This design comes from an exercise in tuning for small area, a short achievable clock period and few clock cycles per item on the open sky130 flow, not from production work.
At most, simulation tests tie the RTL to the original design; equivalence was not proved.
Not every run is shown, and edits may drop behaviour that the tests do not exercise.
No functional check of the RTL was part of runs 1 to 5.

==> run_1/clock_map.png <==
Bar = 100 µm.
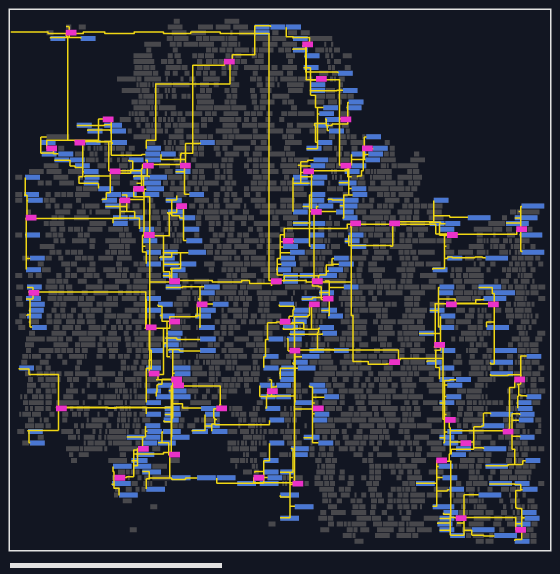
==> run_1/port_nets.png <==
Bar = 100 µm.
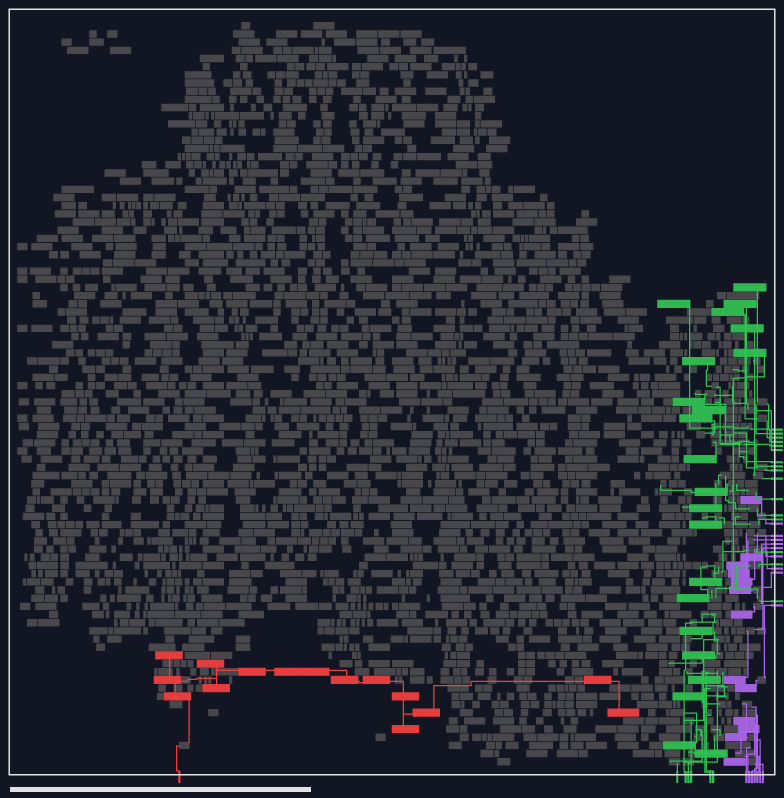
==> run_1/cell_classes.png <==
Bar = 100 µm. Fill, decap, tap and diode cells in grey.
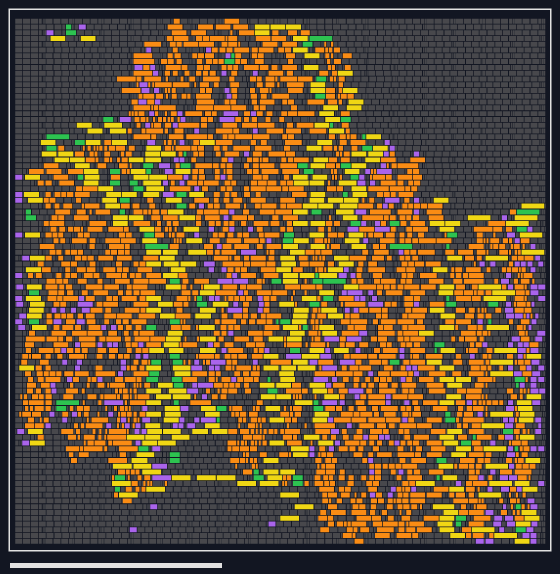
==> flow/design.v, too long to show whole: its modules and the start of the top module <==
// module cheb_fa: 4 lines
// module cheb_ha: 4 lines
// module cheb_bpp: 3 lines
// module cheb_bppn: 3 lines
// module cheb_mac2: 430 lines
// module cheb_mac1: 571 lines
// module cheb_mac0: 524 lines
// module cheb_dsub: 103 lines
// module cheb_accadd: 138 lines
// module cheb_cpa16: 75 lines
// module layer: 97 lines
module layer #(
    parameter integer WIDTH     = 16,
    parameter integer ACC_WIDTH = 22
)(
    input  logic              clk,
    input  logic              rst_n,
    input  logic              start,
    input  logic signed [WIDTH-1:0] x_in,
    output logic              ready,
    output logic              debug_bit,
    output logic signed [WIDTH-1:0]     y_out,
    output logic signed [ACC_WIDTH-1:0] acc_out
);
  // ...
==> flow/flow/run.sh <==
#!/bin/bash
# The standard layout (standard.sh), in two parts:
#  1. the standard synthesis;
#  3. the rest of the standard flow, with timing repair aimed at a setup
#     slack margin of 6.6 ns. The SDC, clock period and I/O constraints are
#     unchanged.
set -euo pipefail
bash standard.sh synth > synth.log 2>&1
R=orfs/results/sky130hd/layer/base
openroad -no_init -exit flow/downsize.tcl > downsize.log 2>&1
bash standard.sh SETUP_SLACK_MARGIN=6.6 finish > standard.log 2>&1
==> flow/flow/downsize.tcl <==
set odb orfs/results/sky130hd/layer/base/1_synth.odb
read_db $odb
set db [ord::get_db]
set block [ord::get_db_block]
set to [$db findMaster sky130_fd_sc_hd__a22oi_1]
set n 0
foreach inst [$block getInsts] {
  if {[[$inst getMaster] getName] eq "sky130_fd_sc_hd__a22oi_2"} {
    $inst swapMaster $to
    incr n
  }
}
puts "downsized $n a22oi_2 to a22oi_1"
write_db $odb
==> flow/standard.sh <==
#!/bin/bash
# synth_recipe.tcl (not shown) runs the flow's synth.tcl, then flattens the netlist and writes it again
# the make line also repeats each setting of config.mk as NAME=value (left out here)
make -C /OpenROAD-flow-scripts/flow DESIGN_CONFIG=/design/flow/config.mk WORK_HOME=/design/flow/orfs CLKGATE_MAP_FILE= SYNTH_SCRIPT=/design/flow/synth_recipe.tcl "${@:-finish}"
==> flow/config.mk <==
export PLATFORM = sky130hd
export DESIGN_NAME = layer
export DESIGN_NICKNAME = layer
export VERILOG_FILES = /design/flow/design.v
export SDC_FILE = /design/flow/constraint.sdc
export NUM_CORES = 4
export LEC_CHECK = 0
export CAP_MARGIN = 20
export CORE_MARGIN = 2
export CORE_UTILIZATION = 40
export CTS_BUF_LIST = sky130_fd_sc_hd__clkbuf_4 sky130_fd_sc_hd__clkbuf_8
export SLEW_MARGIN = 20
export SYNTH_HIERARCHICAL = 1
export SYNTH_MINIMUM_KEEP_SIZE = 0
==> flow/constraint.sdc <==
create_clock -name core_clock -period 10.0 [get_ports {clk}]
set_input_delay 2.0000 -clock core_clock [delete_from_list [all_inputs] [get_ports {clk}]]
set_output_delay 2.0000 -clock core_clock [all_outputs]
set_load 0.01 [all_outputs]
==> run notes, run 1 <==
vias in the first global route 19.7k; cts hold-fix bufs 0; Worst Setup Slack, final 5340 ps; Area after DPL 26800 µm²; DP Cell Count 3012; area of the multi-input gates 18500 µm²; pre-CTS setup slack 4830 ps; nets 2978; post-CTS resize count 212; largest net degree at the start of global routing 35; Sequential cell area 6700 µm²; H-tree Lvls 2; arrival time at the worst endpoint 5050 ps; Hold WS 308 ps; Worst R2R Setup Slack 5340 ps; Post-Syn Instances 2234; fmax 214 MHz; routed vias/inst 5.35; DIE WIDTH 254 µm; Hold Crit Class flip-flop to flip-flop; layout cells sized above 1 0.282; Hold Violations, Final 0; Critical Path RT 10380 ps; Final period util 0.466; clk buf depth 3; Signal buf overhead 0.0993; Crit path largest cell delay 520 ps; status finished clean; DR top layer met4; Tap Cells 837; drt initial violations 1137; Crit path buffers/inverters 2; clock buf count 83; Top Usage Layer GRT met2; commonest non-fill, non-tap cell in the layout xnor2_1; WL final 66.4 mm; vias after detailed routing 18.1k; RePlAce Congestion 0.859; Mapped Nets 2714; Mapped Avg Cell Area 11.2 µm²; Clock buf/inv share 0.0449; final core utilization 0.505; M3 GR Usage 0.0310; first-pass iteration count of the detailed router 6; clk slew on worst S/H paths 60 ps; M1 WL 25.9 mm; Critical Path Stages 19; CP Max Fanout 7; Max-Slew Margin vs Limit 0.347; invs w/o clock 119; first-pass GRT wire length 106 mm; WS Path Type flip-flop to flip-flop; Die Ht 254 µm; maxcap violations 0; setup TNS 0 ps; CP top delay family adder cells; Fill cells 5470; max reg flops 22; CTS tree done; met2 GRT Util 0.383; multi-input logic portion of the cell area 0.593; Post-DP HPWL 44.1 mm; initial antenna violation count 2; Clock Tree Root clkbuf_8; Area growth syn-to-layout 24.9%; Initial Util 0.405; reg2reg path depth 19; Tot GR Track Use 0.208; startpoint types flip-flop; total gr overflow 0; Final Critical Period 4660 ps; hold path cells 0; pins over their slew limit 0; met2 wire length 34.9 mm
About clock_map.png:
flip-flops -> blue  # count 314
cells driving clock nets -> magenta  # count 59
clock wires -> yellow  # length 4810 µm
routed clock nets = 60
worst-skew pair later-pin latency: 680 ps
clock skew: 42.2 ps

About port_nets.png:
y_out -> purple  # bits 16, direction output, edge 9 right, 7 bottom, end cells 13, buffers 16, wire 323 µm
rst_n -> red  # bits 1, direction input, edge bottom, end cells 15, buffers 1, wire 216 µm
acc_out -> green  # bits 22, direction output, edge 16 right, 6 bottom, end cells 22, buffers 47, wire 1200 µm
PortBufs: 58
IO Pins: 59

About cell_classes.png:
clock drivers and dummy loads -> green  # cells 111, share of their area 4.6%
other buffers and delay cells -> purple  # cells 327, share of their area 10%
flip-flops -> yellow  # cells 314, share of their area 22%
all other logic -> orange  # cells 1796, share of their area 63%
Core Box Area: 61800 µm²
Seq area share: 0.214
post-route cell area: 31200 µm²

==> run 1 -> run 2 <==
--- a/flow/design.v
+++ b/flow/design.v
@@ -1643,6 +1643,7 @@
 endmodule
 module cheb_accadd (
   input  logic        first,
+  input  logic        valid,
   input  logic [21:0] acc,
   input  logic [15:0] a,
   input  logic [15:0] b,
@@ -1650,26 +1651,29 @@
   output logic [21:0] s
 );
   wire [21:0] ax = first ? 22'd0 : acc;
-  wire [15:0] ap = a ^ 16'h8000;
+  wire [15:0] ag = valid ? a : 16'd0;
+  wire [15:0] bg = valid ? b : 16'd0;
+  wire cg = valid & c;
+  wire [15:0] ap = ag ^ 16'h8000;
   wire [16:0] cr;
   wire [15:0] sm;
-  assign cr[0] = c;
-  cheb_fa u_f0 (.a(ax[0]), .b(ap[0]), .c(b[0]), .s(sm[0]), .co(cr[1]));
-  cheb_fa u_f1 (.a(ax[1]), .b(ap[1]), .c(b[1]), .s(sm[1]), .co(cr[2]));
-  cheb_fa u_f2 (.a(ax[2]), .b(ap[2]), .c(b[2]), .s(sm[2]), .co(cr[3]));
-  cheb_fa u_f3 (.a(ax[3]), .b(ap[3]), .c(b[3]), .s(sm[3]), .co(cr[4]));
-  cheb_fa u_f4 (.a(ax[4]), .b(ap[4]), .c(b[4]), .s(sm[4]), .co(cr[5]));
-  cheb_fa u_f5 (.a(ax[5]), .b(ap[5]), .c(b[5]), .s(sm[5]), .co(cr[6]));
-  cheb_fa u_f6 (.a(ax[6]), .b(ap[6]), .c(b[6]), .s(sm[6]), .co(cr[7]));
-  cheb_fa u_f7 (.a(ax[7]), .b(ap[7]), .c(b[7]), .s(sm[7]), .co(cr[8]));
-  cheb_fa u_f8 (.a(ax[8]), .b(ap[8]), .c(b[8]), .s(sm[8]), .co(cr[9]));
-  cheb_fa u_f9 (.a(ax[9]), .b(ap[9]), .c(b[9]), .s(sm[9]), .co(cr[10]));
-  cheb_fa u_f10 (.a(ax[10]), .b(ap[10]), .c(b[10]), .s(sm[10]), .co(cr[11]));
-  cheb_fa u_f11 (.a(ax[11]), .b(ap[11]), .c(b[11]), .s(sm[11]), .co(cr[12]));
-  cheb_fa u_f12 (.a(ax[12]), .b(ap[12]), .c(b[12]), .s(sm[12]), .co(cr[13]));
-  cheb_fa u_f13 (.a(ax[13]), .b(ap[13]), .c(b[13]), .s(sm[13]), .co(cr[14]));
-  cheb_fa u_f14 (.a(ax[14]), .b(ap[14]), .c(b[14]), .s(sm[14]), .co(cr[15]));
-  cheb_fa u_f15 (.a(ax[15]), .b(ap[15]), .c(b[15]), .s(sm[15]), .co(cr[16]));
+  assign cr[0] = cg;
+  cheb_fa u_f0 (.a(ax[0]), .b(ap[0]), .c(bg[0]), .s(sm[0]), .co(cr[1]));
+  cheb_fa u_f1 (.a(ax[1]), .b(ap[1]), .c(bg[1]), .s(sm[1]), .co(cr[2]));
+  cheb_fa u_f2 (.a(ax[2]), .b(ap[2]), .c(bg[2]), .s(sm[2]), .co(cr[3]));
+  cheb_fa u_f3 (.a(ax[3]), .b(ap[3]), .c(bg[3]), .s(sm[3]), .co(cr[4]));
+  cheb_fa u_f4 (.a(ax[4]), .b(ap[4]), .c(bg[4]), .s(sm[4]), .co(cr[5]));
+  cheb_fa u_f5 (.a(ax[5]), .b(ap[5]), .c(bg[5]), .s(sm[5]), .co(cr[6]));
+  cheb_fa u_f6 (.a(ax[6]), .b(ap[6]), .c(bg[6]), .s(sm[6]), .co(cr[7]));
+  cheb_fa u_f7 (.a(ax[7]), .b(ap[7]), .c(bg[7]), .s(sm[7]), .co(cr[8]));
+  cheb_fa u_f8 (.a(ax[8]), .b(ap[8]), .c(bg[8]), .s(sm[8]), .co(cr[9]));
+  cheb_fa u_f9 (.a(ax[9]), .b(ap[9]), .c(bg[9]), .s(sm[9]), .co(cr[10]));
+  cheb_fa u_f10 (.a(ax[10]), .b(ap[10]), .c(bg[10]), .s(sm[10]), .co(cr[11]));
+  cheb_fa u_f11 (.a(ax[11]), .b(ap[11]), .c(bg[11]), .s(sm[11]), .co(cr[12]));
+  cheb_fa u_f12 (.a(ax[12]), .b(ap[12]), .c(bg[12]), .s(sm[12]), .co(cr[13]));
+  cheb_fa u_f13 (.a(ax[13]), .b(ap[13]), .c(bg[13]), .s(sm[13]), .co(cr[14]));
+  cheb_fa u_f14 (.a(ax[14]), .b(ap[14]), .c(bg[14]), .s(sm[14]), .co(cr[15]));
+  cheb_fa u_f15 (.a(ax[15]), .b(ap[15]), .c(bg[15]), .s(sm[15]), .co(cr[16]));
   wire [16:0] ra = {1'b0, sm};
   wire [16:0] rb = cr;
   wire [16:0] g = ra & rb;
@@ -1742,9 +1746,9 @@
   wire P4_16 = p[16] & P3_15;
   wire [16:0] lo = {p[16] ^ G3_15, p[15] ^ G3_14, p[14] ^ G3_13, p[13] ^ G3_12, p[12] ^ G3_11, p[11] ^ G3_10, p[10] ^ G3_9, p[9] ^ G3_8, p[8] ^ G2_7, p[7] ^ G2_6, p[6] ^ G2_5, p[5] ^ G2_4, p[4] ^ G1_3, p[3] ^ G1_2, p[2] ^ G0_1, p[1] ^ g[0], p[0]};
   wire lo17 = G4_16;
-  wire [15:0] tg = ap & b;
-  wire [15:0] tp = ap ^ b;
-  wire tg0c = tg[0] | (tp[0] & c);
+  wire [15:0] tg = ap & bg;
+  wire [15:0] tp = ap ^ bg;
+  wire tg0c = tg[0] | (tp[0] & cg);
   wire TG0_1 = tg[1] | (tp[1] & tg0c);
   wire TP0_1 = tp[1] & tp[0];
   wire TG2_3 = tg[3] | (tp[3] & tg[2]);
@@ -1776,7 +1780,13 @@
   wire TG0_15 = TG8_15 | (TP8_15 & TG0_7);
   wire TP0_15 = TP8_15 & TP0_7;
   wire t16 = TG0_15;
-  wire [5:0] hi = ax[21:16] + {4'b0, lo17, lo[16]} + {5'b0, lo[15]} - 6'd1 - {5'b0, t16};
+  wire [5:0] h0 = ax[21:16] - 6'd2;
+  wire [5:0] h1 = ax[21:16] - 6'd1;
+  wire [5:0] h2 = ax[21:16];
+  wire [5:0] h3 = ax[21:16] + 6'd1;
+  wire [5:0] h4 = ax[21:16] + 6'd2;
+  wire [2:0] e = {1'b0, lo17, lo[16]} + {2'b0, lo[15]} + {2'b0, ~t16};
+  wire [5:0] hi = e == 3'd0 ? h0 : e == 3'd1 ? h1 : e == 3'd2 ? h2 : e == 3'd3 ? h3 : h4;
   assign s = {hi, lo[15:0] ^ 16'h8000};
 endmodule
 module cheb_cpa16 (
@@ -1931,9 +1941,9 @@
     cheb_dsub  u_ds  (.idx(i3), .x15(x3[15]), .b2(b2d), .d(d_n));
     cheb_mac0  u_m0  (.x(x4), .bin(b1), .d(d), .ca(a0_n), .cb(b0s_n), .cc(c0_n));
     logic signed [ACC_WIDTH-1:0] acc, acc_n;
-    cheb_accadd u_acc (.first(fst6), .acc(acc), .a(a0), .b(b0s), .c(c0), .s(acc_n));
+    cheb_accadd u_acc (.first(fst6), .valid(v5), .acc(acc), .a(a0), .b(b0s), .c(c0), .s(acc_n));
     always_ff @(posedge clk)
-        if (v5) acc <= acc_n;
+        acc <= acc_n;
     function automatic logic [WIDTH-1:0] requant(input logic [ACC_WIDTH-1:0] a);
         if (!a[21] && a[20:10] != '0)
             requant = 16'h7fff;
==> flow/flow/run.sh (replaced) <==
#!/bin/bash
# The standard layout (standard.sh: ORFS synthesis to final layout),
# with timing repair aimed at a setup slack margin of 6.6 ns, i.e. paths of
# at most 3.4 ns; the SDC, clock period and I/O constraints are unchanged.
set -euo pipefail
bash standard.sh SETUP_SLACK_MARGIN=6.6 finish > standard.log 2>&1
==> run_2/cell_classes.png <==
Bar = 100 µm. Fill, decap, tap and diode cells in grey.
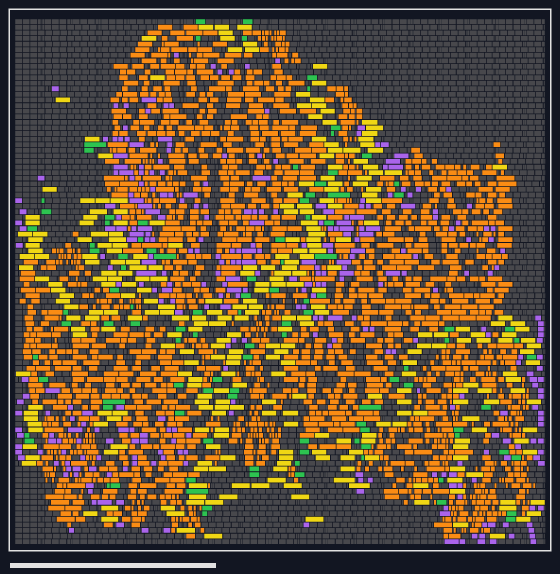
all other logic -> orange  # cells 1869, share of their area 65%
flip-flops -> yellow  # cells 314, share of their area 20%
clock drivers and dummy loads -> green  # cells 106, share of their area 4.2%
other buffers and delay cells -> purple  # cells 330, share of their area 10%
Seq area share: 0.197
Core Box Area: 66000 µm²
num rows: 94
post-route cell area: 33200 µm²
final core utilization: 0.503

==> run_2/final_congestion.png <==
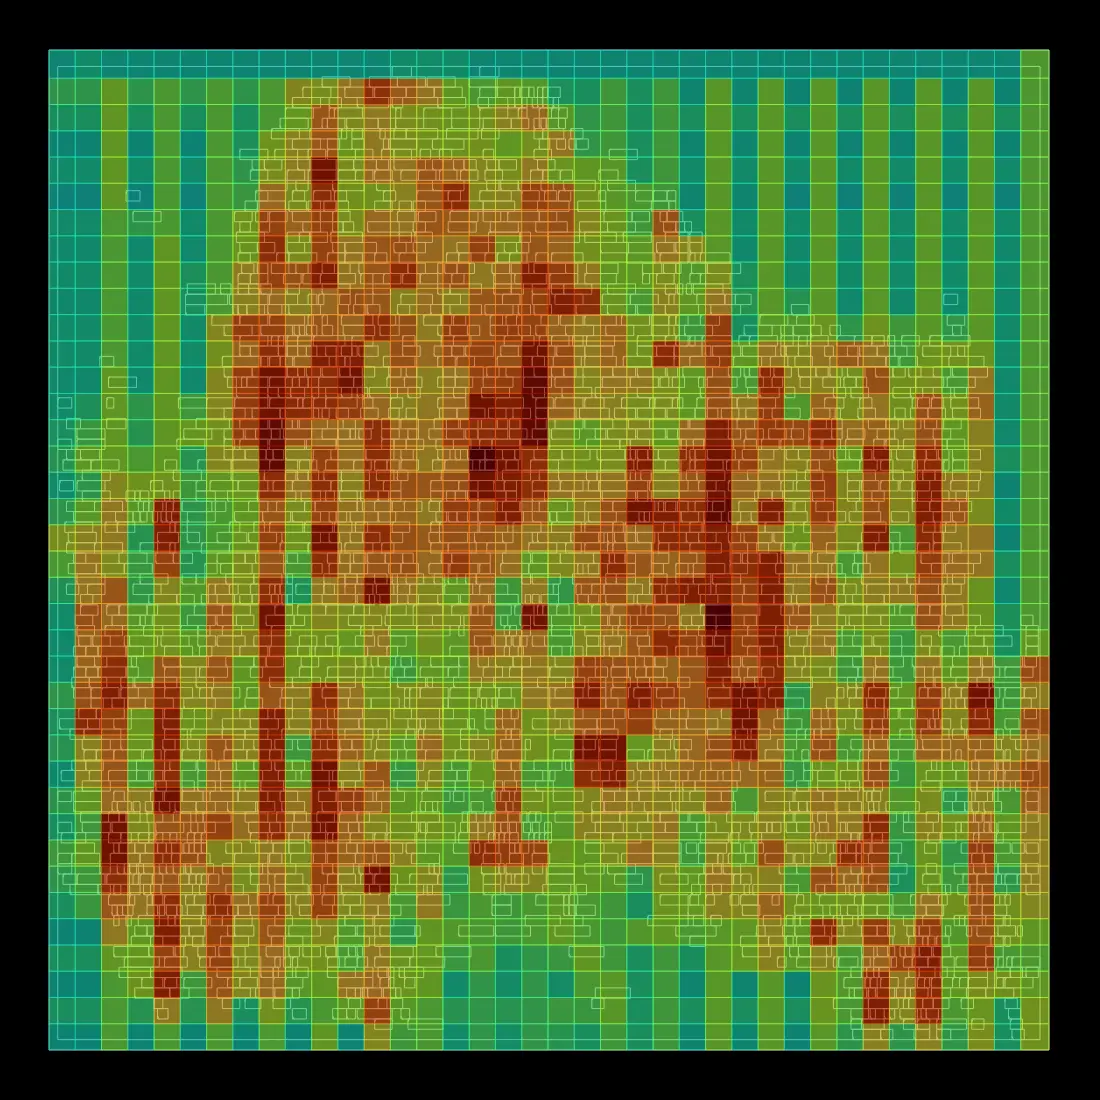
M1 GR Usage: 0.260
M3 GR Usage: 0.0315
Top Usage Layer GRT: met2
met2 GRT Util: 0.374

==> run 2 against run 1 <==
Effect of this change:
- highest routed layer is now met5
- area after synthesis rose by 7.0%
- via count is 3.4% higher
- final cell count grew 2.9%
- register-to-register slack better by 60 ps
- count of clock-buffer cells in the layout grew 1
- critical path depth decreased by 2
- clock skew rose by 15 ps
- largest cell class unchanged
==> run notes, run 2 <==
Critical Path Stages 17 (-2); commonest non-fill, non-tap cell in the layout xnor2_1; post-CTS resize count 185 (-13%); clk buf depth 3 (unchanged); first-pass GRT wire length 116 mm (+9.6%); Worst R2R Setup Slack 5400 ps (+60 ps); routed vias/inst 5.38 (+0.46%); RePlAce Congestion 0.815 (-5.2%); Area growth syn-to-layout 23.9%; post-synthesis adder-cell area fraction 0.296; CP Max Fanout 7 (unchanged); clock buf count 84 (+1.2%); Post-Synthesis Cell Area 26800 µm²; first-pass iteration count of the detailed router 5 (-1); Crit path largest cell delay 580 ps (+60 ps); Synth area leader dfxtp_1; initial antenna violation count 3 (+1); setup TNS 0 ps (unchanged); Sequential cell area 6520 µm² (-2.6%); Max-Slew Margin vs Limit 0.394 (+0.0469); Yosys warning total 10; Cell Count, Final, Fillers Out 3484; clk slew on worst S/H paths 80 ps (+20 ps); Signal buffers 330; Compound-Gate Fraction of Synth Area 0.204; Leading cell kind multi-input combinational cells; PortBufs 58 (unchanged); nets 3051 (+2.5%); Post-Syn Instances 2317 (+3.7%); startpoint types flip-flop; total gr overflow 0 (unchanged); Final period util 0.460 (-0.00623); Worst Setup Slack, final 5400 ps (+62.3 ps); Mapped Nets 2796 (+3.0%); CTS tree done; reg2reg path depth 17 (-2); Crit path buffers/inverters 1 (-1); Cell variety after synth 89; multi-input logic portion of the cell area 0.617 (+0.0240); Hold WS 312 ps (+4.17 ps); met2 wire length 37.3 mm (+6.9%); DR top layer met5; Post-DP HPWL 47.9 mm (+8.5%); Signal buf overhead 0.0988 (-0.000499); Mapped Avg Cell Area 11.6 µm² (+3.2%); Die ar. 69000 µm²; Tap Cells 864 (+3.2%); pins over their slew limit 0 (unchanged); maxcap violations 0 (unchanged); Die Ht 263 µm (+3.4%); Clock Tree Root clkbuf_8; Most used DFF post-synth dfxtp_1; invs w/o clock 119 (unchanged); number of flip-flops and latches 314; ys async rst share 0.0478; vias in the first global route 20.5k (+3.8%); main combinational cell family by area after synthesis adder cells; most frequent cells in the layout 332 x xnor2_1, 316 x a22oi_2, 229 x dfxtp_1; WS Path Type flip-flop to flip-flop; largest net degree at the start of global routing 35 (unchanged); Clock buf/inv share 0.0409 (-0.00401); pre-CTS setup slack 4880 ps (+51.4 ps); Fill cells 5700 (+4.2%); comb_multi_in 1750; DR WL met3 3.46 mm; cts hold-fix bufs 0 (unchanged); most frequent cells after synthesis 362 x xnor2_1, 315 x a22oi_2, 299 x dfxtp_1; DIE WIDTH 263 µm (+3.4%); drt initial violations 921 (-19%); Final Critical Period 4600 ps (-62.3 ps); most prevalent standard cell on the critical path fa_2; CP top delay family adder cells; Tot GR Track Use 0.214 (+0.00677); fmax 217 MHz (+1.4%); multiplexer area fraction after synthesis 0.0132; Critical Path RT 10550 ps (+170 ps); Hold Crit Class flip-flop to flip-flop; residual DRC count 0; H-tree Lvls 2 (unchanged); Avg WL per Cell 21.3 µm; hold path cells 0 (unchanged); Area after DPL 28500 µm² (+6.5%); status finished clean; CTS sink cnt 314; IO Pins 59 (unchanged); max reg flops 22 (unchanged); area of the multi-input gates 20500 µm² (+10%); M1 WL 30.6 mm (+18%); Simple-Gate Fraction of Synth Area 0.0616; Hold Violations, Final 0 (unchanged); DP Cell Count 3123 (+3.7%); layout cells sized above 1 0.399 (+0.117); Initial Util 0.406 (+0.000999); Critical Path, Cell by Cell and2_4 -> fa_1 -> ha_2 -> fa_2 -> a211oi_2 -> o211a_1 -> o22a_2 -> a21oi_2 -> a21o_1 -> ha_4 -> inv_2 -> fa_2 -> and4bb_2 -> o21a_1 -> or2_4 -> a22oi_2 -> o21ai_1; vias after detailed routing 18.7k (+3.4%); arrival time at the worst endpoint 5160 ps (+110 ps); WL final 74.4 mm (+12%)
==> run_2/port_nets.png <==
Bar = 100 µm.
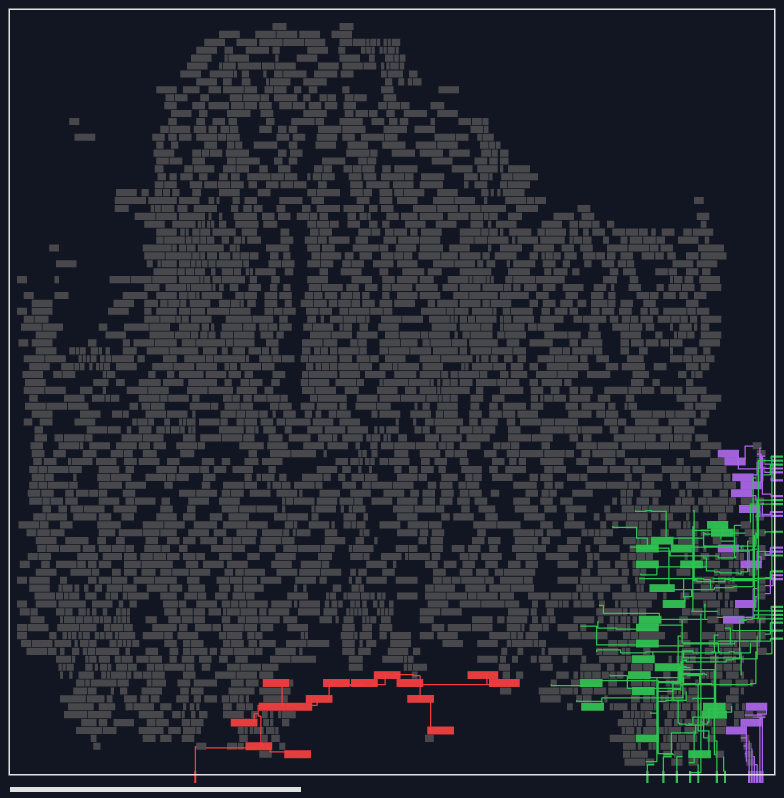
y_out -> purple  # bits 16, direction output, edge 10 right, 6 bottom, end cells 13, buffers 16, wire 255 µm
acc_out -> green  # bits 22, direction output, edge 15 right, 7 bottom, end cells 22, buffers 22, wire 1760 µm
rst_n -> red  # bits 1, direction input, edge bottom, end cells 15, buffers 1, wire 166 µm

==> run_2/clock_map.png <==
Bar = 100 µm.
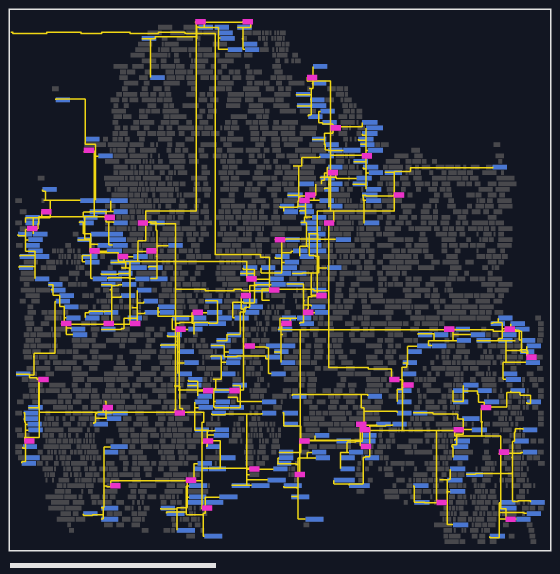
clock wires -> yellow  # length 5030 µm
flip-flops -> blue  # count 314
cells driving clock nets -> magenta  # count 57
routed clock nets = 58
worst-skew pair later-pin latency: 670 ps
clock skew: 57.1 ps

==> run_2/density.png <==
26 x 26 tiles, from black (low) to pale yellow (high), 0 to 100% covered.
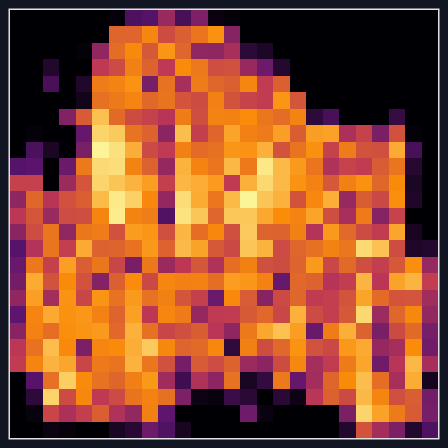

==> run 2 -> run 3 <==
==> flow/flow/run.sh (replaced) <==
#!/bin/bash
# The standard layout (standard.sh), in three parts:
#  1. the standard synthesis;
#  3. the rest of the standard flow, with timing repair aimed at a setup
#     slack margin of 6.6 ns and free to resize cells across footprints, so
#     that it sizes up again the cells on critical paths. The SDC, clock
#     period and I/O constraints are unchanged.
set -euo pipefail
bash standard.sh synth > synth.log 2>&1
openroad -no_init -exit flow/downsize.tcl > downsize.log 2>&1
bash standard.sh SETUP_SLACK_MARGIN=6.6 MATCH_CELL_FOOTPRINT=0 finish > standard.log 2>&1
==> run_3/density.png <==
25 x 25 tiles, from black (low) to pale yellow (high), 0 to 100% covered.
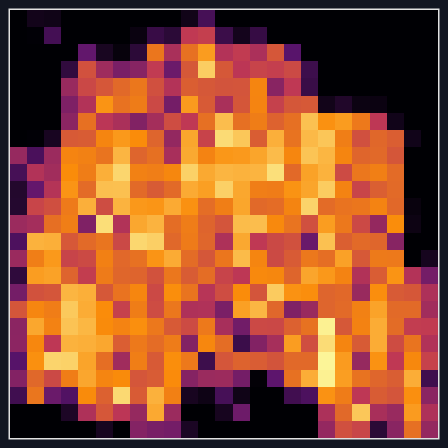
mean over tiles = 48%
tiles over 75% full = 19%
nearly empty tiles = 19%
fullest tile = 98%
densest ninth of the die = middle

==> run_3/clock_map.png <==
Bar = 100 µm.
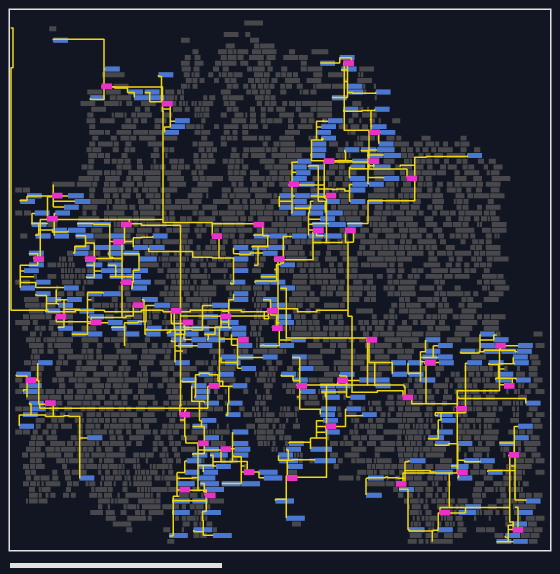
cells driving clock nets -> magenta  # count 54
clock wires -> yellow  # length 4700 µm
flip-flops -> blue  # count 314
routed clock nets = 55
worst-skew pair later-pin latency: 660 ps
clock skew: 47.3 ps

==> run 3 against run 2 <==
Effect of this change:
- final cell count decreased by 0.52%
- sequential cell count unchanged
- routed wire length decreased by 3.9%
- highest routed layer unchanged
==> run notes, run 3 <==
status finished clean; Tap Cells 846 (-2.1%); commonest non-fill, non-tap cell in the layout xnor2_1; Final Critical Period 4550 ps (-55.0 ps); Post-Synthesis Cell Area 25200 µm² (-5.9%); PortBufs 58 (unchanged); CP Max Fanout 7 (unchanged); Post-Syn Instances 2317 (unchanged); nets 3051 (unchanged); Crit path largest cell delay 570 ps (about the same); drt initial violations 1355 (+47%); setup TNS 0 ps (unchanged); Max-Slew Margin vs Limit 0.417 (+0.0231); met2 wire length 35.6 mm (-4.6%); Signal buffers 332 (+0.61%); WS Path Type flip-flop to flip-flop; Sequential cell area 6510 µm² (-0.12%); Yosys warning total 10 (unchanged); area of the multi-input gates 19300 µm² (-5.8%); Tot GR Track Use 0.221 (+0.00642); Fill cells 5448 (-4.4%); Critical Path, Cell by Cell buf_6 -> and2_4 -> fa_1 -> ha_4 -> and3_4 -> a221oi_4 -> o22a_2 -> a21oi_2 -> a21o_1 -> ha_1 -> inv_2 -> fa_2 -> inv_2 -> ha_4 -> and4bb_2 -> o21a_1 -> or2_4 -> o211ai_1 -> o21ai_1; Die ar. 65000 µm² (-5.8%); Area growth syn-to-layout 27.3%; Hold Violations, Final 0 (unchanged); maxcap violations 0 (unchanged); CTS sink cnt 314 (unchanged); fmax 220 MHz (+1.2%); arrival time at the worst endpoint 5080 ps (-80 ps); Die Ht 255 µm (-2.9%); most frequent cells in the layout 338 x xnor2_1, 244 x a22oi_1, 237 x dfxtp_1; pre-CTS setup slack 4850 ps (-22.3 ps); met2 GRT Util 0.385 (+0.0107); WL final 71.5 mm (-3.9%); M1 WL 28.9 mm (-5.6%); final core utilization 0.512 (+0.00954); Post-DP HPWL 45.9 mm (-4.0%); max reg flops 22 (unchanged); Mapped Nets 2796 (unchanged); Top Usage Layer GRT met2; Worst R2R Setup Slack 5450 ps (+50 ps); Area after DPL 26900 µm² (-5.6%); vias in the first global route 20.0k (-2.0%); post-CTS resize count 227 (+23%); startpoint types flip-flop; H-tree Lvls 2 (unchanged); Clock buf/inv share 0.0406 (-0.000246); Critical Path Stages 19 (+2); Mapped Avg Cell Area 10.9 µm² (-5.9%); routed vias/inst 5.46 (+1.5%); clock buf count 75 (-11%); initial antenna violation count 3 (unchanged); clk slew on worst S/H paths 80 ps (about the same); Hold WS 319 ps (+7.13 ps); Cell Count, Final, Fillers Out 3466 (-0.52%); Seq area share 0.203 (+0.00646); largest net degree at the start of global routing 33 (-5.7%); Crit path buffers/inverters 3 (+2); layout cells sized above 1 0.301 (-0.0980); M3 GR Usage 0.0334 (+0.00187); CP top delay family adder cells; pins over their slew limit 0 (unchanged); Final period util 0.455 (-0.00550); DIE WIDTH 255 µm (-2.9%); DR WL met3 4.11 mm (+19%); Clock Tree Root clkbuf_8; RePlAce Congestion 0.890 (+9.2%); Worst Setup Slack, final 5450 ps (+55.0 ps); multi-input logic portion of the cell area 0.601 (-0.0158); DP Cell Count 3095 (-0.90%); Initial Util 0.402 (-0.00340); residual DRC count 0 (unchanged); reg2reg path depth 19 (+2); Hold Crit Class flip-flop to flip-flop; clk buf depth 3 (unchanged); Critical Path RT 10530 ps (-20 ps); invs w/o clock 120 (+0.84%)
==> run_3/cell_classes.png <==
Bar = 100 µm. Fill, decap, tap and diode cells in grey.
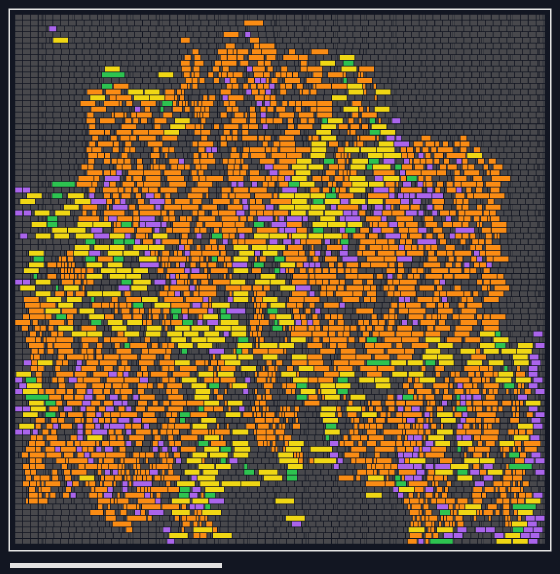
flip-flops -> yellow  # cells 314, share of their area 21%
clock drivers and dummy loads -> green  # cells 102, share of their area 4.2%
all other logic -> orange  # cells 1870, share of their area 64%
other buffers and delay cells -> purple  # cells 332, share of their area 11%
num rows: 92
post-route cell area: 32100 µm²
Core Box Area: 62600 µm²

==> run_3/port_nets.png <==
Bar = 100 µm.
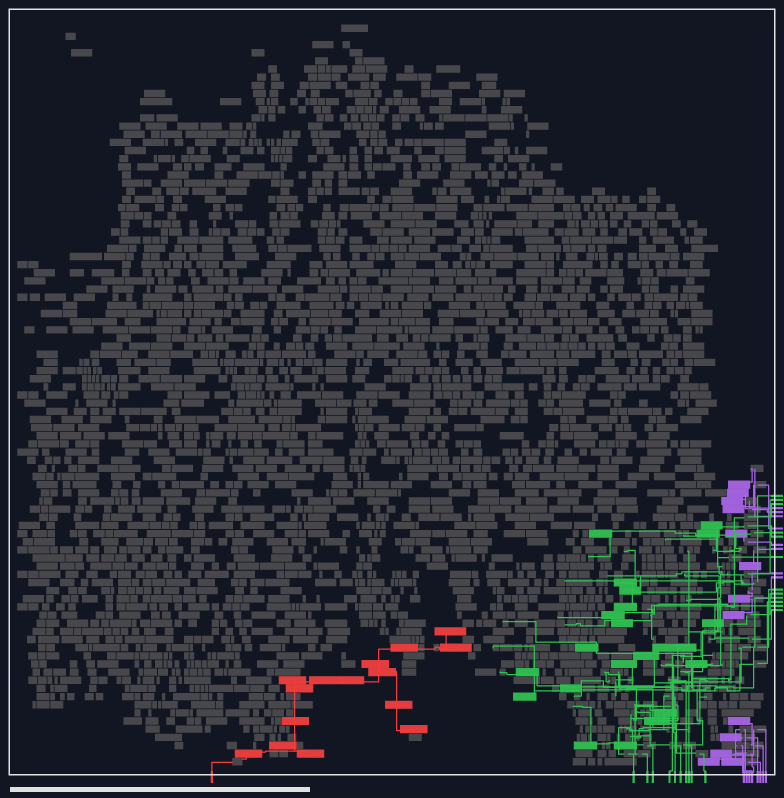
y_out -> purple  # bits 16, direction output, edge 8 bottom, 8 right, end cells 13, buffers 16, wire 287 µm
rst_n -> red  # bits 1, direction input, edge bottom, end cells 15, buffers 1, wire 144 µm
acc_out -> green  # bits 22, direction output, edge 12 right, 10 bottom, end cells 22, buffers 22, wire 2040 µm

==> run 3 -> run 4 <==
--- a/flow/design.v
+++ b/flow/design.v
@@ -1654,30 +1654,28 @@
   wire [15:0] ag = valid ? a : 16'd0;
   wire [15:0] bg = valid ? b : 16'd0;
   wire cg = valid & c;
-  wire [15:0] ap = ag ^ 16'h8000;
   wire [16:0] cr;
   wire [15:0] sm;
   assign cr[0] = cg;
-  cheb_fa u_f0 (.a(ax[0]), .b(ap[0]), .c(bg[0]), .s(sm[0]), .co(cr[1]));
-  cheb_fa u_f1 (.a(ax[1]), .b(ap[1]), .c(bg[1]), .s(sm[1]), .co(cr[2]));
-  cheb_fa u_f2 (.a(ax[2]), .b(ap[2]), .c(bg[2]), .s(sm[2]), .co(cr[3]));
-  cheb_fa u_f3 (.a(ax[3]), .b(ap[3]), .c(bg[3]), .s(sm[3]), .co(cr[4]));
-  cheb_fa u_f4 (.a(ax[4]), .b(ap[4]), .c(bg[4]), .s(sm[4]), .co(cr[5]));
-  cheb_fa u_f5 (.a(ax[5]), .b(ap[5]), .c(bg[5]), .s(sm[5]), .co(cr[6]));
-  cheb_fa u_f6 (.a(ax[6]), .b(ap[6]), .c(bg[6]), .s(sm[6]), .co(cr[7]));
-  cheb_fa u_f7 (.a(ax[7]), .b(ap[7]), .c(bg[7]), .s(sm[7]), .co(cr[8]));
-  cheb_fa u_f8 (.a(ax[8]), .b(ap[8]), .c(bg[8]), .s(sm[8]), .co(cr[9]));
-  cheb_fa u_f9 (.a(ax[9]), .b(ap[9]), .c(bg[9]), .s(sm[9]), .co(cr[10]));
-  cheb_fa u_f10 (.a(ax[10]), .b(ap[10]), .c(bg[10]), .s(sm[10]), .co(cr[11]));
-  cheb_fa u_f11 (.a(ax[11]), .b(ap[11]), .c(bg[11]), .s(sm[11]), .co(cr[12]));
-  cheb_fa u_f12 (.a(ax[12]), .b(ap[12]), .c(bg[12]), .s(sm[12]), .co(cr[13]));
-  cheb_fa u_f13 (.a(ax[13]), .b(ap[13]), .c(bg[13]), .s(sm[13]), .co(cr[14]));
-  cheb_fa u_f14 (.a(ax[14]), .b(ap[14]), .c(bg[14]), .s(sm[14]), .co(cr[15]));
-  cheb_fa u_f15 (.a(ax[15]), .b(ap[15]), .c(bg[15]), .s(sm[15]), .co(cr[16]));
+  cheb_fa u_f0 (.a(ax[0]), .b(ag[0]), .c(bg[0]), .s(sm[0]), .co(cr[1]));
+  cheb_fa u_f1 (.a(ax[1]), .b(ag[1]), .c(bg[1]), .s(sm[1]), .co(cr[2]));
+  cheb_fa u_f2 (.a(ax[2]), .b(ag[2]), .c(bg[2]), .s(sm[2]), .co(cr[3]));
+  cheb_fa u_f3 (.a(ax[3]), .b(ag[3]), .c(bg[3]), .s(sm[3]), .co(cr[4]));
+  cheb_fa u_f4 (.a(ax[4]), .b(ag[4]), .c(bg[4]), .s(sm[4]), .co(cr[5]));
+  cheb_fa u_f5 (.a(ax[5]), .b(ag[5]), .c(bg[5]), .s(sm[5]), .co(cr[6]));
+  cheb_fa u_f6 (.a(ax[6]), .b(ag[6]), .c(bg[6]), .s(sm[6]), .co(cr[7]));
+  cheb_fa u_f7 (.a(ax[7]), .b(ag[7]), .c(bg[7]), .s(sm[7]), .co(cr[8]));
+  cheb_fa u_f8 (.a(ax[8]), .b(ag[8]), .c(bg[8]), .s(sm[8]), .co(cr[9]));
+  cheb_fa u_f9 (.a(ax[9]), .b(ag[9]), .c(bg[9]), .s(sm[9]), .co(cr[10]));
+  cheb_fa u_f10 (.a(ax[10]), .b(ag[10]), .c(bg[10]), .s(sm[10]), .co(cr[11]));
+  cheb_fa u_f11 (.a(ax[11]), .b(ag[11]), .c(bg[11]), .s(sm[11]), .co(cr[12]));
+  cheb_fa u_f12 (.a(ax[12]), .b(ag[12]), .c(bg[12]), .s(sm[12]), .co(cr[13]));
+  cheb_fa u_f13 (.a(ax[13]), .b(ag[13]), .c(bg[13]), .s(sm[13]), .co(cr[14]));
+  cheb_fa u_f14 (.a(ax[14]), .b(ag[14]), .c(bg[14]), .s(sm[14]), .co(cr[15]));
+  cheb_fa u_f15 (.a(ax[15]), .b(ag[15]), .c(bg[15]), .s(sm[15]), .co(cr[16]));
   wire [16:0] ra = {1'b0, sm};
-  wire [16:0] rb = cr;
-  wire [16:0] g = ra & rb;
-  wire [16:0] p = ra ^ rb;
+  wire [16:0] g = ra & cr;
+  wire [16:0] p = ra ^ cr;
   wire G0_1 = g[1] | (p[1] & g[0]);
   wire P0_1 = p[1] & p[0];
   wire G0_3 = g[3] | (p[3] & g[2]);
@@ -1745,49 +1743,44 @@
   wire G4_16 = g[16] | (p[16] & G3_15);
   wire P4_16 = p[16] & P3_15;
   wire [16:0] lo = {p[16] ^ G3_15, p[15] ^ G3_14, p[14] ^ G3_13, p[13] ^ G3_12, p[12] ^ G3_11, p[11] ^ G3_10, p[10] ^ G3_9, p[9] ^ G3_8, p[8] ^ G2_7, p[7] ^ G2_6, p[6] ^ G2_5, p[5] ^ G2_4, p[4] ^ G1_3, p[3] ^ G1_2, p[2] ^ G0_1, p[1] ^ g[0], p[0]};
-  wire lo17 = G4_16;
-  wire [15:0] tg = ap & bg;
-  wire [15:0] tp = ap ^ bg;
+  wire [15:0] tg = ag & bg;
+  wire [15:0] tp = ag ^ bg;
   wire tg0c = tg[0] | (tp[0] & cg);
-  wire TG0_1 = tg[1] | (tp[1] & tg0c);
-  wire TP0_1 = tp[1] & tp[0];
-  wire TG2_3 = tg[3] | (tp[3] & tg[2]);
-  wire TP2_3 = tp[3] & tp[2];
-  wire TG0_3 = TG2_3 | (TP2_3 & TG0_1);
-  wire TP0_3 = TP2_3 & TP0_1;
-  wire TG4_5 = tg[5] | (tp[5] & tg[4]);
-  wire TP4_5 = tp[5] & tp[4];
-  wire TG6_7 = tg[7] | (tp[7] & tg[6]);
-  wire TP6_7 = tp[7] & tp[6];
-  wire TG4_7 = TG6_7 | (TP6_7 & TG4_5);
-  wire TP4_7 = TP6_7 & TP4_5;
-  wire TG0_7 = TG4_7 | (TP4_7 & TG0_3);
-  wire TP0_7 = TP4_7 & TP0_3;
-  wire TG8_9 = tg[9] | (tp[9] & tg[8]);
-  wire TP8_9 = tp[9] & tp[8];
-  wire TG10_11 = tg[11] | (tp[11] & tg[10]);
-  wire TP10_11 = tp[11] & tp[10];
-  wire TG8_11 = TG10_11 | (TP10_11 & TG8_9);
-  wire TP8_11 = TP10_11 & TP8_9;
-  wire TG12_13 = tg[13] | (tp[13] & tg[12]);
-  wire TP12_13 = tp[13] & tp[12];
-  wire TG14_15 = tg[15] | (tp[15] & tg[14]);
-  wire TP14_15 = tp[15] & tp[14];
-  wire TG12_15 = TG14_15 | (TP14_15 & TG12_13);
-  wire TP12_15 = TP14_15 & TP12_13;
-  wire TG8_15 = TG12_15 | (TP12_15 & TG8_11);
-  wire TP8_15 = TP12_15 & TP8_11;
-  wire TG0_15 = TG8_15 | (TP8_15 & TG0_7);
-  wire TP0_15 = TP8_15 & TP0_7;
-  wire t16 = TG0_15;
-  wire [5:0] h0 = ax[21:16] - 6'd2;
-  wire [5:0] h1 = ax[21:16] - 6'd1;
-  wire [5:0] h2 = ax[21:16];
-  wire [5:0] h3 = ax[21:16] + 6'd1;
-  wire [5:0] h4 = ax[21:16] + 6'd2;
-  wire [2:0] e = {1'b0, lo17, lo[16]} + {2'b0, lo[15]} + {2'b0, ~t16};
-  wire [5:0] hi = e == 3'd0 ? h0 : e == 3'd1 ? h1 : e == 3'd2 ? h2 : e == 3'd3 ? h3 : h4;
-  assign s = {hi, lo[15:0] ^ 16'h8000};
+  wire TG1_2 = tg[2] | (tp[2] & tg[1]);
+  wire TP1_2 = tp[2] & tp[1];
+  wire TG0_2 = TG1_2 | (TP1_2 & tg0c);
+  wire TP0_2 = TP1_2 & tp[0];
+  wire TG3_4 = tg[4] | (tp[4] & tg[3]);
+  wire TP3_4 = tp[4] & tp[3];
+  wire TG5_6 = tg[6] | (tp[6] & tg[5]);
+  wire TP5_6 = tp[6] & tp[5];
+  wire TG3_6 = TG5_6 | (TP5_6 & TG3_4);
+  wire TP3_6 = TP5_6 & TP3_4;
+  wire TG0_6 = TG3_6 | (TP3_6 & TG0_2);
+  wire TP0_6 = TP3_6 & TP0_2;
+  wire TG7_8 = tg[8] | (tp[8] & tg[7]);
+  wire TP7_8 = tp[8] & tp[7];
+  wire TG9_10 = tg[10] | (tp[10] & tg[9]);
+  wire TP9_10 = tp[10] & tp[9];
+  wire TG7_10 = TG9_10 | (TP9_10 & TG7_8);
+  wire TP7_10 = TP9_10 & TP7_8;
+  wire TG11_12 = tg[12] | (tp[12] & tg[11]);
+  wire TP11_12 = tp[12] & tp[11];
+  wire TG13_14 = tg[14] | (tp[14] & tg[13]);
+  wire TP13_14 = tp[14] & tp[13];
+  wire TG11_14 = TG13_14 | (TP13_14 & TG11_12);
+  wire TP11_14 = TP13_14 & TP11_12;
+  wire TG7_14 = TG11_14 | (TP11_14 & TG7_10);
+  wire TP7_14 = TP11_14 & TP7_10;
+  wire TG0_14 = TG7_14 | (TP7_14 & TG0_6);
+  wire TP0_14 = TP7_14 & TP0_6;
+  wire t16 = tg[15] | (tp[15] & TG0_14);
+  wire y15 = tp[15] ^ TG0_14;
+  wire co = lo[16] ^ t16;
+  wire [5:0] hp = ax[21:16] + 6'd1;
+  wire [5:0] hm = ax[21:16] - 6'd1;
+  wire [5:0] hi = (co & ~y15) ? hp : (~co & y15) ? hm : ax[21:16];
+  assign s = {hi, lo[15:0]};
 endmodule
 module cheb_cpa16 (
   input  logic [15:0] a,
==> run_4/cell_classes.png <==
Bar = 100 µm. Fill, decap, tap and diode cells in grey.
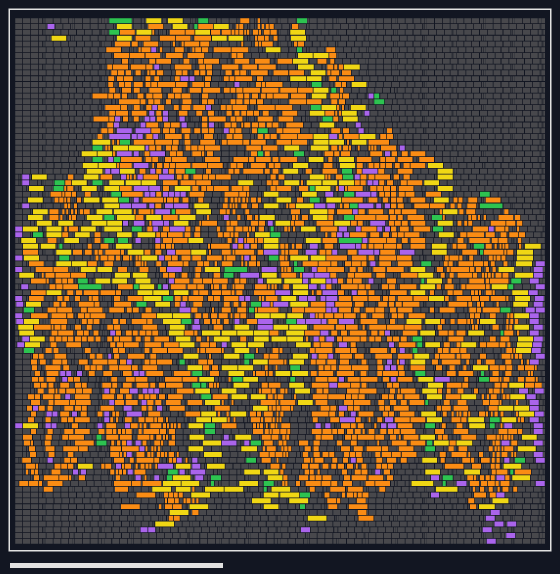
clock drivers and dummy loads -> green  # cells 112, share of their area 4.5%
other buffers and delay cells -> purple  # cells 295, share of their area 10%
all other logic -> orange  # cells 1872, share of their area 64%
flip-flops -> yellow  # cells 314, share of their area 22%
final core utilization: 0.509
Seq area share: 0.208
num rows: 91
post-route cell area: 31400 µm²
Core Box Area: 61700 µm²

==> run_4/port_nets.png <==
Bar = 100 µm.
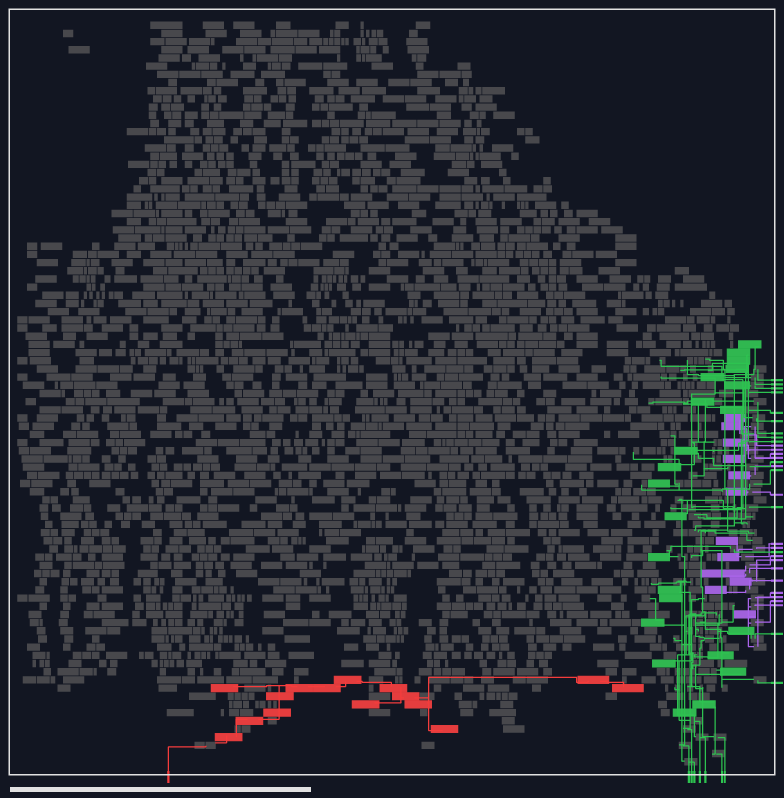
y_out -> purple  # bits 16, direction output, edge right, end cells 13, buffers 16, wire 258 µm
acc_out -> green  # bits 22, direction output, edge 15 right, 7 bottom, end cells 22, buffers 22, wire 1850 µm
rst_n -> red  # bits 1, direction input, edge bottom, end cells 15, buffers 1, wire 208 µm

==> run_4/final_congestion.png <==
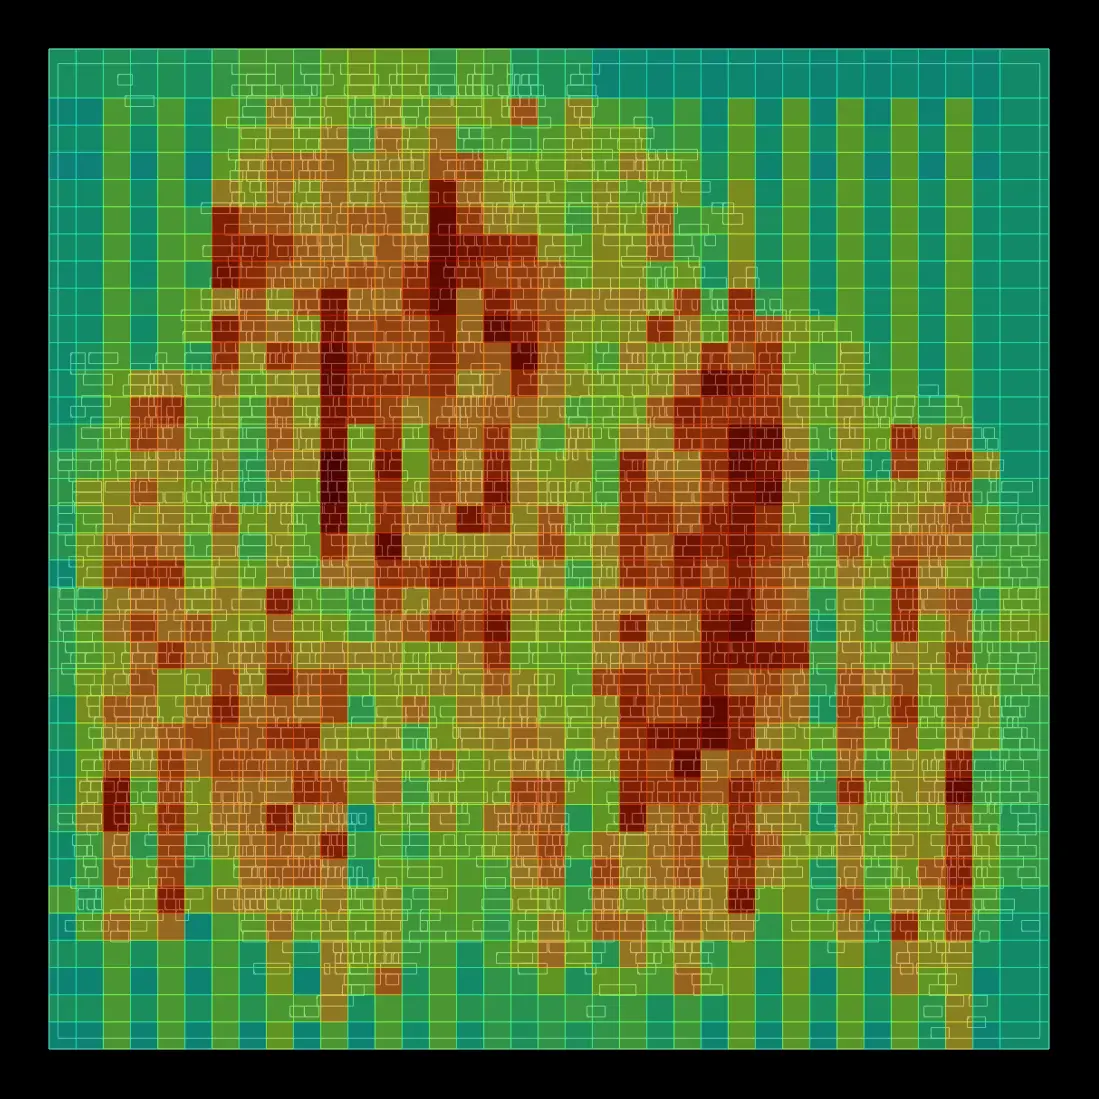
Tot GR Track Use: 0.216
M1 GR Usage: 0.257

==> run_4/density.png <==
25 x 25 tiles, from black (low) to pale yellow (high), 0 to 100% covered.
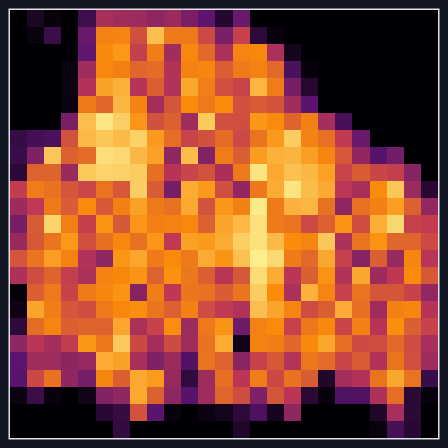
nearly empty tiles = 18%
tiles over 75% full = 18%
fullest tile = 96%
emptiest ninth of the die = top right
densest ninth of the die = middle
mean over tiles = 47%
Initial Util: 0.405

==> run 4 against run 3 <==
Effect of this change:
- highest routed layer is now met4
- global-route usage decreased by 0.48 points
- count of clock-buffer cells in the layout increased by 7
- area after synthesis decreased by 0.82%
- final area decreased by 2.1%
- core utilization decreased by 0.32 points
- hold slack got worse by 14 ps
==> run notes, run 4 <==
DIE WIDTH 254 µm (-0.40%); Critical Path Stages 12 (-7); Die Ht 254 µm (-0.40%); Final Critical Period 3730 ps (-819 ps); Worst Setup Slack, final 6270 ps (+819 ps); Hold Crit Class flip-flop to flip-flop; max reg flops 22 (unchanged); Die ar. 64500 µm² (-0.81%); most frequent cells in the layout 330 x xnor2_1, 258 x a22oi_1, 224 x dfxtp_1; DR WL met3 4.41 mm (+7.5%); Hold WS 305 ps (-13.9 ps); status finished clean; CP Max Fanout 34 (+27); Fill cells 5392 (-1.0%); Area after DPL 26600 µm² (-1.3%); reg2reg path depth 12 (-7); initial antenna violation count 2 (-1); WS Path Type flip-flop to flip-flop; Cell Count, Final, Fillers Out 3431 (-1.0%); Tap Cells 837 (-1.1%); Final period util 0.373 (-0.0819); CP top delay family adder cells; Crit path buffers/inverters 1 (-2); Worst R2R Setup Slack 6270 ps (+820 ps); setup TNS 0 ps (unchanged); clk buf depth 3 (unchanged); Sequential cell area 6530 µm² (+0.29%); arrival time at the worst endpoint 4280 ps (-800 ps); Top Usage Layer GRT met2; CTS sink cnt 314 (unchanged); worst-skew pair later-pin latency 690 ps (+30 ps); post-CTS resize count 184 (-19%)
==> run 4 -> run 5 <==
--- a/flow/config.mk
+++ b/flow/config.mk
@@ -7,7 +7,7 @@
 export LEC_CHECK = 0
 export CAP_MARGIN = 20
 export CORE_MARGIN = 2
-export CORE_UTILIZATION = 40
+export CORE_UTILIZATION = 60
 export CTS_BUF_LIST = sky130_fd_sc_hd__clkbuf_4 sky130_fd_sc_hd__clkbuf_8
 export SLEW_MARGIN = 20
 export SYNTH_HIERARCHICAL = 1
==> run_5/final_congestion.png <==
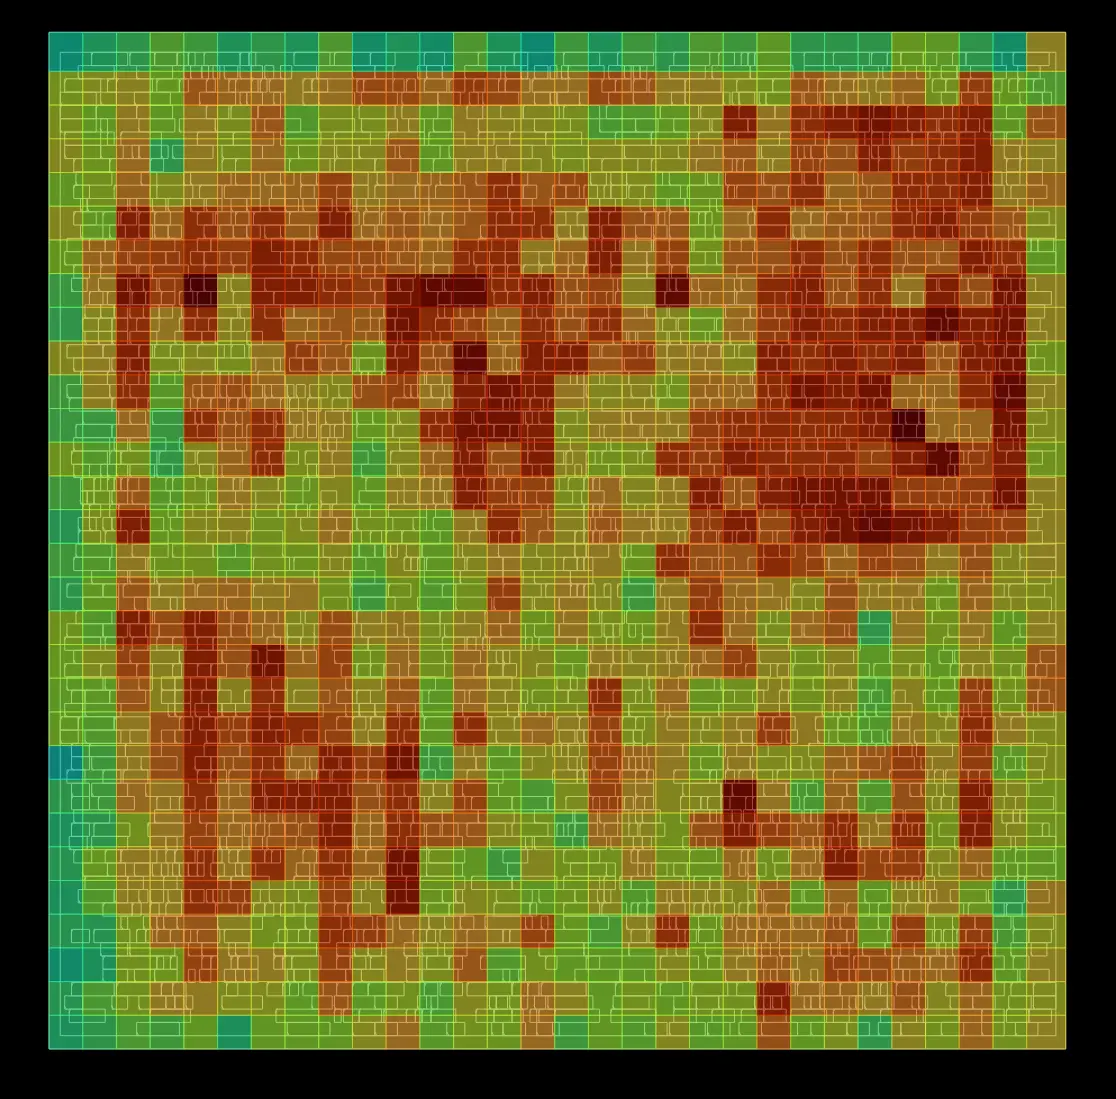
M1 GR Usage: 0.413
M3 GR Usage: 0.0542
final core utilization: 0.751
met2 GRT Util: 0.536

==> run_5/port_nets.png <==
Bar = 50 µm.
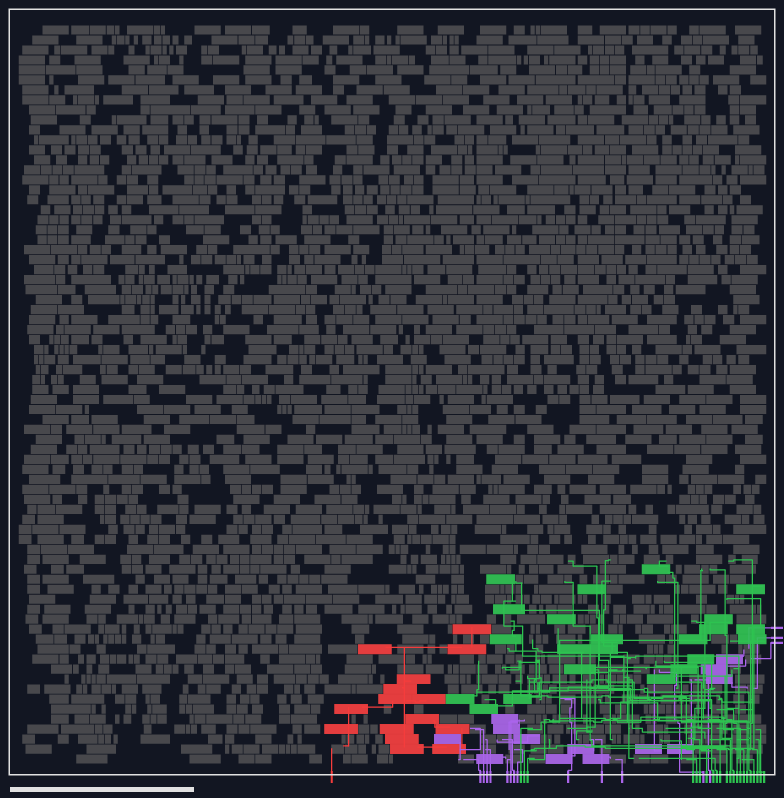
rst_n -> red  # bits 1, direction input, edge bottom, end cells 15, buffers 1, wire 110 µm
y_out -> purple  # bits 16, direction output, edge 13 bottom, 3 right, end cells 13, buffers 16, wire 366 µm
acc_out -> green  # bits 22, direction output, edge bottom, end cells 22, buffers 22, wire 2260 µm

==> run_5/density.png <==
21 x 21 tiles, from black (low) to pale yellow (high), 0 to 100% covered.
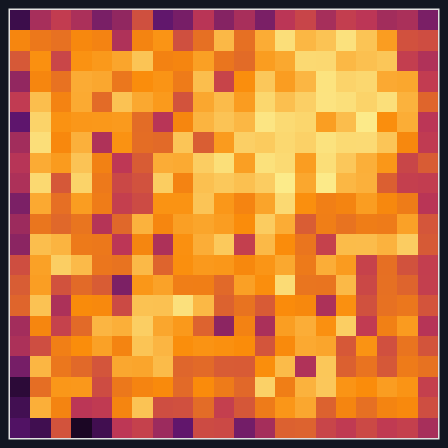
fullest tile = 96%
tiles over 75% full = 46%
mean over tiles = 70%

==> run_5/clock_map.png <==
Bar = 50 µm.
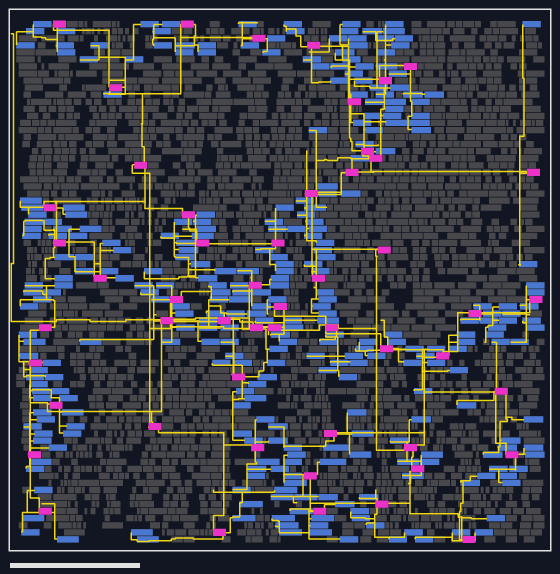
clock wires -> yellow  # length 4540 µm
flip-flops -> blue  # count 314
cells driving clock nets -> magenta  # count 52
flops lie = spread over the die
clock skew: 33.7 ps
worst-skew pair later-pin latency: 650 ps

==> run 5 against run 4 <==
Effect of this change:
- area after synthesis unchanged
- hold slack gained 12 ps
==> run notes, run 5 <==
status finished clean; Clock buf/inv share 0.0394; largest net degree at the start of global routing 27; post-route cell area 30800 µm² (-2.0%); number of diodes 2; Final period util 0.377 (+0.00403); residual DRC count 0; Die ar. 43300 µm² (-33%); post-CTS resize count 153 (-17%); Post-DP HPWL 45.4 mm; Mapped Avg Cell Area 10.8 µm²; setup bufs post-CTS 159; first-pass iteration count of the detailed router 8; DIE WIDTH 208 µm (-18%); Tap Cells 532 (-36%); clk slew on worst S/H paths 70 ps; unrepaired setup endpoints after global routing yes; num rows 74 (-19%); DR WL met3 5.20 mm (+18%); Initial Util 0.609 (+0.204); WS Path Type flip-flop to flip-flop; Clock Tree Root clkbuf_8; PortBufs 58; Post-Synthesis Cell Area 25000 µm²; DP Cell Count 2780; Area after DPL 26200 µm² (-1.5%); Hold Violations, Final 0; Critical Path RT 10530 ps; Least-Margin Pin Slew 906 ps; Tot GR Track Use 0.322 (+0.106); RePlAce Congestion 0.891; drt initial violations 1796; setup TNS 0 ps (unchanged); Critical Path Stages 13 (+1); Seq area share 0.212 (+0.00440); CP endpoint kind flip-flop; Die Ht 208 µm (-18%); Area growth syn-to-layout 23.3%; Mapped Nets 2790; area of the multi-input gates 18800 µm²; routed vias/inst 6.16; Hold WS 317 ps (+12.2 ps); WL final 71.0 mm; Setup violations, final 0; Post-Syn Instances 2317; IO Pins 59; total gr overflow 0; Fill cells 2725 (-49%); CTS buffer count 52; CTS tree done; startpoint types flip-flop; Top Usage Layer GRT met2; pre-CTS setup slack 5650 ps; comb_multi_in 1754; Sequential cell area 6540 µm² (+0.11%); Slowest cell on crit path fa_1; CP top delay family adder cells; invs w/o clock 118; initial antenna violation count 4 (+2); CP Max Fanout 5 (-85%); pins over their slew limit 0; cts hold-fix bufs 0; number of flip-flops and latches 314; fmax 265 MHz; max reg flops 22 (unchanged); arrival time at the worst endpoint 4300 ps (+20 ps); Signal buffers 296; met2 wire length 34.5 mm; first-pass GRT wire length 109 mm; maxcap violations 0; clk buf depth 3 (unchanged); Crit path largest cell delay 440 ps; most frequent cells in the layout 329 x xnor2_1, 261 x a22oi_1, 226 x dfxtp_1; multi-input logic portion of the cell area 0.611; nets 3009; Critical Path, Cell by Cell inv_6 -> ha_4 -> mux2_2 -> o22a_4 -> a22oi_2 -> xnor2_1 -> ha_2 -> fa_1 -> fa_1 -> ha_1 -> a211o_1 -> o31a_1 -> a31o_1; Hold Crit Class flip-flop to flip-flop; Cell Count, Final, Fillers Out 3113 (-9.3%); most prevalent standard cell on the critical path fa_1; Crit path buffers/inverters 1 (unchanged); H-tree Lvls 2; Core Box Area 41000 µm² (-34%); CTS sink cnt 314 (unchanged); antenna-violating nets left 0; hold path cells 0; Worst R2R Setup Slack 6230 ps (-40 ps); vias in the first global route 19.8k; vias after detailed routing 19.2k; reg2reg path depth 13 (+1); Leading cell kind multi-input combinational cells; Yosys warning total 10; Worst Setup Slack, final 6230 ps (-40.3 ps); Final Critical Period 3770 ps (+40.3 ps); Signal buf overhead 0.101
==> run 5 -> run 6 <==
--- a/flow/design.v
+++ b/flow/design.v
@@ -15,77 +15,15 @@
 endmodule
 module cheb_mac2 (
   input  logic [3:0]  idx,
+  input  logic [14:0] dig,
   input  logic [15:0] x,
   output logic [15:0] ca,
   output logic [15:0] cb,
   output logic cc
 );
-  logic [4:0] m2_one;
-  always_comb begin
-    case (idx)
-      4'd0: m2_one = 5'h18;
-      4'd1: m2_one = 5'h1b;
-      4'd2: m2_one = 5'h14;
-      4'd3: m2_one = 5'h1e;
-      4'd4: m2_one = 5'ha;
-      4'd5: m2_one = 5'h15;
-      4'd6: m2_one = 5'h17;
-      4'd7: m2_one = 5'h16;
-      4'd8: m2_one = 5'he;
-      4'd9: m2_one = 5'h15;
-      4'd10: m2_one = 5'h14;
-      4'd11: m2_one = 5'h19;
-      4'd12: m2_one = 5'h1d;
-      4'd13: m2_one = 5'h15;
-      4'd14: m2_one = 5'h13;
-      4'd15: m2_one = 5'h15;
-      default: m2_one = '0;
-    endcase
-  end
-  logic [4:0] m2_two;
-  always_comb begin
-    case (idx)
-      4'd0: m2_two = 5'h6;
-      4'd1: m2_two = 5'h4;
-      4'd2: m2_two = 5'h8;
-      4'd3: m2_two = 5'h1;
-      4'd4: m2_two = 5'h14;
-      4'd5: m2_two = 5'h2;
-      4'd6: m2_two = 5'h8;
-      4'd7: m2_two = 5'h9;
-      4'd8: m2_two = 5'h0;
-      4'd9: m2_two = 5'ha;
-      4'd10: m2_two = 5'ha;
-      4'd11: m2_two = 5'h4;
-      4'd12: m2_two = 5'h0;
-      4'd13: m2_two = 5'h2;
-      4'd14: m2_two = 5'h0;
-      4'd15: m2_two = 5'h2;
-      default: m2_two = '0;
-    endcase
-  end
-  logic [4:0] m2_neg;
-  always_comb begin
-    case (idx)
-      4'd0: m2_neg = 5'h12;
-      4'd1: m2_neg = 5'h1a;
-      4'd2: m2_neg = 5'h14;
-      4'd3: m2_neg = 5'h15;
-      4'd4: m2_neg = 5'h12;
-      4'd5: m2_neg = 5'h15;
-      4'd6: m2_neg = 5'h1b;
-      4'd7: m2_neg = 5'h17;
-      4'd8: m2_neg = 5'ha;
-      4'd9: m2_neg = 5'h19;
-      4'd10: m2_neg = 5'h6;
-      4'd11: m2_neg = 5'h19;
-      4'd12: m2_neg = 5'hc;
-      4'd13: m2_neg = 5'h11;
-      4'd14: m2_neg = 5'h3;
-      4'd15: m2_neg = 5'h12;
-      default: m2_neg = '0;
-    endcase
-  end
+  wire [4:0] m2_one = dig[4:0];
+  wire [4:0] m2_two = dig[9:5];
+  wire [4:0] m2_neg = dig[14:10];
   wire m2_pp0_0 = (m2_one[0] & x[0]) ^ m2_neg[0];
   wire m2_pp0_1;
   cheb_bpp u_m2_pp0_1 (.one(m2_one[0]), .two(m2_two[0]), .neg(m2_neg[0]), .bi(x[1]), .bim1(x[0]), .p(m2_pp0_1));
@@ -1643,7 +1581,6 @@
 endmodule
 module cheb_accadd (
   input  logic        first,
-  input  logic        valid,
   input  logic [21:0] acc,
   input  logic [15:0] a,
   input  logic [15:0] b,
@@ -1651,9 +1588,9 @@
   output logic [21:0] s
 );
   wire [21:0] ax = first ? 22'd0 : acc;
-  wire [15:0] ag = valid ? a : 16'd0;
-  wire [15:0] bg = valid ? b : 16'd0;
-  wire cg = valid & c;
+  wire [15:0] ag = a;
+  wire [15:0] bg = b;
+  wire cg = c;
   wire [16:0] cr;
   wire [15:0] sm;
   assign cr[0] = cg;
@@ -1904,6 +1841,30 @@
             ready <= lst7;
         end
     end
+    wire [3:0] idx_n = start ? 4'd0 : cnt;
+  logic [14:0] dig_n;
+  always_comb begin
+    case (idx_n)
+      4'd0: dig_n = 15'h48d8;
+      4'd1: dig_n = 15'h689b;
+      4'd2: dig_n = 15'h5114;
+      4'd3: dig_n = 15'h543e;
+      4'd4: dig_n = 15'h4a8a;
+      4'd5: dig_n = 15'h5455;
+      4'd6: dig_n = 15'h6d17;
+      4'd7: dig_n = 15'h5d36;
+      4'd8: dig_n = 15'h280e;
+      4'd9: dig_n = 15'h6555;
+      4'd10: dig_n = 15'h1954;
+      4'd11: dig_n = 15'h6499;
+      4'd12: dig_n = 15'h301d;
+      4'd13: dig_n = 15'h4455;
+      4'd14: dig_n = 15'hc13;
+      4'd15: dig_n = 15'h4855;
+      default: dig_n = '0;
+    endcase
+  end
+    logic [14:0] dig0;
     logic [3:0]  i0, i1, i2, i3, i4;
     logic [15:0] x0, x1, x2, x3, x4;
     logic [15:0] a2, b2s, a1, b1s, a0, b0s;      
@@ -1914,7 +1875,8 @@
     logic [15:0] b2_n, b1_n, d_n;
     always_ff @(posedge clk) begin
         x0   <= x_in;
-        i0   <= start ? 4'd0 : cnt;
+        i0   <= idx_n;
+        dig0 <= dig_n;
         x1 <= x0;  i1 <= i0;
         a2 <= a2_n; b2s <= b2s_n; c2 <= c2_n;
         x2 <= x1;  i2 <= i1;
@@ -1927,14 +1889,14 @@
         d  <= d_n;
         a0 <= a0_n; b0s <= b0s_n; c0 <= c0_n;
     end
-    cheb_mac2  u_m2  (.idx(i0), .x(x0), .ca(a2_n), .cb(b2s_n), .cc(c2_n));
+    cheb_mac2  u_m2  (.idx(i0), .dig(dig0), .x(x0), .ca(a2_n), .cb(b2s_n), .cc(c2_n));
     cheb_cpa16 u_p2  (.a(a2), .b(b2s), .c(c2), .s(b2_n));
     cheb_mac1  u_m1  (.idx(i2), .x(x2), .bin(b2), .ca(a1_n), .cb(b1s_n), .cc(c1_n));
     cheb_cpa16 u_p1  (.a(a1), .b(b1s), .c(c1), .s(b1_n));
     cheb_dsub  u_ds  (.idx(i3), .x15(x3[15]), .b2(b2d), .d(d_n));
     cheb_mac0  u_m0  (.x(x4), .bin(b1), .d(d), .ca(a0_n), .cb(b0s_n), .cc(c0_n));
     logic signed [ACC_WIDTH-1:0] acc, acc_n;
-    cheb_accadd u_acc (.first(fst6), .valid(v5), .acc(acc), .a(a0), .b(b0s), .c(c0), .s(acc_n));
+    cheb_accadd u_acc (.first(fst6), .acc(acc), .a(a0), .b(b0s), .c(c0), .s(acc_n));
     always_ff @(posedge clk)
         acc <= acc_n;
     function automatic logic [WIDTH-1:0] requant(input logic [ACC_WIDTH-1:0] a);
@@ -1945,13 +1907,15 @@
         else
             requant = {a[10:0], 5'b0};
     endfunction
-    logic [WIDTH-1:0] yq;
-    logic             dbg;
+    logic [ACC_WIDTH-1:0] acc_q;
+    logic [WIDTH-1:0]     yq;
+    logic                 dbg;
     always_ff @(posedge clk) begin
-        yq  <= requant(acc);
-        dbg <= ^acc ^ ^requant(acc);
+        acc_q <= acc;
+        yq    <= requant(acc);
+        dbg   <= ^acc ^ ^requant(acc);
     end
-    assign acc_out   = acc;
+    assign acc_out   = acc_q;
     assign y_out     = yq;
     assign debug_bit = dbg;
 endmodule
--- a/flow/config.mk
+++ b/flow/config.mk
@@ -7,7 +7,7 @@
 export LEC_CHECK = 0
 export CAP_MARGIN = 20
 export CORE_MARGIN = 2
-export CORE_UTILIZATION = 60
+export CORE_UTILIZATION = 40
 export CTS_BUF_LIST = sky130_fd_sc_hd__clkbuf_4 sky130_fd_sc_hd__clkbuf_8
 export SLEW_MARGIN = 20
 export SYNTH_HIERARCHICAL = 1
==> run_6/cell_classes.png <==
Bar = 100 µm. Fill, decap, tap and diode cells in grey.
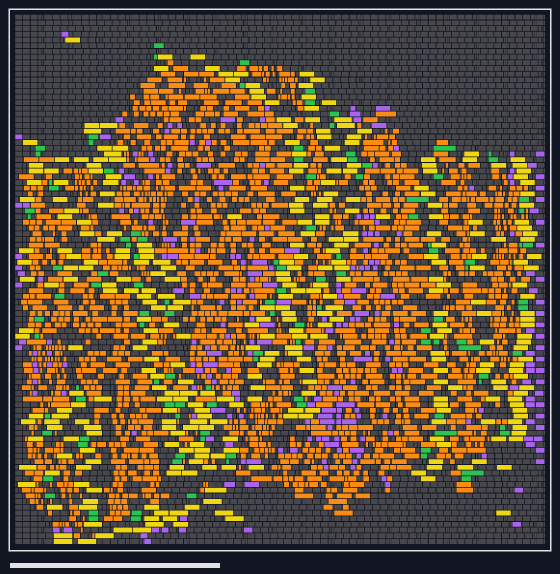
flip-flops -> yellow  # cells 350, share of their area 24%
clock drivers and dummy loads -> green  # cells 115, share of their area 4.7%
all other logic -> orange  # cells 1864, share of their area 63%
other buffers and delay cells -> purple  # cells 245, share of their area 8.6%

==> run_6/clock_map.png <==
Bar = 100 µm.
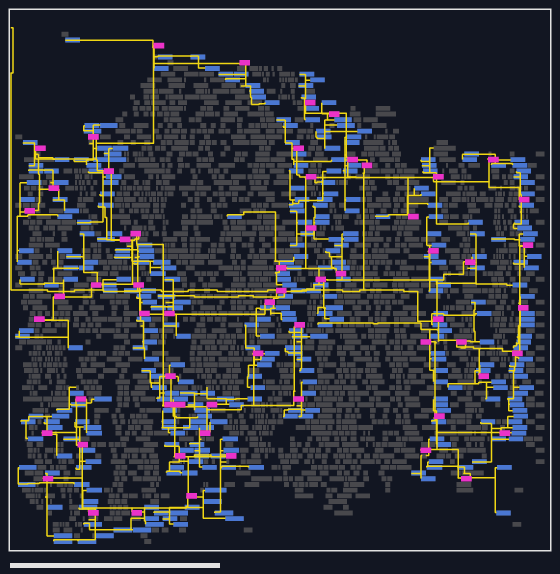
cells driving clock nets -> magenta  # count 61
clock wires -> yellow  # length 5100 µm
flip-flops -> blue  # count 350
routed clock nets = 62

==> run 6 against run 5 <==
Effect of this change:
- final cell count is 10% higher
- hold slack better by 3.6 ps
- still clean on timing, DRC and antenna
- sequential cell count is 36 higher
- area after synthesis is 3.0% higher
- register-to-register slack better by 360 ps
- first-iteration DRC count is 35% lower
==> run notes, run 6 <==
status finished clean; final core utilization 0.487 (-0.264); Core Box Area 64000 µm² (+56%); DIE WIDTH 258 µm (+24%); most frequent cells in the layout 363 x xnor2_1, 298 x a22oi_1, 265 x dfxtp_1; first-pass iteration count of the detailed router 5 (-3); Clock Tree Root clkbuf_8; Sequential cell area 7220 µm² (+10%); CP endpoint kind flip-flop; fmax 293 MHz (+11%); Signal buffers 245 (-17%); number of diodes 1 (-1); most prevalent standard cell on the critical path fa_1; Post-Syn Instances 2341 (+1.0%); Hold Violations, Final 0 (unchanged); vias after detailed routing 18.5k (-3.4%); arrival time at the worst endpoint 3940 ps (-360 ps); first-pass GRT wire length 104 mm (-4.7%); hold path cells 0 (unchanged); Top Usage Layer GRT met2; Mapped Avg Cell Area 11.0 µm² (+2.0%); M1 GR Usage 0.229 (-0.184); Post-Synthesis Cell Area 25800 µm² (+3.0%); Critical Path, Cell by Cell or2b_1 -> o22ai_4 -> buf_12 -> clkbuf_16 -> a22oi_1 -> xnor2_1 -> fa_1 -> fa_2 -> fa_1 -> fa_1; CTS sink cnt 350 (+11%); RePlAce Congestion 0.839 (-5.9%); cts hold-fix bufs 0 (unchanged); setup TNS 0 ps (unchanged); multi-input logic portion of the cell area 0.590 (-0.0206); pre-CTS setup slack 5740 ps (+89.2 ps); Worst R2R Setup Slack 6590 ps (+360 ps); number of flip-flops and latches 350 (+11%); vias in the first global route 19.6k (-0.80%)
Testbench counts for the RTL of run 6, summed over its fixed seeds: cycles 8,840, items 384.
==> run_6/final_congestion.png <==
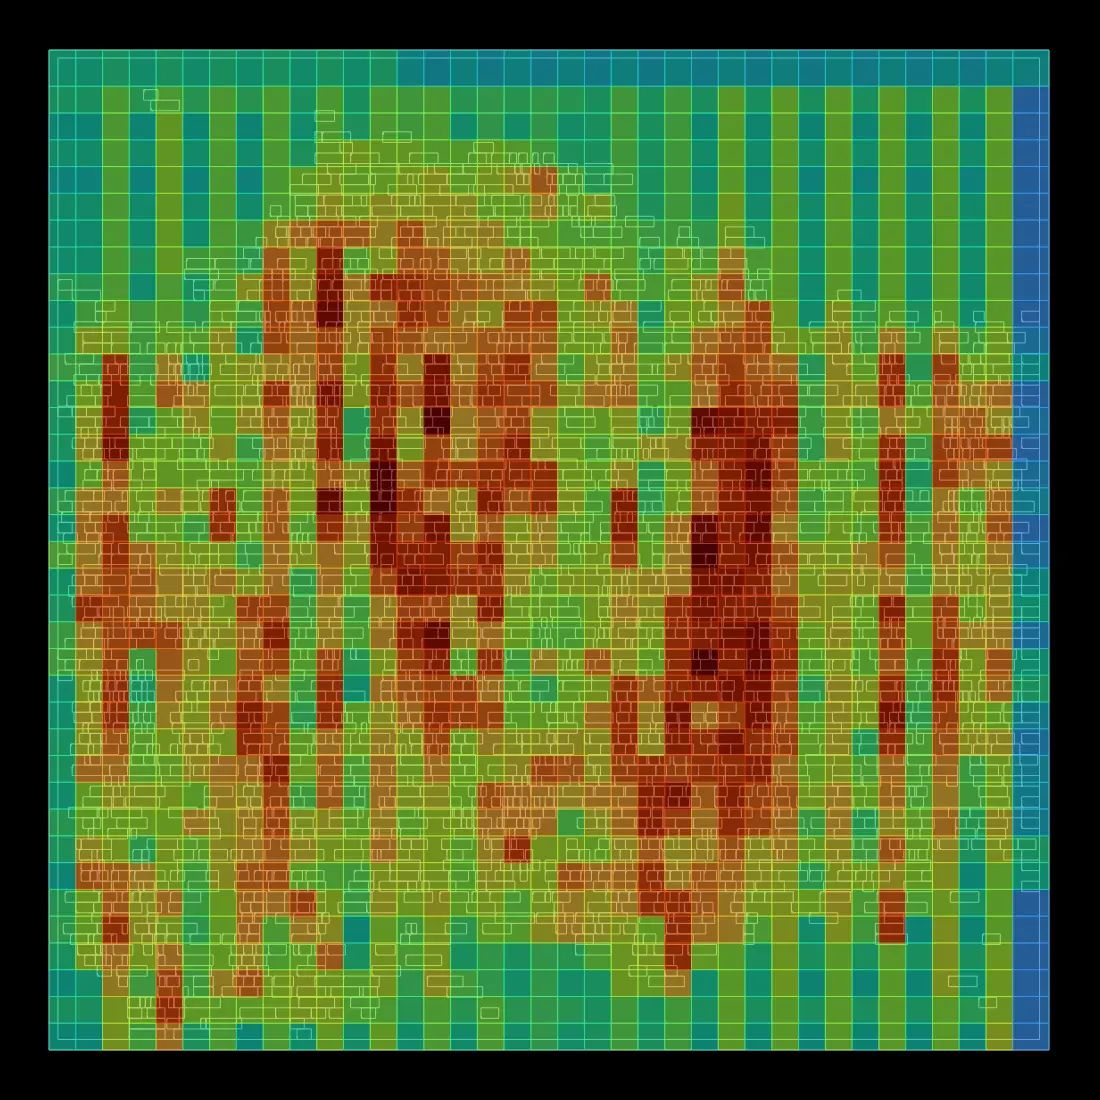
M3 GR Usage: 0.0313
Avg WL per Cell: 19.1 µm
met2 GRT Util: 0.345

==> run_6/port_nets.png <==
Bar = 100 µm.
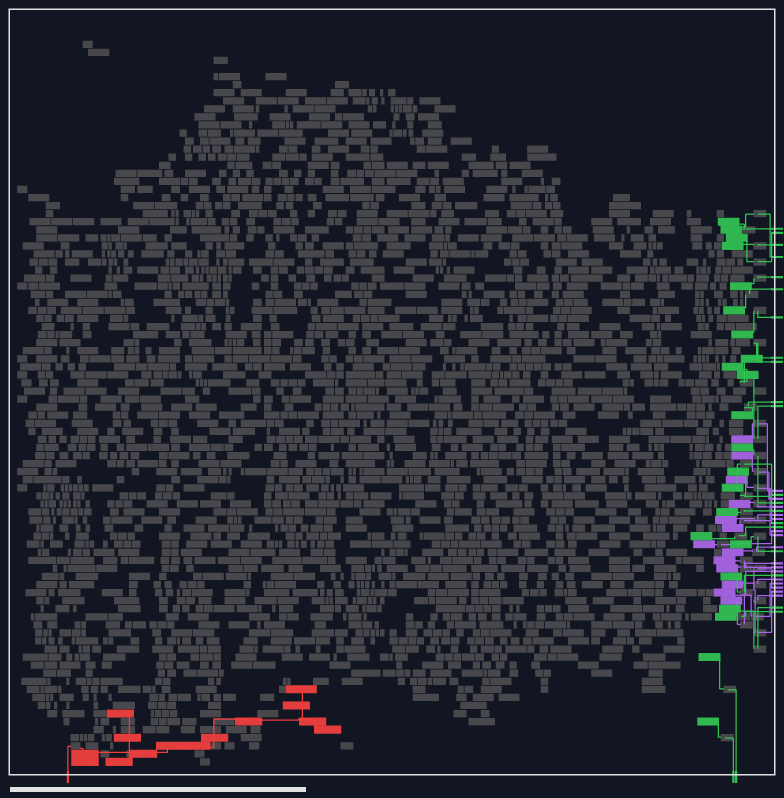
rst_n -> red  # bits 1, direction input, edge bottom, end cells 14, buffers 1, wire 123 µm
acc_out -> green  # bits 22, direction output, edge 20 right, 2 bottom, end cells 22, buffers 22, wire 467 µm
y_out -> purple  # bits 16, direction output, edge right, end cells 13, buffers 16, wire 302 µm

==> run 6 -> run 7 <==
==> flow/flow/run.sh (replaced) <==
#!/bin/bash
# The standard layout (standard.sh), in three parts:
#  1. the standard synthesis;
#  3. the rest of the standard flow, with timing repair aimed at a setup
#     slack margin of 6.6 ns and free to resize cells across footprints, so
#     that it buffers and sizes up what the critical paths need. The SDC,
#     clock period and I/O constraints are unchanged.
set -euo pipefail
bash standard.sh synth > synth.log 2>&1
openroad -no_init -exit flow/downsize.tcl > downsize.log 2>&1
bash standard.sh SETUP_SLACK_MARGIN=6.6 MATCH_CELL_FOOTPRINT=0 finish > standard.log 2>&1
--- a/flow/flow/downsize.tcl
+++ b/flow/flow/downsize.tcl
@@ -1,5 +1,7 @@
 set odb orfs/results/sky130hd/layer/base/1_synth.odb
 read_db $odb
+read_liberty $::env(FLOW_HOME)/platforms/sky130hd/lib/sky130_fd_sc_hd__tt_025C_1v80.lib
+remove_buffers
 set db [ord::get_db]
 set block [ord::get_db_block]
 set to [$db findMaster sky130_fd_sc_hd__a22oi_1]
==> run 7 against run 6 <==
Effect of this change:
- still clean
- area after synthesis is 3.5% lower
- hold slack got worse by 30 ps
- synthesized cell count is 5.4% lower
- setup slack worse by 76 ps
- via count down 1.2%
- largest cell class unchanged
- highest routed layer unchanged
==> run notes, run 7 <==
fmax 287 MHz (-2.2%); first-pass GRT wire length 103 mm (-0.77%); Area after DPL 26800 µm²; M1 GR Usage 0.245 (+0.0158); vias after detailed routing 18.3k (-1.2%); M1 WL 26.1 mm; number of flip-flops and latches 350 (unchanged); reg2reg path depth 12; Clock buf/inv share 0.0434; Post-Syn Instances 2214 (-5.4%); first-pass iteration count of the detailed router 7 (+2); final core utilization 0.496 (+0.00874); Fill cells 5476; setup TNS 0 ps (unchanged); most frequent cells in the layout 367 x xnor2_1, 304 x a22oi_1, 275 x dfxtp_1; pre-CTS setup slack 5790 ps (+43.7 ps); number of diodes 1 (unchanged); antenna-violating nets left 0; CP endpoint kind flip-flop; Seq area share 0.236; post-route cell area 30500 µm²; Signal buf overhead 0.0756; Core Box Area 61600 µm² (-3.8%); vias in the first global route 19.4k (-1.2%); routed vias/inst 5.42; status finished clean; Signal buffers 219 (-11%); Critical Path Stages 12; DIE WIDTH 253 µm (-1.7%); CTS sink cnt 350 (unchanged); multi-input logic portion of the cell area 0.596 (+0.00580); M3 GR Usage 0.0295 (-0.00181); Avg WL per Cell 19.0 µm (-0.70%); unrepaired setup endpoints after global routing yes; maxcap violations 0; Sequential cell area 7210 µm² (-0.17%); Die ar. 64100 µm²; most prevalent standard cell on the critical path fa_1; Top Usage Layer GRT met2; post-CTS resize count 134; Hold Crit Class flip-flop to flip-flop; Hold Violations, Final 0 (unchanged); Critical Path, Cell by Cell or2b_1 -> o22ai_4 -> buf_6 -> a22oi_2 -> xnor2_2 -> fa_2 -> fa_1 -> fa_1 -> ha_1 -> nand3_1 -> a21oi_1 -> a211o_1; commonest non-fill, non-tap cell in the layout xnor2_1; Mapped Avg Cell Area 11.2 µm² (+2.0%); hold path cells 0 (unchanged); Worst R2R Setup Slack 6520 ps (-80 ps); Leading cell kind multi-input combinational cells; cts hold-fix bufs 0 (unchanged); Clock Tree Root clkbuf_8; nets 2977; arrival time at the worst endpoint 4030 ps (+90 ps); Post-Synthesis Cell Area 24900 µm² (-3.5%); RePlAce Congestion 0.835 (-0.42%); setup bufs post-CTS 111; Worst Setup Slack, final 6520 ps
==> run_7/final_congestion.png <==
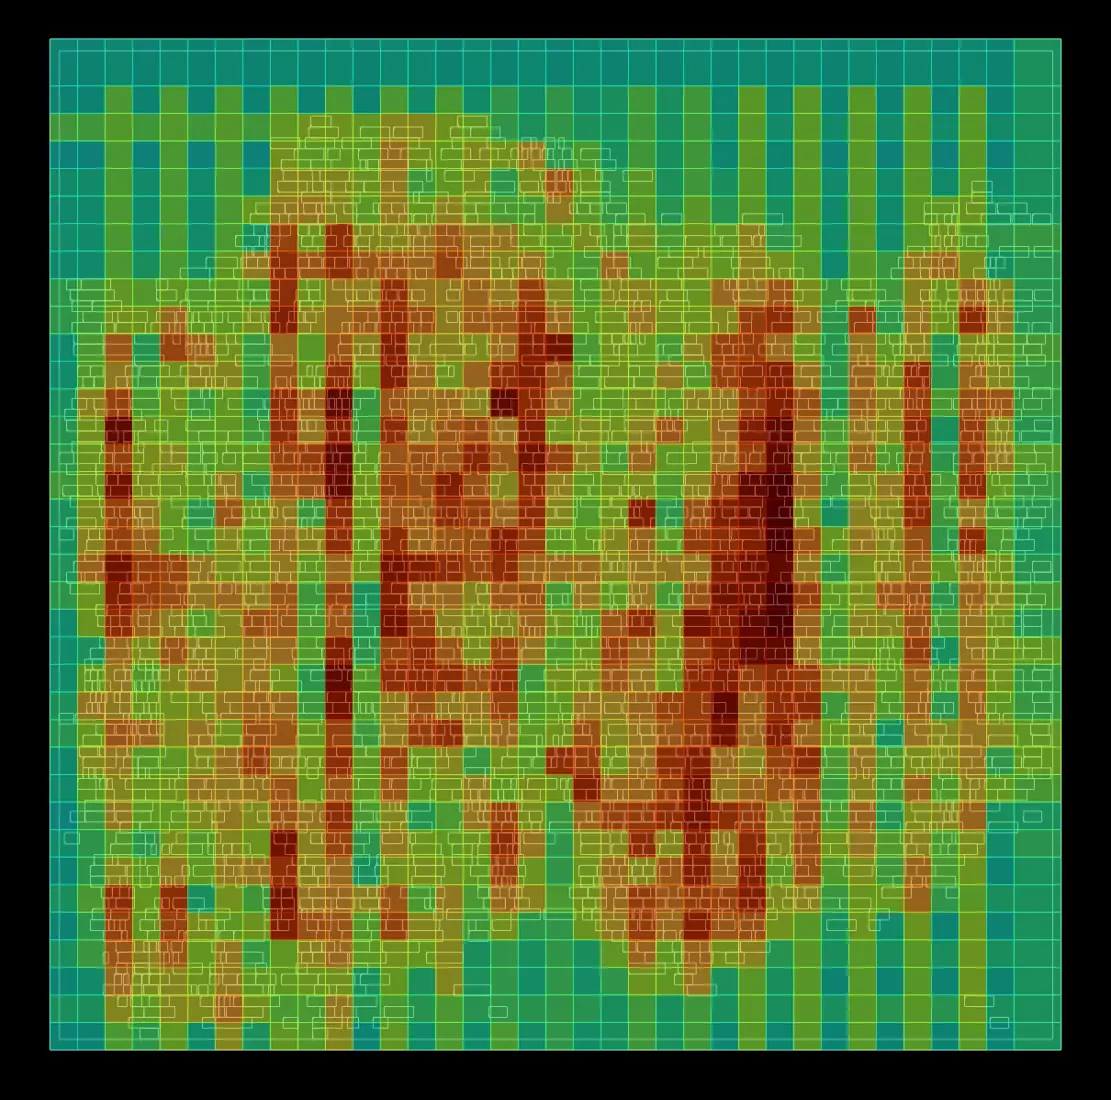
Tot GR Track Use: 0.201
met2 GRT Util: 0.358

==> run_7/cell_classes.png <==
Bar = 100 µm. Fill, decap, tap and diode cells in grey.
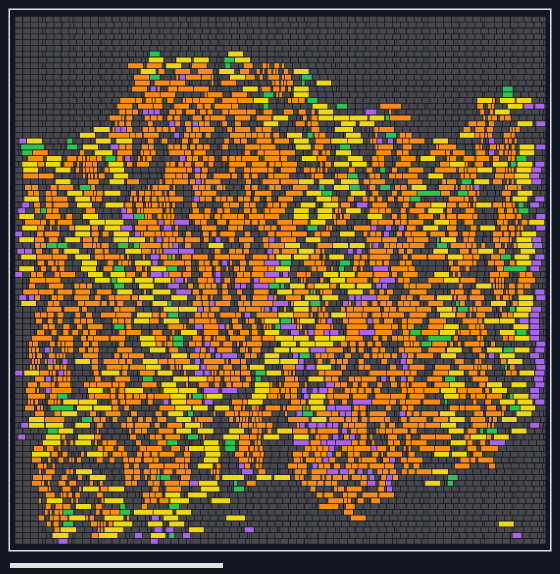
clock drivers and dummy loads -> green  # cells 109, share of their area 4.5%
all other logic -> orange  # cells 1864, share of their area 63%
flip-flops -> yellow  # cells 350, share of their area 24%
other buffers and delay cells -> purple  # cells 219, share of their area 7.8%

==> run_7/port_nets.png <==
Bar = 100 µm.
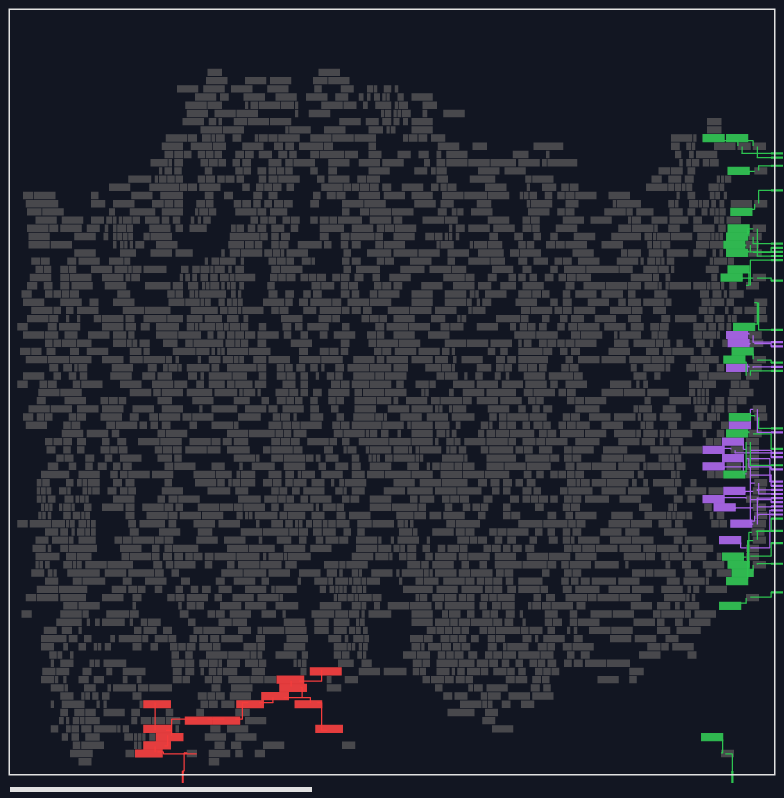
y_out -> purple  # bits 16, direction output, edge right, end cells 13, buffers 16, wire 228 µm
rst_n -> red  # bits 1, direction input, edge bottom, end cells 14, buffers 1, wire 113 µm
acc_out -> green  # bits 22, direction output, edge 21 right, 1 bottom, end cells 22, buffers 22, wire 306 µm

==> run_7/clock_map.png <==
Bar = 100 µm.
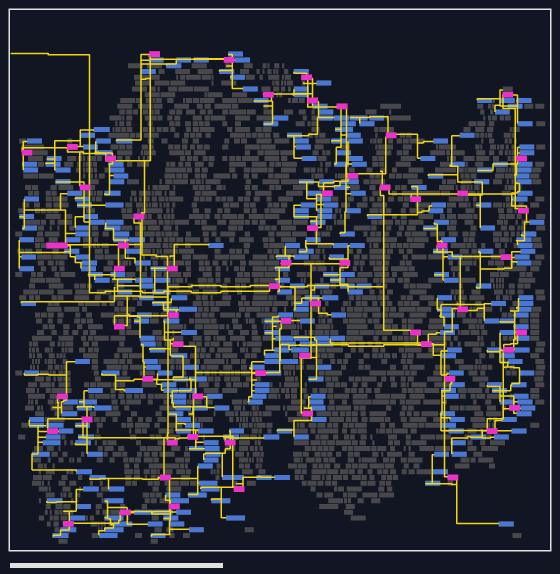
clock wires -> yellow  # length 5100 µm
cells driving clock nets -> magenta  # count 61
flip-flops -> blue  # count 350
flops lie = spread over the die
routed clock nets = 62

==> run_7/density.png <==
25 x 25 tiles, from black (low) to pale yellow (high), 0 to 100% covered.
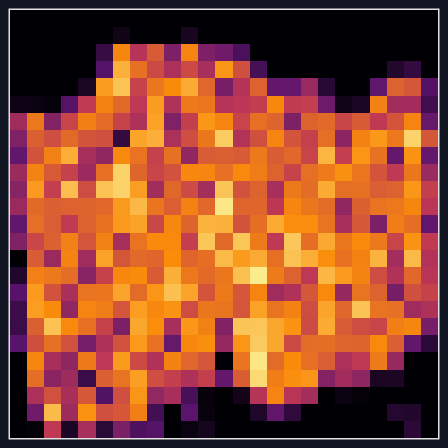

==> run 7 -> run 8 <==
--- a/flow/config.mk
+++ b/flow/config.mk
@@ -8,7 +8,9 @@
 export CAP_MARGIN = 20
 export CORE_MARGIN = 2
 export CORE_UTILIZATION = 40
-export CTS_BUF_LIST = sky130_fd_sc_hd__clkbuf_4 sky130_fd_sc_hd__clkbuf_8
+export CTS_BUF_LIST = sky130_fd_sc_hd__clkbuf_8 sky130_fd_sc_hd__clkbuf_16
+export CTS_CLUSTER_DIAMETER = 60
+export CTS_CLUSTER_SIZE = 24
 export SLEW_MARGIN = 20
 export SYNTH_HIERARCHICAL = 1
 export SYNTH_MINIMUM_KEEP_SIZE = 0
==> run_8/density.png <==
25 x 25 tiles, from black (low) to pale yellow (high), 0 to 100% covered.
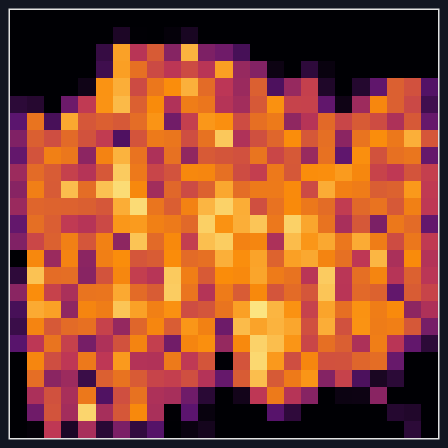
nearly empty tiles = 20%
mean over tiles = 46%
tiles over 75% full = 15%
densest ninth of the die = middle
emptiest ninth of the die = top right
fullest tile = 94%
Core Box Area: 61600 µm²
Initial Util: 0.403
final core utilization: 0.499

==> run_8/cell_classes.png <==
Bar = 100 µm. Fill, decap, tap and diode cells in grey.
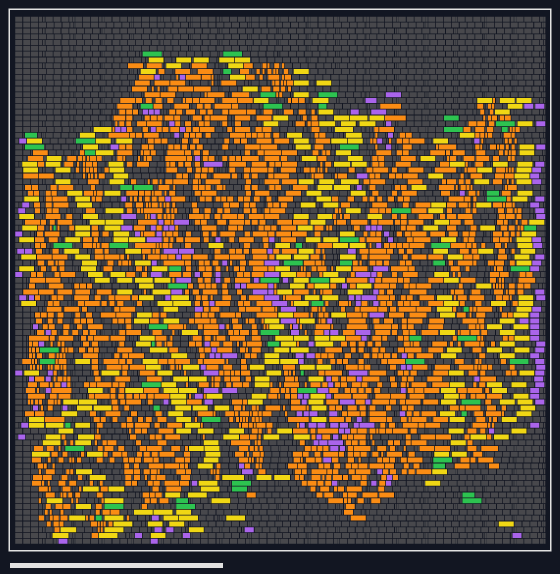
flip-flops -> yellow  # cells 350, share of their area 24%
other buffers and delay cells -> purple  # cells 229, share of their area 8.3%
clock drivers and dummy loads -> green  # cells 68, share of their area 4.5%
all other logic -> orange  # cells 1864, share of their area 63%

==> run_8/clock_map.png <==
Bar = 100 µm.
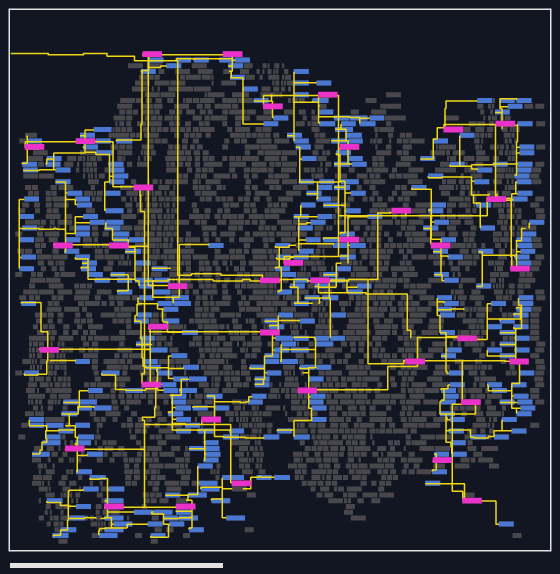
cells driving clock nets -> magenta  # count 37
clock wires -> yellow  # length 4860 µm
flip-flops -> blue  # count 350
routed clock nets = 38
clock skew: 37.0 ps

==> run_8/port_nets.png <==
Bar = 100 µm.
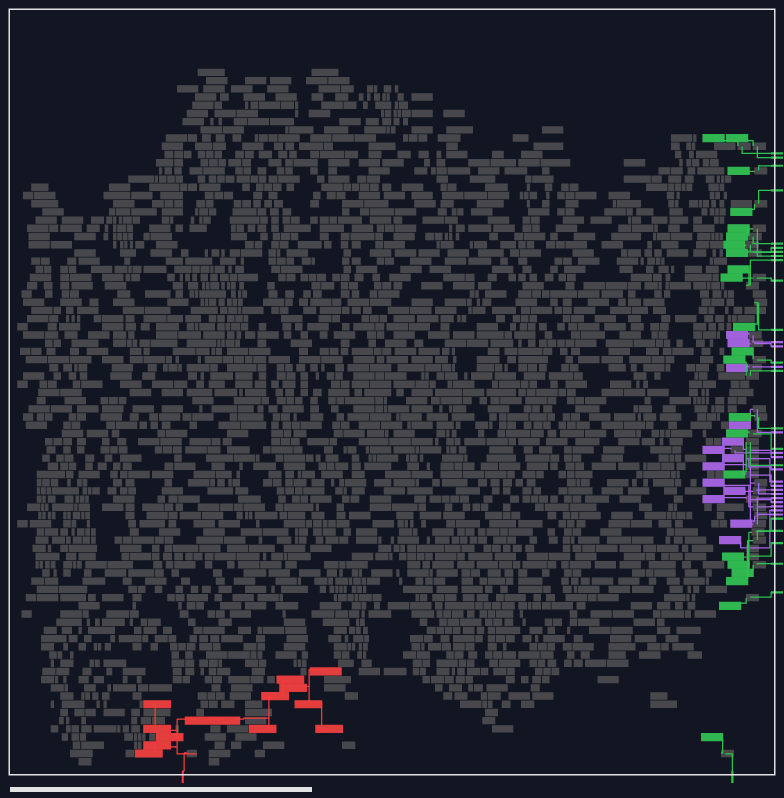
y_out -> purple  # bits 16, direction output, edge right, end cells 13, buffers 16, wire 239 µm
rst_n -> red  # bits 1, direction input, edge bottom, end cells 14, buffers 1, wire 121 µm
acc_out -> green  # bits 22, direction output, edge 21 right, 1 bottom, end cells 22, buffers 22, wire 306 µm

==> run 8 against run 7 <==
Effect of this change:
- clock skew decreased by 7.6 ps
- maximum frequency decreased by 0.23%
- via count decreased by 0.76%
- sequential cell count unchanged
- hold slack improved by 27 ps
- final area increased by 0.76%
- global-route usage decreased by 0.093 points
- register-to-register slack about the same
- sequential share of layout area decreased by 0.12 points
==> run notes, run 8 <==
DR top layer met4; Die ar. 64100 µm² (unchanged); Tot GR Track Use 0.201 (-0.000935); vias after detailed routing 18.2k (-0.76%); Post-Syn Instances 2214 (unchanged); Mapped Nets 2695; nets 2963 (-0.47%); CTS tree done; Clock Tree Root clkbuf_16; post-route cell area 30800 µm² (+0.76%); vias in the first global route 19.1k (-1.3%); Hold Violations, Final 0 (unchanged); setup TNS 0 ps (unchanged); cts hold-fix bufs 0 (unchanged); multi-input logic portion of the cell area 0.593 (-0.00310); fmax 286 MHz (-0.23%); first-pass iteration count of the detailed router 5 (-2); number of flip-flops and latches 350 (unchanged); M1 GR Usage 0.241 (-0.00392); routed vias/inst 5.43 (+0.18%); Top Usage Layer GRT met2; number of diodes 0 (-1); pre-CTS setup slack 5790 ps (unchanged); post-CTS resize count 125 (-6.7%); Sequential cell area 7230 µm² (+0.24%); unrepaired setup endpoints after global routing yes; Critical Path, Cell by Cell or2b_1 -> o22ai_4 -> buf_4 -> a22oi_2 -> xnor2_1 -> inv_1 -> ha_1 -> inv_1 -> fa_1 -> fa_1 -> ha_1 -> nand3_1 -> a21oi_1 -> a211o_1; Critical Path RT 10440 ps; CP endpoint kind flip-flop; Seq area share 0.235 (-0.00121); met2 GRT Util 0.359 (+0.00110); Leading cell kind multi-input combinational cells; Hold WS 318 ps; clk slew on worst S/H paths 90 ps; commonest non-fill, non-tap cell in the layout xnor2_1; Signal buf overhead 0.0801 (+0.00452); arrival time at the worst endpoint 3930 ps (-100 ps); Clock buf/inv share 0.0436 (+0.000161); Avg WL per Cell 19.2 µm (+1.0%); Worst R2R Setup Slack 6510 ps (about the same); first-pass GRT wire length 102 mm (-0.68%); M3 GR Usage 0.0355 (+0.00596); Least-Margin Pin Slew 812 ps; Hold Crit Class flip-flop to flip-flop; hold path cells 0 (unchanged); CTS sink cnt 350 (unchanged); antenna-violating nets left 0 (unchanged); pins over their slew limit 0; Mapped Avg Cell Area 11.2 µm² (unchanged); Post-Synthesis Cell Area 24900 µm² (unchanged); Critical Path Stages 14 (+2); most frequent cells in the layout 363 x xnor2_1, 300 x a22oi_1, 267 x dfxtp_1; RePlAce Congestion 0.835 (unchanged); DIE WIDTH 253 µm (unchanged); Worst Setup Slack, final 6510 ps (-7.97 ps); largest net degree at the start of global routing 31; Final period util 0.349; reg2reg path depth 14 (+2); Fill cells 5440 (-0.66%); Setup violations, final 0; Area after DPL 26800 µm² (unchanged); Signal buffers 229 (+4.6%); setup bufs post-CTS 100 (-9.9%); status finished clean

-- what the ideal ports hide --
In the flow no input, the clock included, has a driving cell. The finished layouts below were timed again as built, in two steps. Step 1 sets driving cells, clkbuf_16 on the clock port and buf_2 on the other inputs (assumed; they add their load-dependent delay and slew). Step 2 adds t to the input delays and takes it off the output delays; t is the mean of the earliest and latest rising clock arrival at the registers after step 1. Input paths then give back, and output paths get back, about the clock's delay inside the block. a / b / c = no drivers / after step 1 / after step 2; a / b = the first two.
run	t, ns	setup WS [ns]	hold slack, ns	latest minus earliest clock arrival (ns)	worst register clock-pin slew, ns
run 1	0.710	5.335 / 5.335 / 5.335	0.308 / 0.308 / 0.308	0.047 / 0.047	0.07 / 0.07
run 2	0.711	5.397 / 5.397 / 5.397	0.312 / 0.312 / 0.312	0.058 / 0.057	0.08 / 0.08
run 3	0.697	5.452 / 5.452 / 5.452	0.319 / 0.319 / 0.319	0.048 / 0.047	0.08 / 0.08
run 4	0.712	6.272 / 6.272 / 6.272	0.305 / 0.305 / 0.305	0.060 / 0.060	0.07 / 0.07
run 5	0.688	6.231 / 6.231 / 6.231	0.317 / 0.317 / 0.317	0.039 / 0.039	0.08 / 0.08
run 6	0.715	6.592 / 6.592 / 6.145	0.321 / 0.321 / 0.321	0.043 / 0.044	0.07 / 0.07
run 7	0.710	6.516 / 6.516 / 6.165	0.291 / 0.291 / 0.291	0.046 / 0.047	0.07 / 0.07
run 8	0.629	6.508 / 6.508 / 6.186	0.318 / 0.318 / 0.318	0.039 / 0.039	0.09 / 0.09
After both steps setup and hold are still met in every run listed. The setup slack of run 6, which loses most, moves by 0.000 ns with the drivers and by -0.447 ns with both steps.
